This design comes from an exercise in tuning for small area on the open sky130 flow, not from production work.
Only simulation tests tie the RTL to the original design; equivalence was not proved.
Some runs may be left out. An edit can pass the tests and still lose a function that they never use.
The clock cells of runs 4 to 8 come from the design's own scripts or RTL, not from TritonCTS.
No driver is modelled on the clock port, so clock power and skew are understated where the tree is cut down; a real chip needs a root buffer or a tree.
Power is estimated from default activity; no workload was simulated.

Figure 1. Signal wires on met2 (run 1).
The bar under the picture is 50 um long.
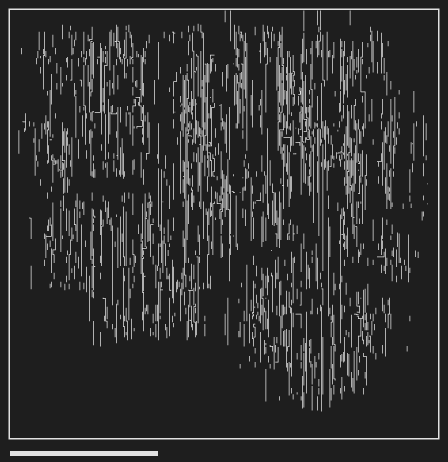
Figure 2. Congestion heat map (run 1).
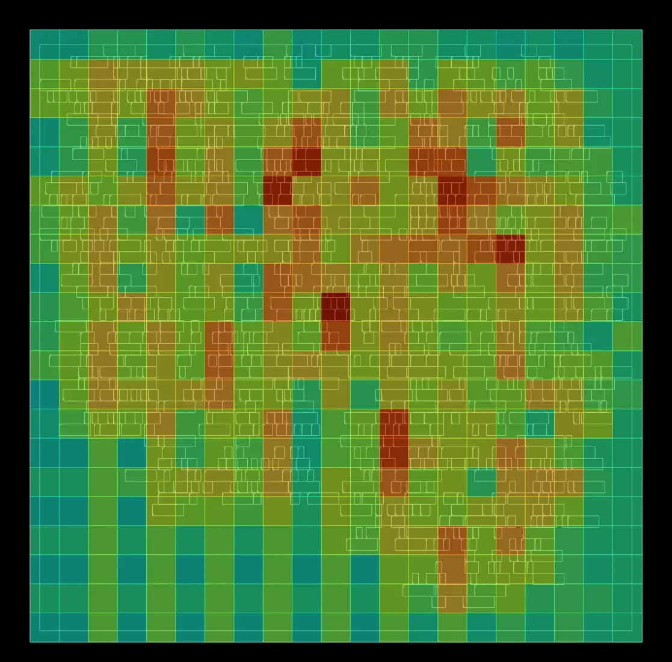
Figure 3. I/O pins on the die edge (run 1).
Pins as bars across the die edge, other pins in grey.
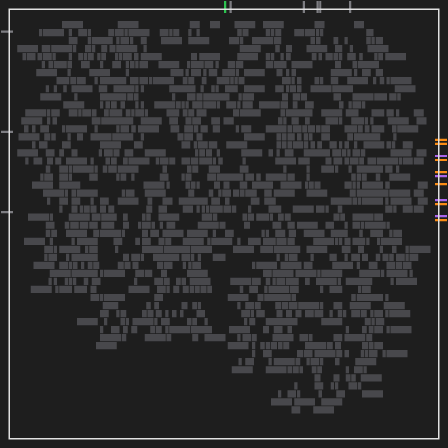
==> design/flow/run.sh <==
#!/bin/bash
# synth_recipe.tcl (not shown) runs the flow's synth.tcl, then flattens the netlist and writes it again
# the make line also repeats each setting of config.mk as NAME=value (left out here)
make -C /OpenROAD-flow-scripts/flow DESIGN_CONFIG=/design/flow/config.mk WORK_HOME=/design/flow/orfs CLKGATE_MAP_FILE= SYNTH_SCRIPT=/design/flow/synth_recipe.tcl finish
==> design/flow/config.mk <==
export PLATFORM = sky130hd
export DESIGN_NAME = main
export DESIGN_NICKNAME = main
export VERILOG_FILES = /design/flow/design.v
export SDC_FILE = /design/flow/constraint.sdc
export NUM_CORES = 4
export LEC_CHECK = 0
export CAP_MARGIN = 20
export CORE_MARGIN = 2
export CORE_UTILIZATION = 40
export SLEW_MARGIN = 20
==> design/flow/constraint.sdc <==
create_clock -name core_clock -period 10.0 [get_ports {clk}]
set_input_delay 2.0000 -clock core_clock [delete_from_list [all_inputs] [get_ports {clk}]]
set_output_delay 2.0000 -clock core_clock [all_outputs]
set_load 0.01 [all_outputs]
==> design/flow/design.v <==
`timescale 1ns / 1ps
module clock_divider(
    input wire clk,
    input wire rst,
    output reg clkTime,
    output reg clkAdj,
    output reg clkLED,
    output reg clkDis,
    output wire tickTime,
    output wire tickAdj,
    output wire tickLED,
    output wire tickDis
    );
    reg [31:0] countTime;
    reg [31:0] countAdj;
    reg [31:0] countLED;
    reg [31:0] countDis;
    assign tickDis  = (countDis  == 10)   & ~clkDis;
    assign tickLED  = (countLED  == 1000) & ~clkLED;
    assign tickAdj  = (countAdj  == 2500) & ~clkAdj;
    assign tickTime = (countTime == 5000) & ~clkTime;
    always@(posedge clk)
    begin
        if (rst)
        begin
            countTime <= 0;
            countAdj <= 0;
            countLED <= 0;
            countDis <= 0;
            clkTime <= 0;
            clkAdj <= 0;
            clkLED <= 0;
            clkDis <= 0;
        end
        else
        begin
        if (countDis == 10)
        begin
            clkDis <= ~clkDis;
            countDis <= 0;
        end
        else
        begin
            countDis <= countDis + 1;
        end
        if (countLED == 1000)
        begin
            clkLED <= ~clkLED;
            countLED <= 0;
        end
        else
        begin
            countLED <= countLED + 1;
        end
        if (countAdj == 2500)
        begin
            clkAdj <= ~clkAdj;
            countAdj <= 0;
        end
        else
        begin
            countAdj <= countAdj + 1;
        end
        if (countTime == 5000)
        begin
            clkTime <= ~clkTime;
            countTime <= 0;
        end
        else
        begin
            countTime <= countTime + 1;           
        end
        end
    end
endmodule
`timescale 1ns / 1ps
module adjust_led(
    input wire clk,
    input wire rst,
    input wire tickLED,
    input wire adj,
    output reg adjLED
    );
    always @(posedge clk) begin
        if (rst)
        begin
            adjLED <= 0;
        end
        else if (tickLED)
        begin
        if(adj)
        begin
            adjLED <= ~adjLED;
        end
        else
        begin
            adjLED <= 0;
        end
        end
    end
endmodule
`timescale 1ns / 1ps
module counter(
    input wire clk,
    input wire sys_rst,
    input wire tickAdj,  
    output reg pause,
    output reg reset,
    input wire sel,
    input wire adj,
    input wire tickDis,  
    input wire rstB,    
    input wire pauseB,  
    output reg [2:0] m10,
    output reg [3:0] m1,
    output reg [2:0] s10,
    output reg [3:0] s1
    );
    reg clk1;
    reg rst;
    reg [2:0] stepRst, stepPause;
    reg pauseFlip;
    always @(posedge clk) 
    begin
    if (sys_rst)
    begin
        m10 <= 3'b000;
        m1 <= 4'b0000;
        s10 <= 3'b000;
        s1 <= 4'b0000;
        clk1 <= 1'b1;
    end
    else if (tickAdj)
    begin
        if(pause)
        begin
        end
        else if(reset) 
        begin
             m10 <= 3'b000;
             m1 <= 4'b0000;
             s10 <= 3'b000;
             s1 <= 4'b0000;
        end
        else if(adj)
        begin
            if(sel)  
            begin
                s1 <= s1 +1;
                if(s1 == 9)
                begin
                    s10 <= s10+1;
                    s1 <= 0;
                    if(s10 == 5)
                    begin
                        s10 <= 0;
                    end
                end
            end 
            else
            begin
                m1 <= m1 +1;
                if(m1 == 9)
                begin
                    m10 <= m10+1;
                    m1 <= 0;
                    if(m10 == 5)
                    begin
                        m10 <= 0;
                    end
                end
            end
        end
        else if (clk1)
        begin
            s1 <= s1 + 1;
            if (s1 == 9)
            begin
                s10 <= s10 + 1;
                s1 <= 0;
                if (s10 == 5)
                begin
                    m1 <= m1 + 1;
                    s10 <= 0;
                    if (m1 == 9)
                    begin
                        m10 <= m10 + 1;
                        m1 <= 0;
                        if (m10 == 5)
                        begin
                            m10 <= 0;
                        end
                    end
                end
            end
        end 
        clk1 <= ~clk1;
    end
    end
    always @(posedge clk)
    begin
        if (sys_rst)
        begin
            stepRst   <= 3'b000;
            stepPause <= 3'b000;
            reset <= 1'b0;
        end
        else if (tickDis)
        begin
        if (rst) 
        begin
            stepRst   <= 3'b000;
            stepPause <= 3'b000;
        end
        else 
        begin
            stepRst   <= {rstB, stepRst[2:1]};
            reset <= rstB;
            stepPause <= {pauseB, stepPause[2:1]};
        end
        end
    end
    always @(posedge clk)
    begin
        if (sys_rst)
        begin
            rst   <= 1'b0;
            pause <= 1'b0;
            pauseFlip <= 1'b0;
        end
        else if (tickDis)
        begin
        if (rst == 1) 
        begin
            rst   <= 1'b0;
            pause <= 1'b0;
            pauseFlip <= 0;
        end 
        else if (pauseFlip)
        begin
            pause <= ~pause;
            pauseFlip <= 1'b0;
        end
        else 
        begin
            rst   <= ~stepRst[0]   & stepRst[1];
            pauseFlip <= ~stepPause[0] & stepPause[1];
        end
        end
    end
endmodule
`timescale 1ns / 1ps
module display(
    input wire clk,
    input wire rst,
    input wire tickDis,  
    input wire clkAdj,
    input wire [2:0] m10,
    input wire [3:0] m1,
    input wire [2:0] s10,
    input wire [3:0] s1,
    input wire adj,
    input wire sel,
    output reg [6:0] seg,
    output reg [3:0] an
);
    reg [1:0] digit_select;   
    reg [8:0] blink_counter;   
    reg blink_state;   
    always @(posedge clk) begin
        if (rst) begin
            blink_counter <= 0;
            blink_state <= 0;
        end else if (tickDis) begin
        blink_counter <= blink_counter + 1;   
        if (blink_counter == 125) begin
            blink_counter <= 0;   
            blink_state <= ~blink_state;   
        end
        end
    end
    always @(posedge clk) begin
        if (rst) begin
            seg <= 7'b1111111;
            an <= 4'b1111;
            digit_select <= 2'b00;
        end else if (tickDis) begin
        case (digit_select)
            2'b00: begin
                an <= 4'b0111;   
                if (adj && ~sel) begin
                    if (~blink_state) begin
                        seg <= 7'b1111111;   
                    end else begin
                        case (m10)
                            3'b000: seg <= 7'b1000000;
                            3'b001: seg <= 7'b1111001;
                            3'b010: seg <= 7'b0100100;
                            3'b011: seg <= 7'b0110000;
                            3'b100: seg <= 7'b0011001;
                            3'b101: seg <= 7'b0010010;
                            default: seg <= 7'b1111111;  
                        endcase
                    end
                end else begin
                    case (m10)
                        3'b000: seg <= 7'b1000000;
                        3'b001: seg <= 7'b1111001;
                        3'b010: seg <= 7'b0100100;
                        3'b011: seg <= 7'b0110000;
                        3'b100: seg <= 7'b0011001;
                        3'b101: seg <= 7'b0010010;
                        default: seg <= 7'b1111111;  
                    endcase   
                end
            end
            2'b01: begin
                an <= 4'b1011;   
                if (adj && ~sel) begin
                    if (~blink_state) begin
                        seg <= 7'b1111111;   
                    end else begin
                        case (m1)
                            4'b0000: seg <= 7'b1000000;
                            4'b0001: seg <= 7'b1111001;
                            4'b0010: seg <= 7'b0100100;
                            4'b0011: seg <= 7'b0110000;
                            4'b0100: seg <= 7'b0011001;
                            4'b0101: seg <= 7'b0010010;
                            4'b0110: seg <= 7'b0000010;
                            4'b0111: seg <= 7'b1111000;
                            4'b1000: seg <= 7'b0000000;
                            4'b1001: seg <= 7'b0010000;
                            default: seg <= 7'b1111111;  
                        endcase
                    end
                end else begin
                    case (m1)
                        4'b0000: seg <= 7'b1000000;
                        4'b0001: seg <= 7'b1111001;
                        4'b0010: seg <= 7'b0100100;
                        4'b0011: seg <= 7'b0110000;
                        4'b0100: seg <= 7'b0011001;
                        4'b0101: seg <= 7'b0010010;
                        4'b0110: seg <= 7'b0000010;
                        4'b0111: seg <= 7'b1111000;
                        4'b1000: seg <= 7'b0000000;
                        4'b1001: seg <= 7'b0010000;
                        default: seg <= 7'b1111111;  
                    endcase   
                end
            end
            2'b10: begin
                an <= 4'b1101;   
                if (adj && sel) begin
                    if (~blink_state) begin
                        seg <= 7'b1111111;   
                    end else begin
                        case (s10)
                            3'b000: seg <= 7'b1000000;
                            3'b001: seg <= 7'b1111001;
                            3'b010: seg <= 7'b0100100;
                            3'b011: seg <= 7'b0110000;
                            3'b100: seg <= 7'b0011001;
                            3'b101: seg <= 7'b0010010;
                            default: seg <= 7'b1111111;  
                        endcase
                    end
                end else begin
                    case (s10)
                        3'b000: seg <= 7'b1000000;
                        3'b001: seg <= 7'b1111001;
                        3'b010: seg <= 7'b0100100;
                        3'b011: seg <= 7'b0110000;
                        3'b100: seg <= 7'b0011001;
                        3'b101: seg <= 7'b0010010;
                        default: seg <= 7'b1111111;  
                    endcase   
                end
            end
            2'b11: begin
                an <= 4'b1110;   
                if (adj && sel) begin
                    if (~blink_state) begin
                        seg <= 7'b1111111;   
                    end else begin
                        case (s1)
                            4'b0000: seg <= 7'b1000000;
                            4'b0001: seg <= 7'b1111001;
                            4'b0010: seg <= 7'b0100100;
                            4'b0011: seg <= 7'b0110000;
                            4'b0100: seg <= 7'b0011001;
                            4'b0101: seg <= 7'b0010010;
                            4'b0110: seg <= 7'b0000010;
                            4'b0111: seg <= 7'b1111000;
                            4'b1000: seg <= 7'b0000000;
                            4'b1001: seg <= 7'b0010000;
                            default: seg <= 7'b1111111;  
                        endcase
                    end
                end else begin
                    case (s1)
                        4'b0000: seg <= 7'b1000000;
                        4'b0001: seg <= 7'b1111001;
                        4'b0010: seg <= 7'b0100100;
                        4'b0011: seg <= 7'b0110000;
                        4'b0100: seg <= 7'b0011001;
                        4'b0101: seg <= 7'b0010010;
                        4'b0110: seg <= 7'b0000010;
                        4'b0111: seg <= 7'b1111000;
                        4'b1000: seg <= 7'b0000000;
                        4'b1001: seg <= 7'b0010000;
                        default: seg <= 7'b1111111;  
                    endcase    
                end
            end
        endcase
        digit_select <= digit_select + 1;
        if (digit_select > 2'b11) digit_select <= 2'b00;   
        end
    end
endmodule
`timescale 1ns / 1ps
module main(
    input clk,
    input rst,
    input btnR,
    input btnC,
    input selSwitch,
    input adjSwitch,
    output adjLED,
    output pauseLED,
    output rstLED,
    output [6:0] seg,
    output [3:0] an
);
    wire clkTime;
    wire clkAdj;
    wire clkLED;
    wire clkDis;
    wire tickTime;
    wire tickAdj;
    wire tickLED;
    wire tickDis;
    wire [2:0] m10;
    wire [3:0] m1;
    wire [2:0] s10;
    wire [3:0] s1;
    wire reset;
    wire pause;
    assign pauseLED = pause;
    assign rstLED = reset;
    clock_divider my_cd(clk, rst, clkTime, clkAdj, clkLED, clkDis, tickTime, tickAdj, tickLED, tickDis);
    adjust_led my_adjust_led(clk, rst, tickLED, adjSwitch, adjLED);
    counter my_counter(clk, rst, tickAdj, pause, reset, selSwitch, adjSwitch, tickDis, btnR, btnC, m10, m1, s10, s1);
    display my_display(clk, rst, tickDis, clkAdj, m10, m1, s10, s1, adjSwitch, selSwitch, seg, an);
endmodule
==> run notes, run 1 <==
Arrival @ worst endpoint 5.03 ns; met2 routed WL 7.126 mm; WL final 15.90 mm; most frequent cells in the layout dfxtp_1, nor2_1, nand2_1, xor2_1, nand3_1; Unique masters post-synth 65; mux cell area share after synthesis 0.01668; switching power 0.2966 mW; global route overflow 0; Initial DRC Count 388; Post-synth EDFFs 0; initial antenna violation count 1; clock latency (worst-skew pair) 0.42 ns; Final Total Pwr 1.349 mW; Logic pwr share 0.027; outcome finished clean; Gates resized, CTS repair 0; pre-CTS setup slack 4.873 ns; Worst-path clk slew 0.07 ns; Netlist Area Pre-Place 7953 sq um; Slowest cell on crit path nor4_2; met3 wire length 471 um; number of synthesized register bits 162; Post-CTS Setup Inserts 0; multi-input combinational area share 0.4934; clock sinks 162; vias per cell 5.153; busiest grt layer met2; final setup fails 0; Final clock-cell share 0.06607; area taken by multi-input logic gates 4410 sq um; Slew Limit Fails 0; nonclk inv count 42; Hold EP my_counter.stepPause[2]; Placement Cell Area 8330 sq um; First-pass DRT Iterations 5; setup TNS 0 ns; ratio of cells with drive above 1 in the final layout 0.05672; fin cells 1217; fin area 8939 sq um; post-synthesis compound-gate area fraction 0.1087; syn_nets 977; Area contributors post-synth dfxtp_1, xor2_1, nor2_1; Crit path largest cell delay 0.70 ns; Post-Synth Adder-Cell Area 0.04877; Comb. pwr 0.0364 mW; first-pass GRT wire length 27.72 mm; Slew @ Worst Pin 0.9597 ns; maximum root-to-sink buffer count 2; WP depth 10; sequential share of cell area 0.3628; Core Box Area 19460 sq um; Post-Synth Simple-Gate Area 0.2716; clock buffers 18; sequential share of power 0.484; post-synth top area cell dfxtp_1; HP Start my_counter.stepPause[2]; Ys Warns 4; CTS tree yes; Routed Antenna Nets 0; commonest non-fill, non-tap cell in the layout dfxtp_1; largest family of logic cells by synthesized area simple AND/OR/NAND/NOR gates; fillers 1911; Detailed Place HPWL 10.91 mm
## Picture notes: Figure 1
longest straight run	45.9 um
nets with wire on the layer	731
share of all routed wire	45%
main direction	vertical
wire length on this layer	7130 um

## Picture notes: Figure 2
met3 GRT Util: 0.03994
GR Layer Usage met2: 0.2426

## Picture notes: Figure 3
colour	port	pins	direction	edge
green	adjLED	1	output	top
purple	an	4	output	right
orange	seg	7	output	right
all pins by edge	11 right, 6 top, 3 left

Figure 4. Clock wires, drivers and flops (run 1).
The bar under the picture is 50 um long.
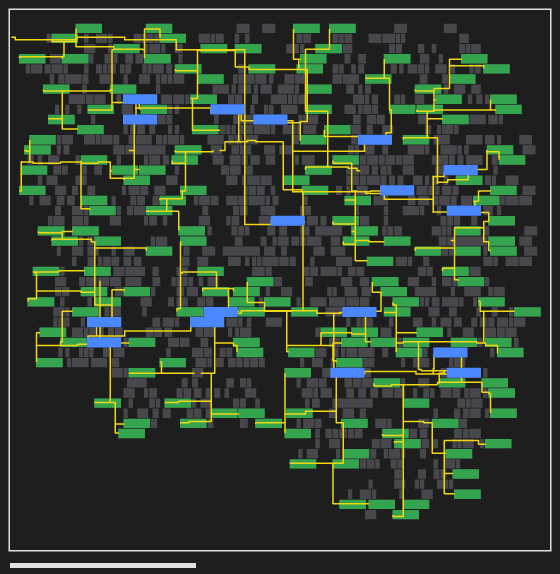

==> run 2: a larger rewrite; changed files in full <==
==> design/flow/design.v <==
`timescale 1ns / 1ps
module clock_divider(
    input wire clk,
    input wire rst,
    output wire tickDis,
    output wire tickAdj,
    output wire tickLED,
    output wire d7b,       
    output wire d9         
    );
    reg p;               
    reg [3:0] r11;
    reg [11:0] r2501;
    reg [2:0] r7;
    reg [3:0] r9;
    reg [3:0] r13;
    wire [3:0] c11    = r11   ^ 4'h5;    
    wire [11:0] c2501 = r2501 ^ 12'h555;  
    wire [2:0] c7     = r7    ^ 3'h5;    
    wire [3:0] c9     = r9    ^ 4'h5;    
    wire [3:0] c13    = r13   ^ 4'h5;    
    wire w11   = (c11 & 4'h3) == 4'h0;            
    wire w2501 = (c2501 & 12'h7b3) == 12'h400;    
    wire w9    = (c9 & 4'h9) == 4'h0;             
    wire w13   = (c13 & 4'hd) == 4'h0;            
    wire w7    = (c7 & 3'h3) == 3'h0;             
    assign tickDis = ~p & w11;
    assign tickAdj = ~p & w2501;
    assign tickLED = tickDis & w7 & w13;
    assign d7b = (c7 == 3'h7);
    assign d9 = (c9 & 4'ha) == 4'h0;
    always @(posedge clk) begin
        p     <= ~rst & ~p;
        r11   <= 4'h5   ^ ((rst | w11)   ? 4'h1    : {c11[2:0], c11[3] ^ c11[0]});
        r2501 <= 12'h555 ^ ((rst | w2501) ? 12'he59 : {c2501[10:0], c2501[11] ^ c2501[10]});
        r7    <= 3'h5   ^ (rst           ? 3'h1    : {c7[1:0], c7[2] ^ c7[0]});
        r9    <= 4'h5   ^ ((rst | w9)    ? 4'h3    : {c9[2:0], c9[3] ^ c9[0]});
        r13   <= 4'h5   ^ ((rst | w13)   ? 4'h1    : {c13[2:0], c13[3] ^ c13[0]});
    end
endmodule
`timescale 1ns / 1ps
module adjust_led(
    input wire clk,
    input wire rst,
    input wire tickLED,
    input wire adj,
    output reg adjLED
    );
    always @(posedge clk) begin
        if (rst)
            adjLED <= 0;
        else if (tickLED)
            adjLED <= adj & ~adjLED;
    end
endmodule
`timescale 1ns / 1ps
module counter(
    input wire clk,
    input wire sys_rst,
    input wire tickAdj,
    output reg pause,
    output reg reset,
    input wire sel,
    input wire adj,
    input wire tickDis,
    input wire rstB,
    input wire pauseB,
    output reg [2:0] m10,
    output reg [3:0] m1,
    output reg [2:0] s10,
    output reg [3:0] s1
    );
    reg clk1;
    reg rst;
    reg [2:0] stepRst, stepPause;
    reg pauseFlip;
    wire s1w  = (s1 == 9);
    wire s10w = (s10 == 5);
    wire m1w  = (m1 == 9);
    wire m10w = (m10 == 5);
    wire run  = tickAdj & ~pause & ~reset;
    wire clr  = tickAdj & ~pause & reset;
    wire incS = run & (adj ? sel : clk1);
    wire incM = run & (adj ? ~sel : (clk1 & s1w & s10w));
    always @(posedge clk) begin
        if (sys_rst | clr) begin
            s1 <= 0; s10 <= 0;
        end else if (incS) begin
            s1 <= s1w ? 4'd0 : s1 + 1;
            if (s1w) s10 <= s10w ? 3'd0 : s10 + 1;
        end
        if (sys_rst | clr) begin
            m1 <= 0; m10 <= 0;
        end else if (incM) begin
            m1 <= m1w ? 4'd0 : m1 + 1;
            if (m1w) m10 <= m10w ? 3'd0 : m10 + 1;
        end
        if (sys_rst)
            clk1 <= 1'b1;
        else if (tickAdj)
            clk1 <= ~clk1;
    end
    always @(posedge clk) begin
        if (sys_rst) begin
            stepRst   <= 3'b000;
            stepPause <= 3'b000;
            reset <= 1'b0;
        end else if (tickDis) begin
            if (rst) begin
                stepRst   <= 3'b000;
                stepPause <= 3'b000;
            end else begin
                stepRst   <= {rstB, stepRst[2:1]};
                reset <= rstB;
                stepPause <= {pauseB, stepPause[2:1]};
            end
        end
    end
    always @(posedge clk) begin
        if (sys_rst) begin
            rst   <= 1'b0;
            pause <= 1'b0;
            pauseFlip <= 1'b0;
        end else if (tickDis) begin
            if (rst) begin
                rst   <= 1'b0;
                pause <= 1'b0;
                pauseFlip <= 1'b0;
            end else if (pauseFlip) begin
                pause <= ~pause;
                pauseFlip <= 1'b0;
            end else begin
                rst   <= ~stepRst[0] & stepRst[1];
                pauseFlip <= ~stepPause[0] & stepPause[1];
            end
        end
    end
endmodule
`timescale 1ns / 1ps
module display(
    input wire clk,
    input wire rst,
    input wire tickDis,
    input wire d7b,
    input wire d9,
    input wire [2:0] m10,
    input wire [3:0] m1,
    input wire [2:0] s10,
    input wire [3:0] s1,
    input wire adj,
    input wire sel,
    output reg [6:0] seg,
    output reg [3:0] an
);
    reg blink_state;
    reg [3:0] code;
    wire selM10 = an[3] & an[2] & an[1];
    wire selMin = an[2] & an[1];
    wire even = ~an[3] | ~an[1];
    wire [3:0] digit = selM10 ? {1'b0, m10} :
                       ~an[3] ? m1 :
                       ~an[2] ? {1'b0, s10} : s1;
    wire blank = adj & (sel ^ selMin) & ~blink_state;
    always @(posedge clk) begin
        if (rst) begin
            blink_state <= 0;
            code <= 4'hf;
            an <= 4'b1111;
        end else if (tickDis) begin
            if (even & d7b & d9) blink_state <= ~blink_state;
            code <= blank ? 4'hf : digit;
            an <= {~selM10, an[3:1]};
        end
    end
    always @(*) seg =
        (code == 4'd0) ? 7'b1000000 :
        (code == 4'd1) ? 7'b1111001 :
        (code == 4'd2) ? 7'b0100100 :
        (code == 4'd3) ? 7'b0110000 :
        (code == 4'd4) ? 7'b0011001 :
        (code == 4'd5) ? 7'b0010010 :
        (code == 4'd6) ? 7'b0000010 :
        (code == 4'd7) ? 7'b1111000 :
        (code == 4'd8) ? 7'b0000000 :
        (code == 4'd9) ? 7'b0010000 :
        7'b1111111;
endmodule
`timescale 1ns / 1ps
module main(
    input clk,
    input rst,
    input btnR,
    input btnC,
    input selSwitch,
    input adjSwitch,
    output adjLED,
    output pauseLED,
    output rstLED,
    output [6:0] seg,
    output [3:0] an
);
    wire tickAdj, tickLED, tickDis, d7b, d9;
    wire [2:0] m10;
    wire [3:0] m1;
    wire [2:0] s10;
    wire [3:0] s1;
    wire reset;
    wire pause;
    assign pauseLED = pause;
    assign rstLED = reset;
    clock_divider my_cd(clk, rst, tickDis, tickAdj, tickLED, d7b, d9);
    adjust_led my_adjust_led(clk, rst, tickLED, adjSwitch, adjLED);
    counter my_counter(clk, rst, tickAdj, pause, reset, selSwitch, adjSwitch, tickDis, btnR, btnC, m10, m1, s10, s1);
    display my_display(clk, rst, tickDis, d7b, d9, m10, m1, s10, s1, adjSwitch, selSwitch, seg, an);
endmodule
==> design/flow/config.mk <==
export PLATFORM = sky130hd
export DESIGN_NAME = main
export DESIGN_NICKNAME = main
export VERILOG_FILES = /design/flow/design.v
export SDC_FILE = /design/flow/constraint.sdc
export NUM_CORES = 4
export LEC_CHECK = 0
export CAP_MARGIN = 20
export CORE_MARGIN = 2
export CORE_UTILIZATION = 40
export CTS_BUF_LIST = sky130_fd_sc_hd__clkbuf_16
export CTS_CLUSTER_DIAMETER = 500
export CTS_CLUSTER_SIZE = 100
export SLEW_MARGIN = 20
Figure 5. Clock wires, drivers and flops (run 2).
The bar under the picture is 20 um long.
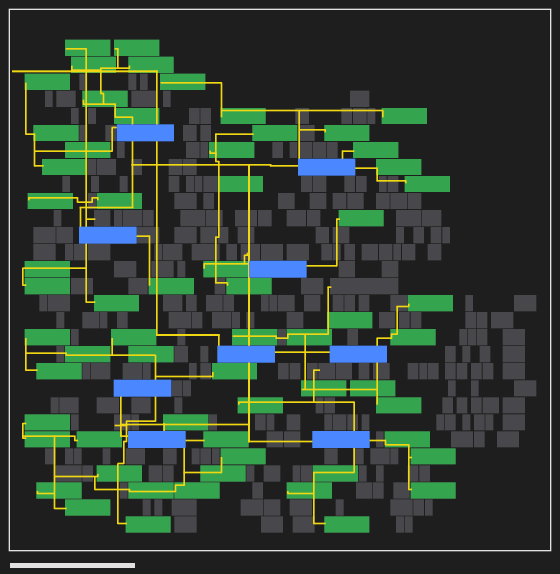
[yellow] clock wires | length: 822 um
[blue] clock-net drivers | count: 9
[green] flip-flops | count: 63
routed clock nets	10
flops lie	all over the die

Figure 6. Congestion heat map (run 2).
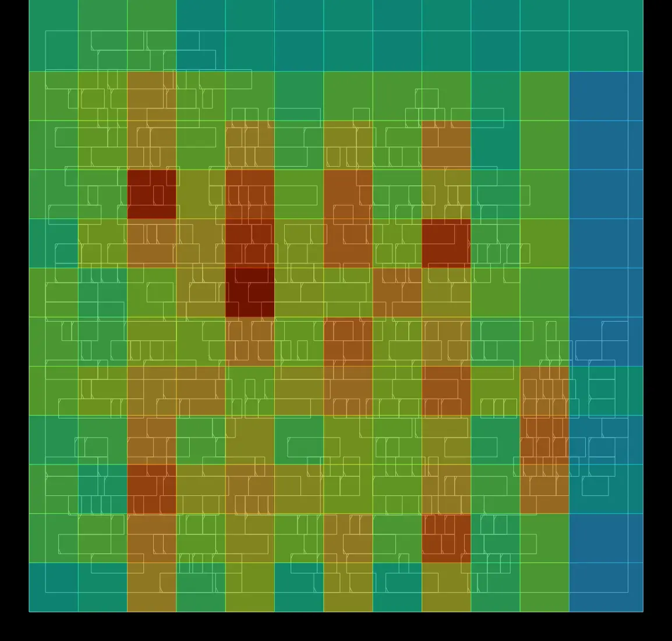
met3 GRT Util: 0.04762
total global-route track usage: 0.1641
busiest grt layer: met2
Avg WL per Cell: 13.31 um
met1 Track Usage GR: 0.2206

Figure 7. The metal 1 layer (run 2).
Supply wires on this layer in grey.
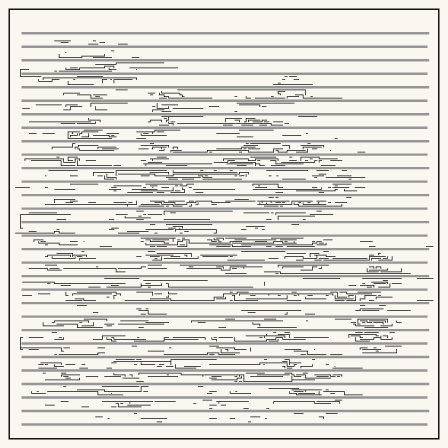
longest straight run	26.2 um
main direction	horizontal
wire length on this layer	2680 um
nets with wire on the layer	321
share of all routed wire	49%

==> run notes, run 2 <==
Slowest cell on crit path dfxtp_1; Inst Count DP 398; clock group share of total power 0.509; maximum root-to-sink buffer count 2; Final Total Pwr 0.6009 mW; Worst-path clk slew 0.06 ns; Slew @ Worst Pin 0.8168 ns; Reg2Reg Depth 4; Final clock-cell share 0.09321; Unique masters post-synth 51; Crit path required time 8.00 ns; sequential share of cell area 0.3931; commonest non-fill, non-tap cell in the layout dfxtp_1; initial antenna violation count 0; top-area cell type share of the netlist area 0.4656; vias per cell 5.473; mux cell area share after synthesis 0.03002; Hold EP my_cd.r2501[3]; Logic pwr share 0.045; P_seq 0.268 mW; met2 routed WL 2.477 mm; area taken by multi-input logic gates 1320 sq um; sequential share of power 0.447; clock buffers 9; Reg with most FFs my_cd.r2501; outcome finished clean; CTS tree yes; fillers 621; crit start category flop; syn_nets 328; Post-Synth XOR/XNOR Area 0.01940; sw frac 0.2253; largest family of logic cells by synthesized area simple AND/OR/NAND/NOR gates; Routed Antenna Nets 0; Ys Warns 4; Netlist Area Pre-Place 2709 sq um; Initial DRC Count 146; Post-Synth Simple-Gate Area 0.2661; post-synthesis compound-gate area fraction 0.1672; met1 WL 2.683 mm; final setup fails 0; Post-Synth Adder-Cell Area 0.004619; dominant kind of cell multi-input combinational cells; number of synthesized register bits 63; drt drc 0; GR Layer Usage met2 0.2445; Reg2Reg Setup Slack 7.72 ns; Core Box Area 6459 sq um; crit-path cells inv_1, nor2_1, o21ai_0, nand3_1, clkdlybuf4s50_1; nonclk inv count 9; met3 wire length 262 um; vias post-DR 2266; CP top delay family buffers and inverters; Arrival @ worst endpoint 1.84 ns; Post-synth EDFFs 0; crit-path max FO 14; post-synth top area cell dfxtp_1; Main synth FF type dfxtp_1; Detailed Place HPWL 3.654 mm; fin cells 414; vias in the first global route 2039; RSZ-0062 raised after global routing no; clock sinks 63; leak pwr 1.179 nW; pre-CTS setup slack 5.951 ns; switching power 0.1354 mW; setup TNS 0 ns; Max IR drop VDD 0.0001198 V; crit end category output port; Buffers, non-clock 20; site row count 29; Post-CTS Setup Inserts 0; WP depth 5; Area contributors post-synth dfxtp_1, a21oi_1, nor2_1; Clock group 0.306 mW; ratio of cells with drive above 1 in the final layout 0.08605; First-pass DRT Iterations 4; most frequent cells in the layout dfxtp_1, nor2_1, a21oi_1, nand2_1; Gates resized, CTS repair 0; fin crit share 0.3840; ys async rst share 0; Placement Cell Area 2909 sq um; fin area 3208 sq um; Crit path largest cell delay 0.56 ns; Nets 339; multi-input gate count 229; Final Hold Fails 0; die area 7446 sq um; Comb. pwr 0.0268 mW; first-pass GRT wire length 9.632 mm; worst r2r src my_cd.r2501[5]; WL final 5.510 mm; global route overflow 0; Clock Skew 0.003395 ns; Slew Limit Fails 0; PortBufs 19; HP Start my_cd.r2501[2]; Util after Layout 0.4967; multi-input combinational area share 0.4115; clock latency (worst-skew pair) 0.32 ns; # Max-Cap Violations 0
Figure 8. The routed nets (run 2).
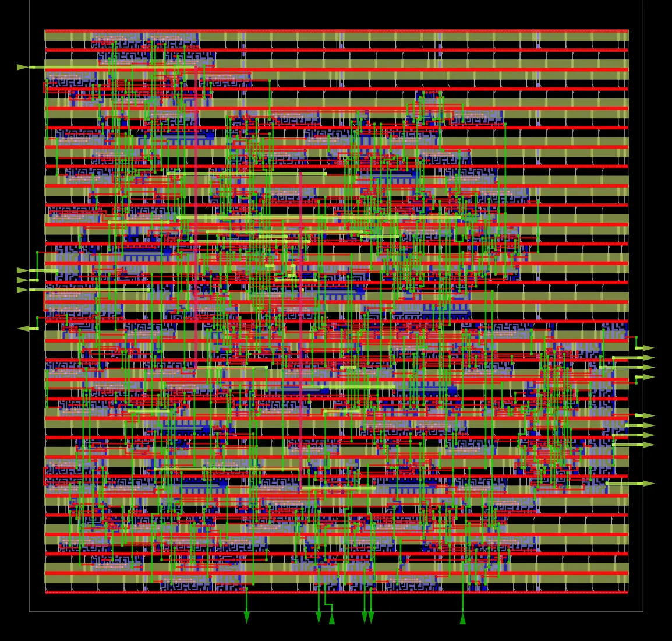

## Run 3: what changed since run 2
--- a/design/flow/design.v
+++ b/design/flow/design.v
@@ -173,16 +173,6 @@
         end
     end
-    always @(*) seg =
-        (code == 4'd0) ? 7'b1000000 :
-        (code == 4'd1) ? 7'b1111001 :
-        (code == 4'd2) ? 7'b0100100 :
-        (code == 4'd3) ? 7'b0110000 :
-        (code == 4'd4) ? 7'b0011001 :
-        (code == 4'd5) ? 7'b0010010 :
-        (code == 4'd6) ? 7'b0000010 :
-        (code == 4'd7) ? 7'b1111000 :
-        (code == 4'd8) ? 7'b0000000 :
-        (code == 4'd9) ? 7'b0010000 :
-        7'b1111111;
+    localparam [111:0] SEGTAB = 112'b1111111111111111111111111111111111111111110010000000000011110000000010001001000110010110000010010011110011000000;
+    always @(*) seg = SEGTAB[code*7 +: 7];
 endmodule
 `timescale 1ns / 1ps
--- a/design/flow/config.mk
+++ b/design/flow/config.mk
@@ -9,6 +9,3 @@
 export CORE_MARGIN = 2
 export CORE_UTILIZATION = 40
-export CTS_BUF_LIST = sky130_fd_sc_hd__clkbuf_16
-export CTS_CLUSTER_DIAMETER = 500
-export CTS_CLUSTER_SIZE = 100
 export SLEW_MARGIN = 20
Figure 9. The routed nets (run 3).
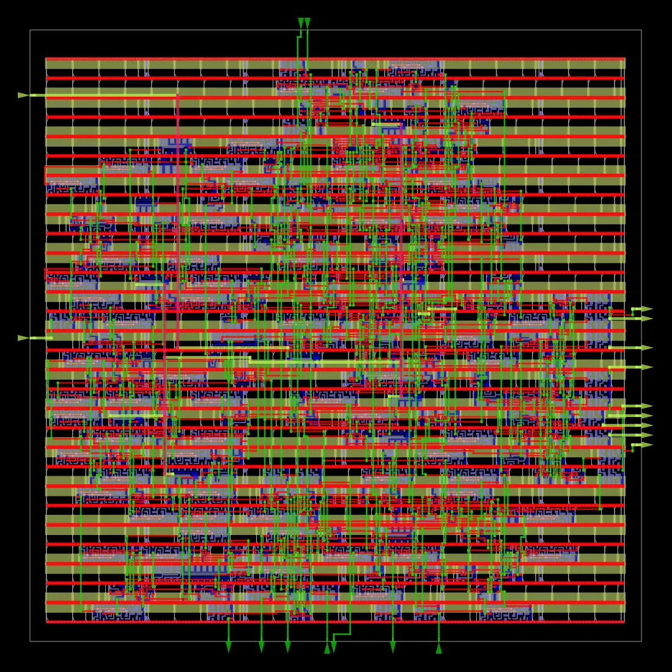
vias post-DR: 2081
met1 WL: 2.605 mm
met3 wire length: 123 um
Avg WL per Cell: 12.98 um
WL final: 5.256 mm

Figure 10. Congestion heat map (run 3).
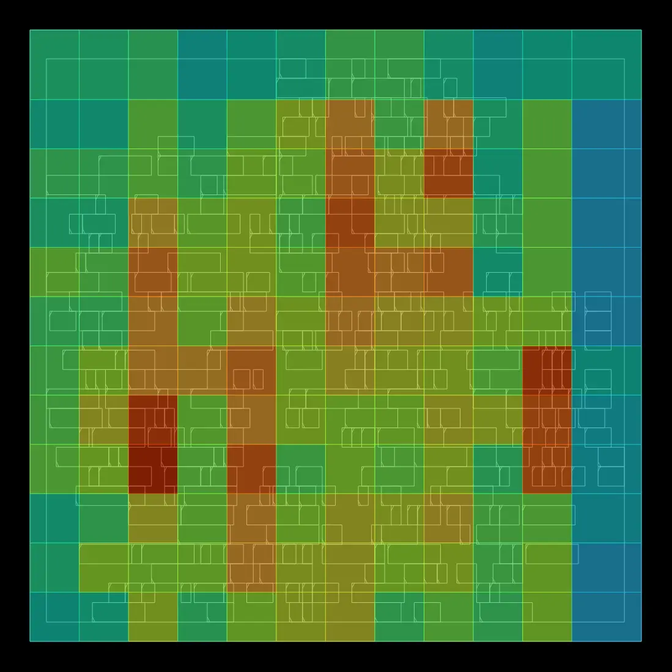
met3 GRT Util: 0.03465
Util after Layout: 0.4873
met1 Track Usage GR: 0.2037
GR Layer Usage met2: 0.2507
total global-route track usage: 0.1581

==> run notes, run 3 <==
sequential share of power 0.517; Hold EP my_cd.r2501[3]; Initial DRC Count 115; Slowest cell on crit path clkdlybuf4s50_1; fin crit share 0.4045; Slew @ Worst Pin 0.7995 ns; Worst-path clk slew 0.07 ns; Core Box Area 6386 sq um; CP top delay family buffers and inverters; clock sinks 63; Gates resized, CTS repair 0; Post-Synth XOR/XNOR Area 0.02956; pre-CTS setup slack 6.237 ns; clock latency (worst-skew pair) 0.34 ns; post-synthesis compound-gate area fraction 0.1131; Ys Warns 4; Placement Cell Area 2904 sq um; RSZ-0062 raised after global routing no; commonest non-fill, non-tap cell in the layout dfxtp_1; HP Start my_cd.r2501[2]; Reg with most FFs my_cd.r2501; Logic pwr share 0.050; final setup fails 0; Clock group 0.224 mW; multi-input gate count 221; Main synth FF type dfxtp_1; crit end category output port; sequential share of cell area 0.4053; WP depth 6; worst r2r src my_cd.r2501[5]; post-synth top area cell dfxtp_1; Unique masters post-synth 41; Routed Antenna Nets 0; setup TNS 0 ns; most frequent cells in the layout dfxtp_1, nor2_1, nand2_1, a21oi_1, clkdlybuf4s50_1; crit-path cells inv_1, ha_1, or2_2, a21oi_1, a31oi_1, clkdlybuf4s50_1; fin cells 405; Max IR drop VDD 0.0001353 V; area taken by multi-input logic gates 1315 sq um; Buffers, non-clock 21; multi-input combinational area share 0.4226; max frequency 0.2472 GHz; mux cell area share after synthesis 0.03519; Netlist Area Pre-Place 2666 sq um; crit path time final 4.045 ns; CTS tree yes; clock buffers 10; Final Total Pwr 0.5175 mW; Inst Count DP 389; largest family of logic cells by synthesized area simple AND/OR/NAND/NOR gates; clock group share of total power 0.433; busiest grt layer met2; switching power 0.1220 mW; Final clock-cell share 0.06675; nonclk inv count 7; syn_nets 318; P_seq 0.268 mW; # Max-Cap Violations 0; die area 7335 sq um; Arrival @ worst endpoint 2.04 ns; Area contributors post-synth dfxtp_1, nor2_1, nand2_1; met2 routed WL 2.427 mm; crit-path max FO 6; First-pass DRT Iterations 4; leak pwr 1.219 nW; crit start category flop; number of synthesized register bits 63; fillers 629; global route overflow 0; vias in the first global route 1952; site row count 29; Comb. pwr 0.0257 mW; initial antenna violation count 0; Post-Synth Simple-Gate Area 0.2872; ratio of cells with drive above 1 in the final layout 0.08537; fin area 3112 sq um; Nets 335; first-pass GRT wire length 9.121 mm; Clock Skew 0.01154 ns; CP endpoint seg[3]; dominant kind of cell multi-input combinational cells; drt drc 0; outcome finished clean; sw frac 0.2358
Figure 11. The metal 1 layer (run 3).
Supply wires on this layer in grey.
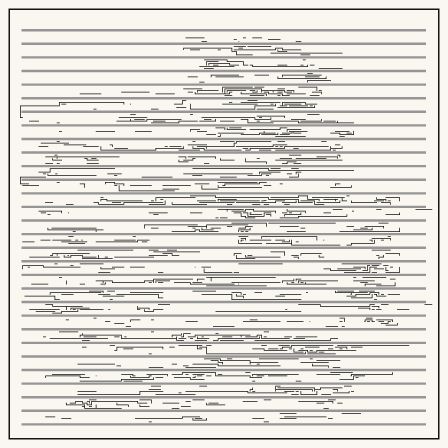
share of all routed wire	50%
longest straight run	19.8 um

Figure 12. Clock wires, drivers and flops (run 3).
The bar under the picture is 20 um long.
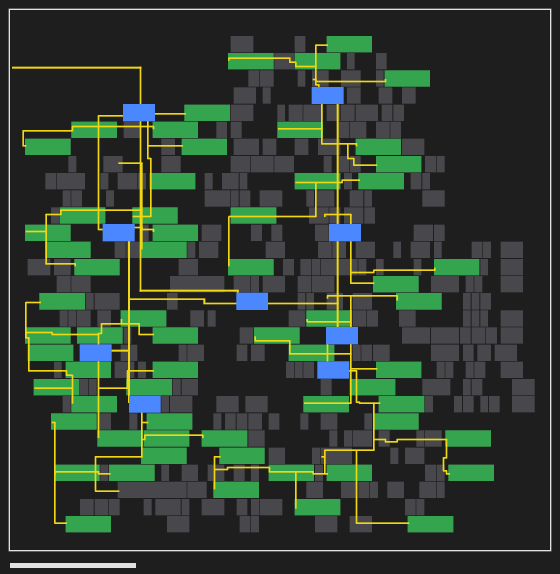

## Run 4: what changed since run 3
--- a/design/flow/design.v
+++ b/design/flow/design.v
@@ -173,6 +173,16 @@
         end
     end
-    localparam [111:0] SEGTAB = 112'b1111111111111111111111111111111111111111110010000000000011110000000010001001000110010110000010010011110011000000;
-    always @(*) seg = SEGTAB[code*7 +: 7];
+    always @(*) seg =
+        (code == 4'd0) ? 7'b1000000 :
+        (code == 4'd1) ? 7'b1111001 :
+        (code == 4'd2) ? 7'b0100100 :
+        (code == 4'd3) ? 7'b0110000 :
+        (code == 4'd4) ? 7'b0011001 :
+        (code == 4'd5) ? 7'b0010010 :
+        (code == 4'd6) ? 7'b0000010 :
+        (code == 4'd7) ? 7'b1111000 :
+        (code == 4'd8) ? 7'b0000000 :
+        (code == 4'd9) ? 7'b0010000 :
+        7'b1111111;
 endmodule
 `timescale 1ns / 1ps
==> design/flow/flow/run.sh (new file) <==
#!/bin/bash
# Own layout flow: the standard flow (standard.sh) with three changes,
# made in a copy of the ORFS scripts folder:
#  - synthesis maps with an area-oriented ABC script (flow/abc_area.script);
#    the Yosys steps, and so the registers and their names, are unchanged;
#  - the ports are buffered with buf_1;
#  - clock tree synthesis is replaced by four clock buffers (flow/clock_buffer.tcl).
set -euo pipefail
W=$PWD
rm -rf "$W/scripts"
cp -r "$FLOW_HOME/scripts" "$W/scripts"
cp "$W/flow/abc_area.script" "$W/scripts/abc_area.script"
grep -q 'log_cmd clock_tree_synthesis {\*}$cts_args' "$W/scripts/cts.tcl"
sed -i 's|log_cmd clock_tree_synthesis {\*}$cts_args|source $::env(OWN_FLOW_DIR)/clock_buffer.tcl|' "$W/scripts/cts.tcl"
export OWN_FLOW_DIR="$W/flow"
export OWN_CLK_PORT=clk
export OWN_CLKBUF=${OWN_CLKBUF:-sky130_fd_sc_hd__clkbuf_8}
export OWN_CLK_NBUF=${OWN_CLK_NBUF:-4}
bash "$W/standard.sh" SCRIPTS_DIR="$W/scripts" ABC_AREA=1 \
  "BUFFER_PORTS_ARGS=-buffer_cell sky130_fd_sc_hd__buf_1" finish > "$W/orfs_make.log" 2>&1
==> design/flow/flow/abc_area.script (new file) <==
strash
&get -n
&deepsyn -T 10
&put
&get -n
&nf -R 1000
&put
topo
stime -c
==> design/flow/flow/clock_buffer.tcl (new file) <==
set block [ord::get_db_block]
set db [ord::get_db]
set clk_name [get_name [get_ports $::env(OWN_CLK_PORT)]]
set port_net [[$block findBTerm $clk_name] getNet]
set master [$db findMaster $::env(OWN_CLKBUF)]
set k $::env(OWN_CLK_NBUF)

set sinks {}
foreach it [$port_net getITerms] {
  set loc [[$it getInst] getLocation]
  lappend sinks [list $it [lindex $loc 0] [lindex $loc 1]]
}
set n [llength $sinks]
if { $k > $n } { set k $n }

# k-means, seeded with sinks spread through the list sorted by x
set sorted [lsort -integer -index 1 $sinks]
set cent {}
for { set c 0 } { $c < $k } { incr c } {
  set s [lindex $sorted [expr { int(($c + 0.5) * $n / $k) }]]
  lappend cent [list [lindex $s 1] [lindex $s 2]]
}
for { set iter 0 } { $iter < 50 } { incr iter } {
  set assign {}
  foreach s $sinks {
    set best 0
    set bd 1e30
    for { set c 0 } { $c < $k } { incr c } {
      set dx [expr { [lindex $s 1] - [lindex [lindex $cent $c] 0] }]
      set dy [expr { [lindex $s 2] - [lindex [lindex $cent $c] 1] }]
      set d [expr { double($dx) * $dx + double($dy) * $dy }]
      if { $d < $bd } { set bd $d; set best $c }
    }
    lappend assign $best
  }
  set newcent {}
  for { set c 0 } { $c < $k } { incr c } {
    set sx 0.0; set sy 0.0; set m 0
    foreach s $sinks a $assign {
      if { $a == $c } { set sx [expr { $sx + [lindex $s 1] }]; set sy [expr { $sy + [lindex $s 2] }]; incr m }
    }
    if { $m > 0 } { lappend newcent [list [expr { $sx / $m }] [expr { $sy / $m }]] } else { lappend newcent [lindex $cent $c] }
  }
  set cent $newcent
}

for { set c 0 } { $c < $k } { incr c } {
  set its {}
  foreach s $sinks a $assign { if { $a == $c } { lappend its [lindex $s 0] } }
  if { [llength $its] == 0 } { continue }
  set buf [odb::dbInst_create $block $master clkbuf_leaf_$c]
  set leaf [odb::dbNet_create $block clknet_leaf_$c]
  $leaf setSigType CLOCK
  foreach it $its { $it disconnect; $it connect $leaf }
  [$buf findITerm A] connect $port_net
  [$buf findITerm X] connect $leaf
  $buf setLocation [expr { int([lindex [lindex $cent $c] 0]) }] [expr { int([lindex [lindex $cent $c] 1]) }]
  $buf setPlacementStatus PLACED
  puts "clock_buffer.tcl: clkbuf_leaf_$c ($::env(OWN_CLKBUF)) drives [llength $its] clock pins"
}
global_connect
set_propagated_clock [all_clocks]
==> design/flow/standard.sh (new file) <==
#!/bin/bash
# synth_recipe.tcl (not shown) runs the flow's synth.tcl, then flattens the netlist and writes it again
# the make line also repeats each setting of config.mk as NAME=value (left out here)
make -C /OpenROAD-flow-scripts/flow DESIGN_CONFIG=/design/flow/config.mk WORK_HOME=/design/flow/orfs CLKGATE_MAP_FILE= SYNTH_SCRIPT=/design/flow/synth_recipe.tcl "${@:-finish}"
removed: design/flow/run.sh
Figure 13. Clock wires, drivers and flops (run 4).
The bar under the picture is 20 um long.
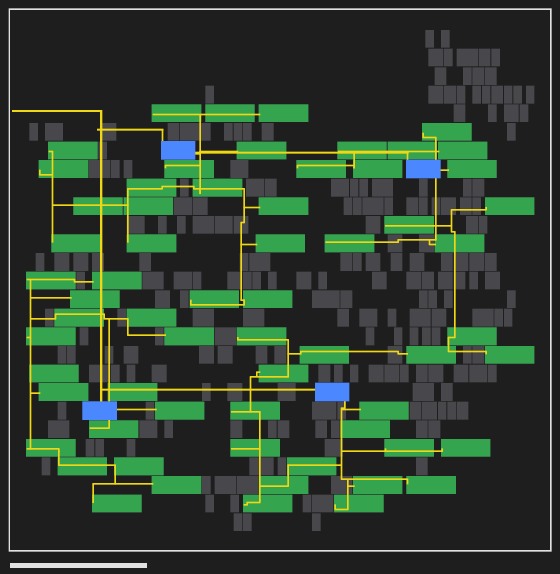
[blue] clock-net drivers | count: 4
[yellow] clock wires | length: 625 um
[green] flip-flops | count: 63
routed clock nets	5
flops lie	all over the die

Figure 14. Congestion heat map (run 4).
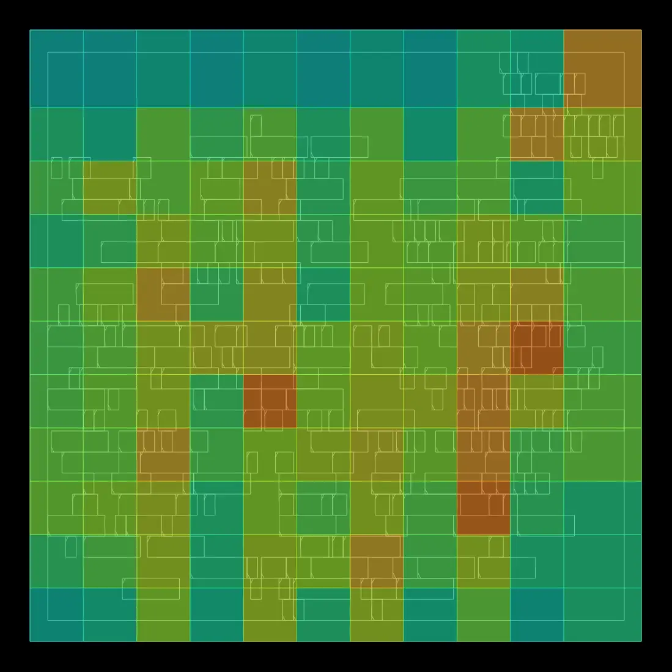
GR Layer Usage met2: 0.2237
Util after Layout: 0.4524
met1 Track Usage GR: 0.1910
Avg WL per Cell: 12.08 um

==> run notes, run 4 <==
met3 GRT Util 0.02045; pwr dens 154.2 nW/um^2; sequential share of cell area 0.5093; mux cell area share after synthesis 0; number of synthesized register bits 63; Critical path buffers and inverters 1; area taken by multi-input logic gates 972.2 sq um; Netlist Area Pre-Place 2252 sq um; max layer used met4; fillers 566; Detailed Place HPWL 3.044 mm; drt drc 0; nonclk inv count 5; crit-path max FO 6; Inst Count DP 338; initial antenna violation count 0; Post-Synth Adder-Cell Area 0.005556; ys async rst share 0; vias in the first global route 1578; Final Total Pwr 0.3818 mW; Reg2Reg Setup Slack 7.23 ns; post-synth top area cell dfxtp_1; RSZ-0062 raised after global routing no; Die Y 79.04 um; syn_nets 253; multi-input gate count 178; max reg flops 12; Clock group 0.0970 mW; dominant kind of cell registers; Die Width 79.04 um; worst hold path class flop to flop; Top pwr grp sequential cells; Unique masters post-synth 33; crit start category input port; First-pass DRT Iterations 4; crit path kind input port to flop; Ys Warns 4; largest family of logic cells by synthesized area simple AND/OR/NAND/NOR gates; Worst-path clk slew 0.09 ns; worst r2r src my_cd.r2501[5]; top-area cell type share of the netlist area 0.5600; Reg area 1261 sq um; CP endpoint my_counter.m10[1]; multi-input combinational area share 0.3926; Post-Syn Instances 246; die area 6247 sq um; ratio of cells with drive above 1 in the final layout 0.01852; fin cells 342; Crit path largest cell delay 0.27 ns; Clock Skew 0.01337 ns; register area share after synthesis 0.5600; crit-path cells buf_1, nand4b_1, nor4_1, o21a_1, and2_0, nand2_1, nor3_1, nand2_1, nor3_1, nor2_1, a21oi_1; # Max-Cap Violations 0; crit end category flop; met3 wire length 223 um; met1 WL 2.102 mm; Slew @ Worst Pin 0.5298 ns; reg-to-reg endpoint my_counter.s10[1]; Main synth FF type dfxtp_1; sw frac 0.2009; WP depth 11; Core Box Area 5473 sq um; fin crit share 0.3664; clock latency (worst-skew pair) 0.15 ns; Post-CTS Setup Inserts 0; total global-route track usage 0.1340; Gates resized, CTS repair 0; CP top delay family simple AND/OR/NAND/NOR gates; Post-Synth Simple-Gate Area 0.2783; Comb. pwr 0.0192 mW; final setup fails 0; vias post-DR 1701; internal power 0.3050 mW; sequential share of power 0.696; Slew headroom 0.6455; met2 routed WL 1.766 mm; Crit path required time 10.08 ns; Final Worst Setup Slack 6.336 ns; Final Hold Fails 0; largest net degree at the start of global routing 28; site row count 27; Post-Synth XOR/XNOR Area 0.02722; max frequency 0.2729 GHz; PortBufs 19; fin area 2476 sq um; switching power 0.07671 mW; leak pwr 0.9135 nW; TAP cells 72; Routed Antenna Nets 0; ANT cells 0; Hold EP my_cd.r2501[3]; Arrival @ worst endpoint 3.74 ns; synth cell count leaders dfxtp_1, nor2_1, nand2_1; hold bufs inserted after CTS 0; post-synthesis compound-gate area fraction 0.1206; gpl congestion 0.8210; synthesized area per cell 9.155 sq um; Max IR drop VDD 0.0001392 V; most frequent cells in the layout dfxtp_1, nor2_1, nand2_1, buf_1, nor3_1; area grow syn2layout 9.944%; Hold Path Depth 1; global route overflow 0; vias per cell 4.974; HP Start my_cd.r2501[2]; Initial Utilization 0.4115; pre-CTS setup slack 6.215 ns; commonest non-fill, non-tap cell in the layout dfxtp_1; Logic pwr share 0.050; first-pass GRT wire length 7.120 mm; Initial DRC Count 66; crit path from adjSwitch; crit path time final 3.664 ns; outcome finished clean; FF+latch count 63; I/O pins 20; Post-synth EDFFs 0; Slowest cell on crit path and2_0; top-count cell post-synth dfxtp_1; Reg2Reg Depth 8; Reg with most FFs my_cd.r2501; Nets 279; clock group share of total power 0.254; Worst Hold Slack 0.3735 ns; P_seq 0.266 mW; Placement Cell Area 2421 sq um; setup TNS 0 ns; busiest grt layer met2; Slew Limit Fails 0; WL final 4.132 mm; Area contributors post-synth dfxtp_1, nor2_1, nand2_1
Figure 15. Signal wires on met2 (run 4).
The bar under the picture is 20 um long.
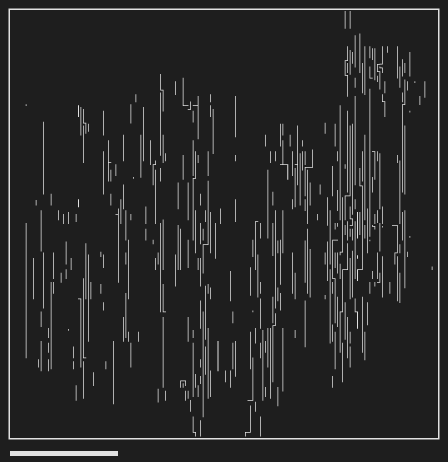
wire length on this layer	1770 um
main direction	vertical
share of all routed wire	43%
nets with wire on the layer	228

Figure 16. The metal 1 layer (run 4).
Supply wires on this layer in grey.
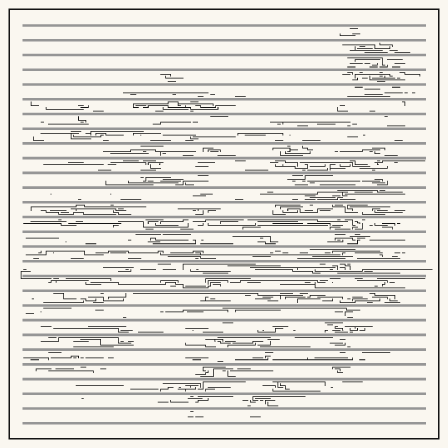

## Run 5: what changed since run 4
--- a/design/flow/design.v
+++ b/design/flow/design.v
@@ -75,24 +75,35 @@
     reg [2:0] stepRst, stepPause;
     reg pauseFlip;
-    wire s1w  = (s1 == 9);
-    wire s10w = (s10 == 5);
-    wire m1w  = (m1 == 9);
-    wire m10w = (m10 == 5);
+    wire s1w  = s1[3] & s1[0];       
+    wire s10w = s10[2] & s10[0];     
+    wire m1w  = m1[3] & m1[0];       
+    wire m10w = m10[2] & m10[0];     
     wire run  = tickAdj & ~pause & ~reset;
     wire clr  = tickAdj & ~pause & reset;
     wire incS = run & (adj ? sel : clk1);
     wire incM = run & (adj ? ~sel : (clk1 & s1w & s10w));
+    function [3:0] inc10(input [3:0] d);
+        inc10 = {d[3] ^ (d[0] & (d[3] | (d[2] & d[1]))),
+                 d[2] ^ (d[1] & d[0]),
+                 d[1] ^ (d[0] & ~d[3]),
+                 ~d[0]};
+    endfunction
+    function [2:0] inc6(input [2:0] d);
+        inc6 = {d[2] ^ (d[0] & (d[2] | d[1])),
+                d[1] ^ (d[0] & ~d[2]),
+                ~d[0]};
+    endfunction
     always @(posedge clk) begin
         if (sys_rst | clr) begin
             s1 <= 0; s10 <= 0;
         end else if (incS) begin
-            s1 <= s1w ? 4'd0 : s1 + 1;
-            if (s1w) s10 <= s10w ? 3'd0 : s10 + 1;
+            s1 <= inc10(s1);
+            if (s1w) s10 <= inc6(s10);
         end
         if (sys_rst | clr) begin
             m1 <= 0; m10 <= 0;
         end else if (incM) begin
-            m1 <= m1w ? 4'd0 : m1 + 1;
-            if (m1w) m10 <= m10w ? 3'd0 : m10 + 1;
+            m1 <= inc10(m1);
+            if (m1w) m10 <= inc6(m10);
         end
         if (sys_rst)
@@ -165,24 +176,26 @@
         if (rst) begin
             blink_state <= 0;
-            code <= 4'hf;
+            code <= 4'ha;
             an <= 4'b1111;
         end else if (tickDis) begin
             if (even & d7b & d9) blink_state <= ~blink_state;
-            code <= blank ? 4'hf : digit;
+            code <= {digit[3] | blank, digit[2], digit[1] | blank, digit[0]};
             an <= {~selM10, an[3:1]};
         end
     end
-    always @(*) seg =
-        (code == 4'd0) ? 7'b1000000 :
-        (code == 4'd1) ? 7'b1111001 :
-        (code == 4'd2) ? 7'b0100100 :
-        (code == 4'd3) ? 7'b0110000 :
-        (code == 4'd4) ? 7'b0011001 :
-        (code == 4'd5) ? 7'b0010010 :
-        (code == 4'd6) ? 7'b0000010 :
-        (code == 4'd7) ? 7'b1111000 :
-        (code == 4'd8) ? 7'b0000000 :
-        (code == 4'd9) ? 7'b0010000 :
-        7'b1111111;
+    always @(*)
+        if (code[3])
+            seg = code[1] ? 7'b1111111 : code[0] ? 7'b0010000 : 7'b0000000;
+        else
+            case (code[2:0])
+                3'd0: seg = 7'b1000000;
+                3'd1: seg = 7'b1111001;
+                3'd2: seg = 7'b0100100;
+                3'd3: seg = 7'b0110000;
+                3'd4: seg = 7'b0011001;
+                3'd5: seg = 7'b0010010;
+                3'd6: seg = 7'b0000010;
+                default: seg = 7'b1111000;
+            endcase
 endmodule
 `timescale 1ns / 1ps
Figure 17. The metal 1 layer (run 5).
Supply wires on this layer in grey.
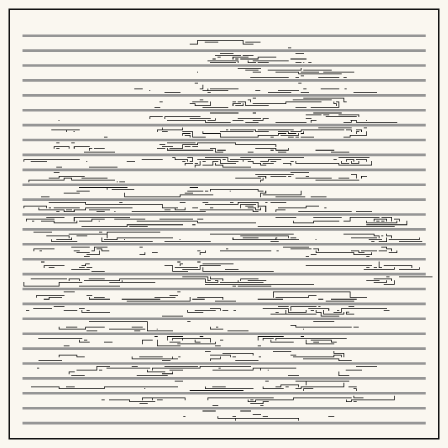
share of all routed wire	52%
main direction	horizontal
longest straight run	24.8 um
nets with wire on the layer	258

Figure 18. Congestion heat map (run 5).
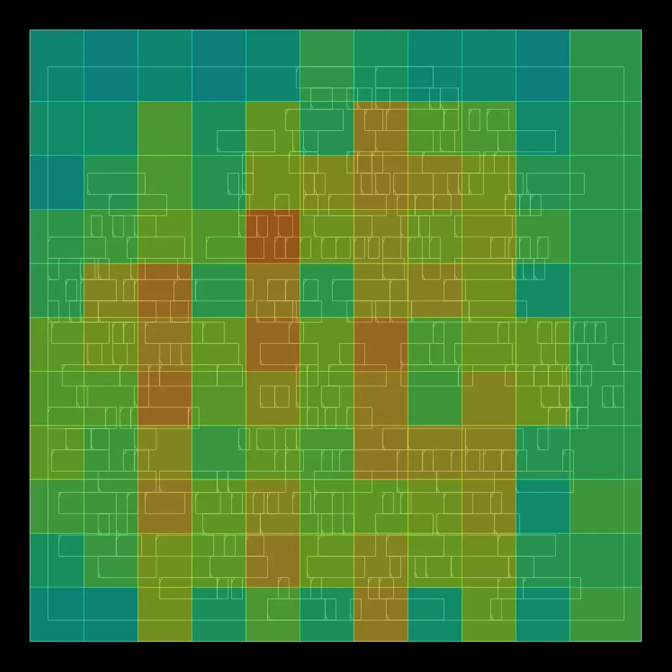
met1 Track Usage GR: 0.2028
Avg WL per Cell: 11.93 um
total global-route track usage: 0.1347
met3 GRT Util: 0.01379

==> run notes, run 5 <==
outcome finished clean; multi-input combinational area share 0.3745; fin crit share 0.3881; clock group share of total power 0.243; Final Total Pwr 0.3960 mW; WP depth 5; CP endpoint my_counter.rst; dominant kind of cell registers; site row count 26; gpl congestion 0.7497; Slew Limit Fails 0; CP top delay family buffers and inverters; hold bufs inserted after CTS 0; Max IR drop VDD 0.0001104 V; Worst Hold Slack 0.3643 ns; Post-Synth XOR/XNOR Area 0.01594; Initial Utilization 0.4224; Ys Warns 4; Top pwr grp sequential cells; vias in the first global route 1538; crit end category flop; Netlist Area Pre-Place 2198 sq um; crit path time final 3.881 ns; Routed Antenna Nets 0; First-pass DRT Iterations 4; nonclk inv count 9; largest net degree at the start of global routing 20; GR Layer Usage met2 0.2164; top-count cell post-synth dfxtp_1; Final Worst Setup Slack 6.119 ns; Post-CTS Setup Inserts 0; Reg2Reg Setup Slack 7.59 ns; synthesized area per cell 9.010 sq um; Slew headroom 0.5311; Crit path largest cell delay 0.52 ns; sequential share of cell area 0.5228; crit path kind input port to flop; Reg with most FFs my_cd.r2501; multi-input gate count 172; Die Width 78.14 um; sequential share of power 0.681; crit-path cells buf_1, clkinv_1, nand2_1, nor2_1, a32o_1; FF+latch count 63; Post-Syn Instances 244; final setup fails 0; area taken by multi-input logic gates 903.4 sq um; worst r2r src my_cd.r2501[5]; most frequent cells in the layout dfxtp_1, nor2_1, nand2_1, a21oi_1, buf_1; switching power 0.08536 mW; RSZ-0062 raised after global routing no; Clock Skew 0.01874 ns; post-synth top area cell dfxtp_1; Initial DRC Count 66; pwr dens 164.2 nW/um^2; reg-to-reg endpoint my_counter.m10[1]; Placement Cell Area 2357 sq um; Util after Layout 0.4635; Final Hold Fails 0; HP Start my_cd.r2501[8]; post-synthesis compound-gate area fraction 0.1707; Post-Synth Adder-Cell Area 0.005692; first-pass GRT wire length 7.086 mm; register area share after synthesis 0.5737; Post-synth EDFFs 0; Crit path required time 10.07 ns; top-area cell type share of the netlist area 0.5737; ANT cells 0; ys async rst share 0; clock latency (worst-skew pair) 0.16 ns; ratio of cells with drive above 1 in the final layout 0.01498; Worst-path clk slew 0.11 ns; largest family of logic cells by synthesized area simple AND/OR/NAND/NOR gates; worst hold path class flop to flop; syn_nets 251; Gates resized, CTS repair 0; Hold EP my_cd.r2501[9]; fin cells 337; Unique masters post-synth 32; fillers 533; Inst Count DP 333; internal power 0.3106 mW; max frequency 0.2576 GHz; Logic pwr share 0.076; TAP cells 70; crit path from rst; setup TNS 0 ns; Clock group 0.0962 mW; initial antenna violation count 0; Die Y 78.14 um; max reg flops 12; # Max-Cap Violations 0; Core Box Area 5205 sq um; synth cell count leaders dfxtp_1, nor2_1, nand2_1; Main synth FF type dfxtp_1; Hold Path Depth 1; sw frac 0.2156; Critical path buffers and inverters 2; Arrival @ worst endpoint 3.95 ns; P_seq 0.270 mW; commonest non-fill, non-tap cell in the layout dfxtp_1; Post-Synth Simple-Gate Area 0.2186; vias per cell 4.970; global route overflow 0; die area 6105 sq um; leak pwr 0.8737 nW; Detailed Place HPWL 2.956 mm; max layer used met4; PortBufs 19; pre-CTS setup slack 5.905 ns; Area contributors post-synth dfxtp_1, nor2_1, nand2_1; Slew @ Worst Pin 0.7033 ns; Slowest cell on crit path buf_1; fin area 2412 sq um; crit start category input port; drt drc 0; mux cell area share after synthesis 0; I/O pins 20; Reg2Reg Depth 11; number of synthesized register bits 63; Nets 276; Reg area 1261 sq um; crit-path max FO 17; Comb. pwr 0.0303 mW; area grow syn2layout 9.732%; busiest grt layer met2
Figure 19. The routed nets (run 5).
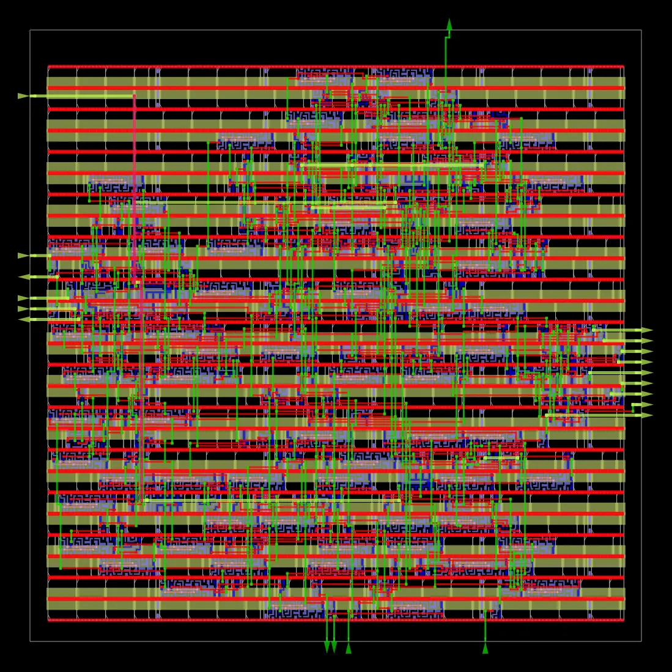
vias post-DR: 1675
met1 WL: 2.095 mm
met2 routed WL: 1.698 mm
met3 wire length: 175 um
WL final: 4.021 mm

Figure 20. I/O pins on the die edge (run 5).
Pins as bars across the die edge, other pins in grey.
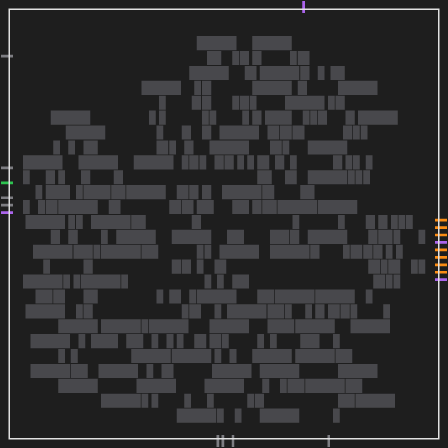

## Run 6: what changed since run 5
--- a/design/flow/design.v
+++ b/design/flow/design.v
@@ -169,7 +169,6 @@
     wire selMin = an[2] & an[1];
     wire even = ~an[3] | ~an[1];
-    wire [3:0] digit = selM10 ? {1'b0, m10} :
-                       ~an[3] ? m1 :
-                       ~an[2] ? {1'b0, s10} : s1;
+    wire [3:0] digit = ({4{selM10}} & {1'b0, m10}) | ({4{~an[3]}} & m1) |
+                       ({4{~an[2]}} & {1'b0, s10}) | ({4{~an[1]}} & s1);
     wire blank = adj & (sel ^ selMin) & ~blink_state;
     always @(posedge clk) begin
--- a/design/flow/config.mk
+++ b/design/flow/config.mk
@@ -8,4 +8,4 @@
 export CAP_MARGIN = 20
 export CORE_MARGIN = 2
-export CORE_UTILIZATION = 40
+export CORE_UTILIZATION = 70
 export SLEW_MARGIN = 20
Figure 21. I/O pins on the die edge (run 6).
Pins as bars across the die edge, other pins in grey.
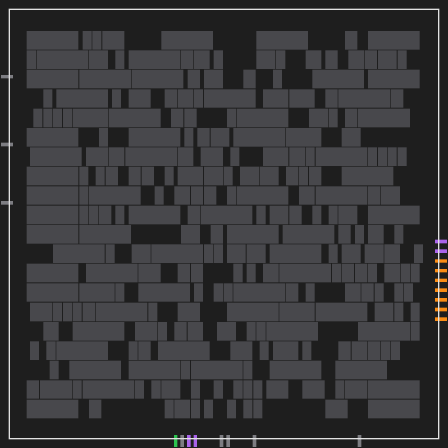
colour	port	pins	direction	edge
purple	an	4	output	2 right, 2 bottom
orange	seg	7	output	right
green	adjLED	1	output	bottom
all pins by edge	9 right, 8 bottom, 3 left

Figure 22. Congestion heat map (run 6).
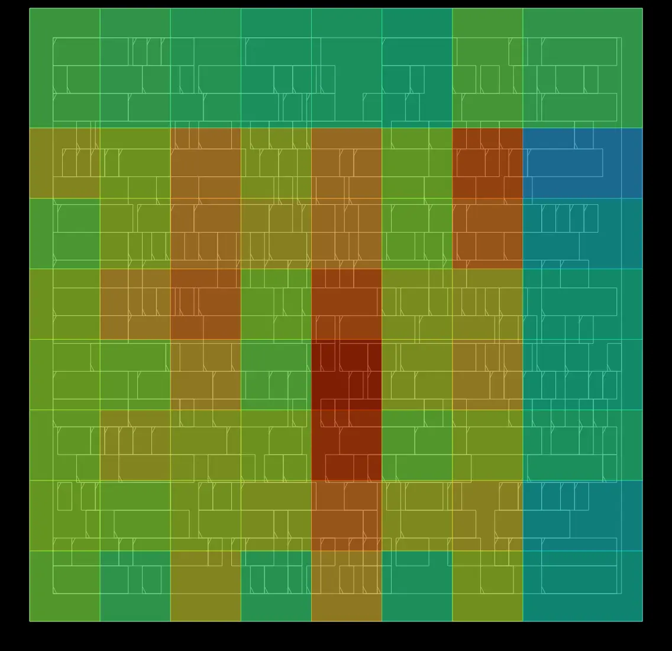
GR Layer Usage met2: 0.3929
met1 Track Usage GR: 0.3102
total global-route track usage: 0.2270
Avg WL per Cell: 12.98 um

Figure 23. The metal 1 layer (run 6).
Supply wires on this layer in grey.
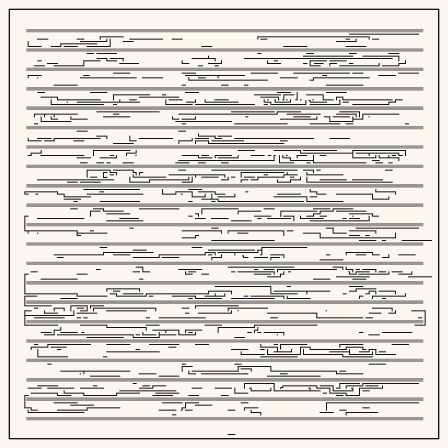
longest straight run	20.7 um
main direction	horizontal
share of all routed wire	48%
nets with wire on the layer	256
wire length on this layer	1880 um

==> run notes, run 6 <==
outcome finished clean; area grow syn2layout 8.262%; vias in the first global route 1497; pwr dens 164.8 nW/um^2; crit-path cells buf_1, nand2b_1, o211a_1, and2_0, nand3_1, or3b_1, a21boi_0, and2_0, nand3_1, nor2_1, nand2_1, nor3b_1; crit path kind input port to flop; WP depth 12; Ys Warns 4; Area contributors post-synth dfxtp_1, nor2_1, nand2_1; top-count cell post-synth dfxtp_1; worst hold path class flop to flop; die area 3601 sq um; global route overflow 0; Detailed Place HPWL 2.921 mm; Slew headroom 0.4882; internal power 0.3086 mW; leak pwr 0.8599 nW; Max IR drop VDD 0.0001551 V; crit path from adjSwitch; Clock group 0.0946 mW; synthesized area per cell 9.265 sq um; Netlist Area Pre-Place 2196 sq um; post-synth top area cell dfxtp_1; Worst-path clk slew 0.10 ns; Die Y 60.01 um; # Max-Cap Violations 0; Post-Synth Adder-Cell Area 0.005698; Crit path largest cell delay 0.39 ns; Reg with most FFs my_cd.r2501; Comb. pwr 0.0285 mW; ratio of cells with drive above 1 in the final layout 0.01538; Unique masters post-synth 34; nonclk inv count 12; Routed Antenna Nets 0; fin crit share 0.4431; Final Worst Setup Slack 5.569 ns; WL final 3.945 mm; HP Start my_cd.r2501[2]; max layer used met4; Post-Synth Simple-Gate Area 0.2308; met1 WL 1.882 mm; largest family of logic cells by synthesized area simple AND/OR/NAND/NOR gates; Slowest cell on crit path and2_0; Reg2Reg Setup Slack 6.18 ns; sequential share of power 0.686; hold bufs inserted after CTS 0; Main synth FF type dfxtp_1; CP top delay family simple AND/OR/NAND/NOR gates; fin cells 304; CP endpoint my_counter.m10[1]; pre-CTS setup slack 5.417 ns; TAP cells 44; number of synthesized register bits 63; Inst Count DP 300; most frequent cells in the layout dfxtp_1, nor2_1, nand2_1, buf_1, a21oi_1; Crit path required time 10.03 ns; post-synthesis compound-gate area fraction 0.1567; multi-input gate count 162; Slew @ Worst Pin 0.7649 ns; P_seq 0.269 mW; dominant kind of cell registers; vias per cell 5.523; PortBufs 19; largest net degree at the start of global routing 19; commonest non-fill, non-tap cell in the layout dfxtp_1; Slew Limit Fails 0; met2 routed WL 1.874 mm; register area share after synthesis 0.5744; RSZ-0062 raised after global routing no; vias post-DR 1679; Placement Cell Area 2322 sq um; max frequency 0.2257 GHz; crit end category flop; ys async rst share 0; Hold EP my_cd.r2501[3]; Die Width 60.01 um; crit start category input port; Util after Layout 0.7851; top-area cell type share of the netlist area 0.5744; worst r2r src my_cd.r2501[5]; drt drc 0; Initial Utilization 0.7252; Worst Hold Slack 0.3692 ns; Post-synth EDFFs 0; First-pass DRT Iterations 4; Post-CTS Setup Inserts 0; clock group share of total power 0.241; Post-Synth XOR/XNOR Area 0.01197; fin area 2377 sq um; reg-to-reg endpoint my_counter.m10[1]; fillers 218; Logic pwr share 0.073; met3 wire length 121 um; I/O pins 20; setup TNS 0 ns; Arrival @ worst endpoint 4.46 ns; max reg flops 12; Top pwr grp sequential cells; busiest grt layer met2; crit-path max FO 8; Core Box Area 3028 sq um; Hold Path Depth 1; Reg2Reg Depth 13; first-pass GRT wire length 6.417 mm; Gates resized, CTS repair 0; mux cell area share after synthesis 0; gpl congestion 0.7773; clock latency (worst-skew pair) 0.15 ns; sequential share of cell area 0.5305; syn_nets 244; initial antenna violation count 0; Clock Skew 0.01281 ns; Reg area 1261 sq um; multi-input combinational area share 0.3742; ANT cells 0; Final Hold Fails 0; met3 GRT Util 0.02814; synth cell count leaders dfxtp_1, nor2_1, nand2_1; site row count 20; crit path time final 4.431 ns; Final Total Pwr 0.3918 mW; sw frac 0.2124; FF+latch count 63; Post-Syn Instances 237; area taken by multi-input logic gates 889.6 sq um; final setup fails 0; switching power 0.08323 mW
Figure 24. Signal wires on met2 (run 6).
The bar under the picture is 20 um long.
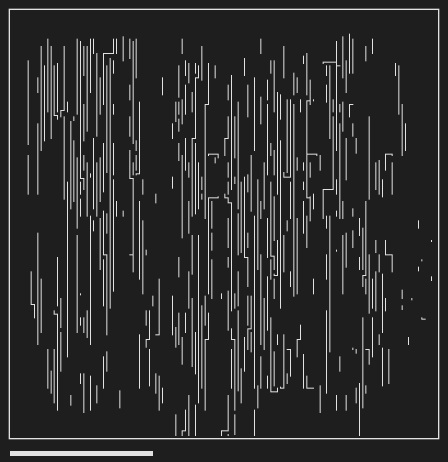

## Run 7: what changed since run 6
--- a/design/flow/config.mk
+++ b/design/flow/config.mk
@@ -8,4 +8,4 @@
 export CAP_MARGIN = 20
 export CORE_MARGIN = 2
-export CORE_UTILIZATION = 70
+export CORE_UTILIZATION = 40
 export SLEW_MARGIN = 20
Figure 25. Signal wires on met2 (run 7).
The bar under the picture is 20 um long.
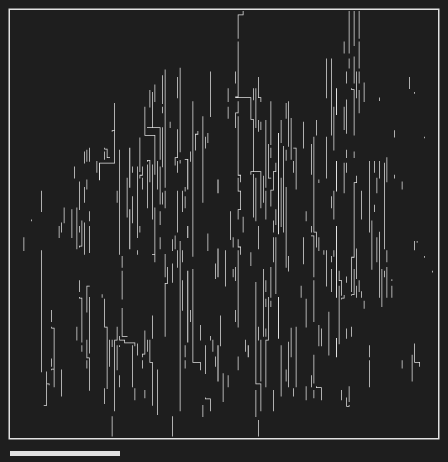
share of all routed wire	41%
longest straight run	30.9 um
nets with wire on the layer	219

Figure 26. I/O pins on the die edge (run 7).
Pins as bars across the die edge, other pins in grey.
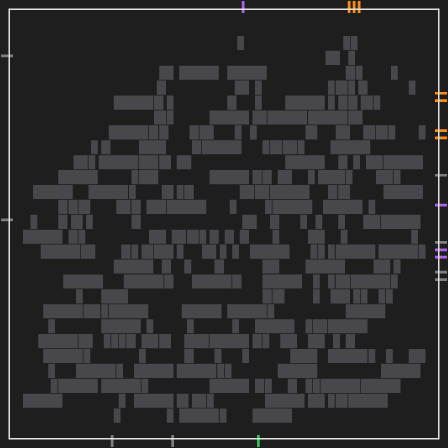
colour	port	pins	direction	edge
orange	seg	7	output	4 right, 3 top
purple	an	4	output	3 right, 1 top
green	adjLED	1	output	bottom

Figure 27. The metal 1 layer (run 7).
Supply wires on this layer in grey.
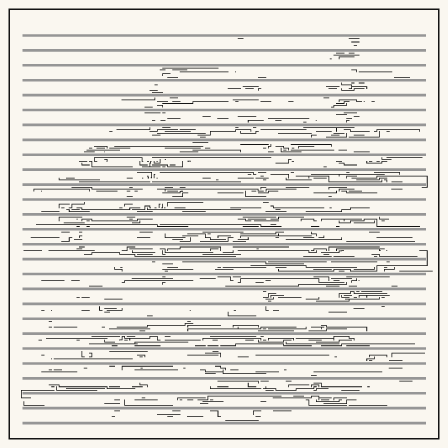
wire length on this layer	2170 um
main direction	horizontal
share of all routed wire	54%

==> run notes, run 7 <==
top-area cell type share of the netlist area 0.5744; RSZ-0062 raised after global routing no; fin area 2410 sq um; multi-input gate count 162; Worst Hold Slack 0.3853 ns; Initial DRC Count 69; Hold EP my_cd.r2501[3]; Post-synth EDFFs 0; Reg area 1261 sq um; Worst-path clk slew 0.11 ns; Post-Syn Instances 237; pre-CTS setup slack 5.415 ns; Area contributors post-synth dfxtp_1, nor2_1, nand2_1; hold bufs inserted after CTS 0; syn_nets 244; clock group share of total power 0.245; post-synthesis compound-gate area fraction 0.1567; P_seq 0.268 mW; crit end category flop; Critical path buffers and inverters 1; crit-path max FO 8; Final Worst Setup Slack 5.597 ns; met1 Track Usage GR 0.1924; Clock Skew 0.02649 ns; leak pwr 0.8599 nW; Logic pwr share 0.072; Crit path required time 10.01 ns; fin cells 330; gpl congestion 0.7540; dominant kind of cell registers; Post-Synth XOR/XNOR Area 0.01197; global route overflow 0; post-synth top area cell dfxtp_1; vias per cell 5.064; Slew @ Worst Pin 0.7968 ns; Detailed Place HPWL 2.940 mm; TAP cells 70; HP Start my_cd.r2501[2]; Post-Synth Simple-Gate Area 0.2308; max layer used met4; Reg2Reg Setup Slack 6.21 ns; area grow syn2layout 9.744%; multi-input combinational area share 0.3692; total global-route track usage 0.1328; fillers 507; number of synthesized register bits 63; Comb. pwr 0.0284 mW; synthesized area per cell 9.265 sq um; mux cell area share after synthesis 0; site row count 26; ANT cells 0; FF+latch count 63; pwr dens 163.0 nW/um^2; Final Total Pwr 0.3927 mW; Top pwr grp sequential cells; synth cell count leaders dfxtp_1, nor2_1, nand2_1; top-count cell post-synth dfxtp_1; Crit path largest cell delay 0.37 ns; register area share after synthesis 0.5744; WP depth 12; ratio of cells with drive above 1 in the final layout 0.01538; WL final 4.031 mm; largest net degree at the start of global routing 21; Netlist Area Pre-Place 2196 sq um; initial antenna violation count 0; most frequent cells in the layout dfxtp_1, nor2_1, nand2_1, buf_1, a21oi_1; clock latency (worst-skew pair) 0.16 ns; sequential share of cell area 0.5234; final setup fails 0; commonest non-fill, non-tap cell in the layout dfxtp_1; Util after Layout 0.4630; area taken by multi-input logic gates 889.6 sq um; busiest grt layer met2; # Max-Cap Violations 0; Die Width 78.09 um; Post-Synth Adder-Cell Area 0.005698; sw frac 0.2142; Unique masters post-synth 34; vias in the first global route 1525; Main synth FF type dfxtp_1; first-pass GRT wire length 6.893 mm; worst r2r src my_cd.r2501[5]; worst hold path class flop to flop; Core Box Area 5205 sq um; Reg2Reg Depth 13; Post-CTS Setup Inserts 0; outcome finished clean; die area 6098 sq um; Clock group 0.0962 mW; Max IR drop VDD 0.00008965 V; Routed Antenna Nets 0; Initial Utilization 0.4219; PortBufs 19; vias post-DR 1671; GR Layer Usage met2 0.2207; drt drc 0; reg-to-reg endpoint my_counter.m10[1]; setup TNS 0 ns; CP endpoint my_counter.m10[1]; met3 wire length 153 um; crit start category input port; Gates resized, CTS repair 0; crit path kind input port to flop; switching power 0.08414 mW; Nets 269; met3 GRT Util 0.01264; Slowest cell on crit path or3b_1; Slew headroom 0.4668; Inst Count DP 326; max reg flops 12; Avg WL per Cell 12.22 um; ys async rst share 0; CP top delay family simple AND/OR/NAND/NOR gates; Placement Cell Area 2355 sq um; crit-path cells buf_1, nand2b_1, o211a_1, and2_0, nand3_1, or3b_1, a21boi_0, and2_0, nand3_1, nor2_1, nand2_1, nor3b_1; met1 WL 2.167 mm; Die Y 78.09 um; max frequency 0.2271 GHz; met2 routed WL 1.646 mm; sequential share of power 0.683; First-pass DRT Iterations 4; crit path time final 4.403 ns; Ys Warns 4; Final Hold Fails 0; Hold Path Depth 1; fin crit share 0.4403; Arrival @ worst endpoint 4.42 ns; largest family of logic cells by synthesized area simple AND/OR/NAND/NOR gates; internal power 0.3086 mW; nonclk inv count 12; crit path from selSwitch; I/O pins 20; Reg with most FFs my_cd.r2501; Slew Limit Fails 0
Figure 28. Clock wires, drivers and flops (run 7).
The bar under the picture is 20 um long.
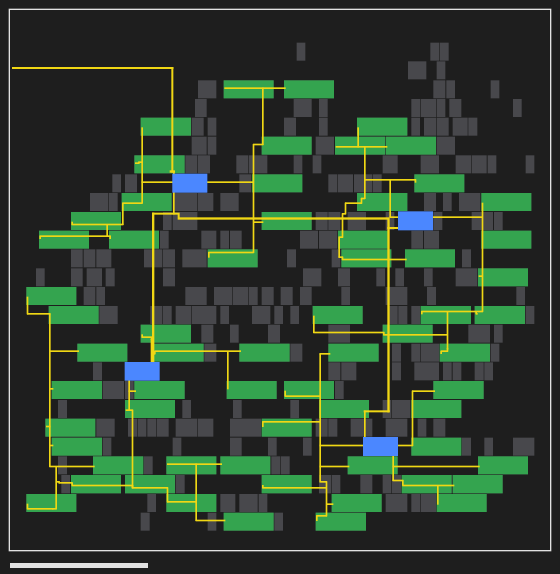

## Run 8: what changed since run 7
--- a/design/flow/flow/run.sh
+++ b/design/flow/flow/run.sh
@@ -15,6 +15,6 @@
 export OWN_FLOW_DIR="$W/flow"
 export OWN_CLK_PORT=clk
-export OWN_CLKBUF=${OWN_CLKBUF:-sky130_fd_sc_hd__clkbuf_8}
-export OWN_CLK_NBUF=${OWN_CLK_NBUF:-4}
+export OWN_CLKBUF=${OWN_CLKBUF:-sky130_fd_sc_hd__clkbuf_16}
+export OWN_CLK_NBUF=${OWN_CLK_NBUF:-2}
 bash "$W/standard.sh" SCRIPTS_DIR="$W/scripts" ABC_AREA=1 \
   "BUFFER_PORTS_ARGS=-buffer_cell sky130_fd_sc_hd__buf_1" finish > "$W/orfs_make.log" 2>&1
Figure 29. Clock wires, drivers and flops (run 8).
The bar under the picture is 20 um long.
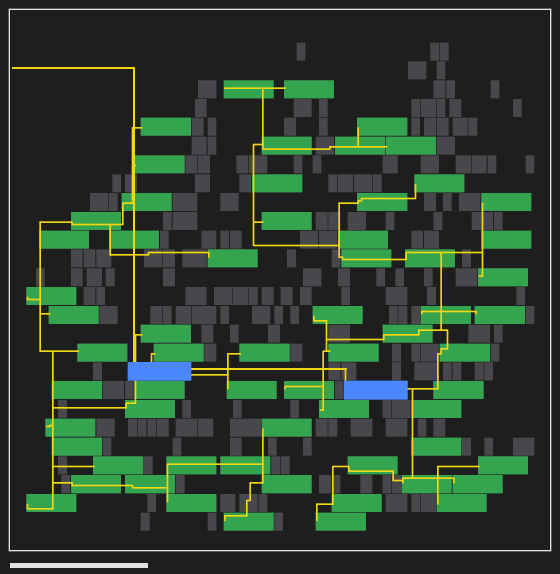
[green] flip-flops | count: 63
[blue] clock-net drivers | count: 2
[yellow] clock wires | length: 560 um
flops lie	all over the die

Figure 30. Congestion heat map (run 8).
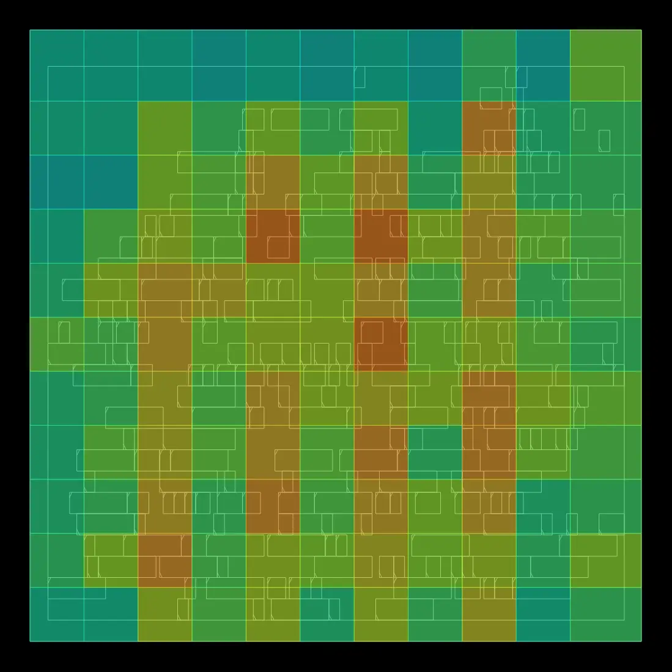
Util after Layout: 0.4620
met3 GRT Util: 0.01034
met1 Track Usage GR: 0.1953

==> run notes, run 8 <==
pwr dens 163.3 nW/um^2; # Max-Cap Violations 0; Main synth FF type dfxtp_1; worst hold path class flop to flop; top-count cell post-synth dfxtp_1; Slew Limit Fails 0; post-synthesis compound-gate area fraction 0.1567; Arrival @ worst endpoint 4.40 ns; Hold EP my_cd.r9[3]; global route overflow 0; dominant kind of cell registers; I/O pins 20; setup TNS 0 ns; reg-to-reg endpoint my_counter.m10[1]; synth cell count leaders dfxtp_1, nor2_1, nand2_1; ys async rst share 0; multi-input gate count 162; Gates resized, CTS repair 0; crit path from selSwitch; Die Y 78.09 um; top-area cell type share of the netlist area 0.5744; crit path time final 4.337 ns; Top pwr grp sequential cells; synthesized area per cell 9.265 sq um; Routed Antenna Nets 0; TAP cells 70; Comb. pwr 0.0284 mW; Core Box Area 5205 sq um; crit end category flop; outcome finished clean; vias per cell 5.070; fin area 2405 sq um; clock latency (worst-skew pair) 0.18 ns; Slew headroom 0.4841; crit start category input port; Post-Synth Adder-Cell Area 0.005698; Initial DRC Count 79; fin cells 328; clock group share of total power 0.245; Post-CTS Setup Inserts 0; most frequent cells in the layout dfxtp_1, nor2_1, nand2_1, buf_1, a21oi_1; switching power 0.08366 mW; sequential share of power 0.683; Crit path largest cell delay 0.37 ns; RSZ-0062 raised after global routing no; Final Total Pwr 0.3926 mW; ANT cells 0; multi-input combinational area share 0.3699; CP endpoint my_counter.m10[1]; Worst Hold Slack 0.3738 ns; first-pass GRT wire length 6.837 mm; register area share after synthesis 0.5744; Post-Synth Simple-Gate Area 0.2308; Reg with most FFs my_cd.r2501; Final Hold Fails 0; crit-path cells buf_1, nand2b_1, o211a_1, and2_0, nand3_1, or3b_1, a21boi_0, and2_0, nand3_1, nor2_1, nand2_1, nor3b_1; vias in the first global route 1510; ratio of cells with drive above 1 in the final layout 0.007752; Reg2Reg Setup Slack 6.27 ns; area grow syn2layout 9.516%; Max IR drop VDD 0.0001052 V; max frequency 0.2306 GHz; Unique masters post-synth 34; largest net degree at the start of global routing 35; post-synth top area cell dfxtp_1; Avg WL per Cell 12.01 um; Ys Warns 4; Nets 267; max reg flops 12; Post-synth EDFFs 0; fin crit share 0.4337; HP Start my_cd.r9[2]; nonclk inv count 12; Detailed Place HPWL 2.940 mm; worst r2r src my_cd.r2501[5]; leak pwr 0.8558 nW; Area contributors post-synth dfxtp_1, nor2_1, nand2_1; Clock Skew 0.01993 ns; Worst-path clk slew 0.12 ns; Reg area 1261 sq um; vias post-DR 1663; drt drc 0; Logic pwr share 0.072; Crit path required time 10.06 ns; P_seq 0.268 mW; FF+latch count 63; Critical path buffers and inverters 1; Clock group 0.0961 mW; internal power 0.3089 mW; area taken by multi-input logic gates 889.6 sq um; PortBufs 19; Reg2Reg Depth 13; site row count 26; number of synthesized register bits 63; die area 6098 sq um
Figure 31. The routed nets (run 8).
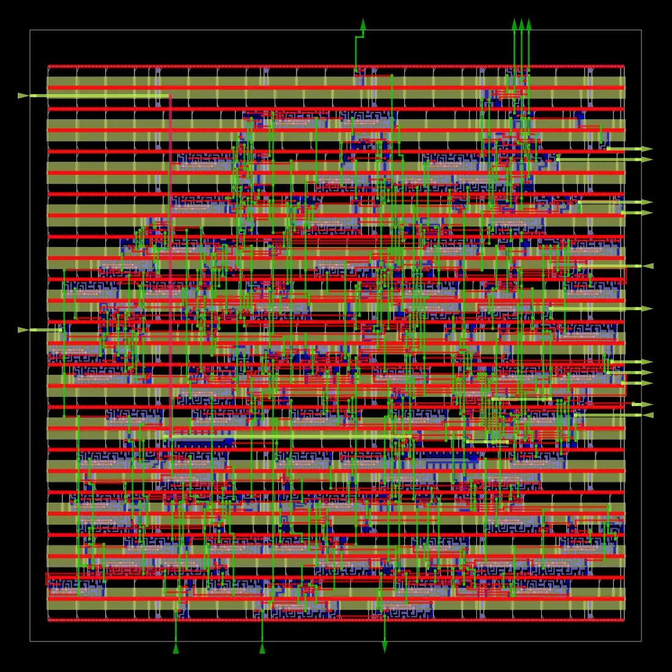
met2 routed WL: 1.644 mm
met3 wire length: 125 um
WL final: 3.939 mm
met1 WL: 2.125 mm

-- port drivers added, routing unchanged --
How much do the figures lean on ideal ports? The routed layouts below were timed once more, with nothing changed but the port constraints.
Step 1 assumes that a clkbuf_16 drives the clock port and a buf_2 every other input.
Step 2 times the ports against the registers' clock, not the clock port: input delays grow and output delays shrink by t, the midpoint of the rising clock arrivals with the driver on.
Slacks: ideal / step 1 / step 2; pairs: ideal / step 1.
run | shift t [ns] | slack for setup (ns) | worst setup path after step 2 | latest minus earliest clock arrival (ns) | worst slew at a driven data input, ns
run 1 | 0.464 | 5.257 / 5.242 / 4.779 | input to register | 0.012 / 0.013 | 0.06
run 2 | 0.354 | 6.160 / 6.126 / 5.940 | input to register | 0.005 / 0.004 | 0.03
run 3 | 0.360 | 5.955 / 5.927 / 6.222 | input to register | 0.011 / 0.011 | 0.03
run 4 | 0.203 | 6.336 / 6.359 / 6.156 | input to register | 0.014 / 0.013 | 0.04
run 5 | 0.209 | 6.119 / 6.151 / 5.942 | input to register | 0.019 / 0.018 | 0.03
run 6 | 0.198 | 5.569 / 5.592 / 5.395 | input to register | 0.013 / 0.013 | 0.04
run 7 | 0.206 | 5.597 / 5.632 / 5.426 | input to register | 0.027 / 0.026 | 0.03
run 8 | 0.213 | 5.663 / 5.689 / 5.476 | input to register | 0.020 / 0.020 | 0.03
After both steps every run listed still meets setup and hold. For run 1, which loses most, drivers alone change the setup slack by -0.015 ns; drivers and shift together by -0.478 ns.
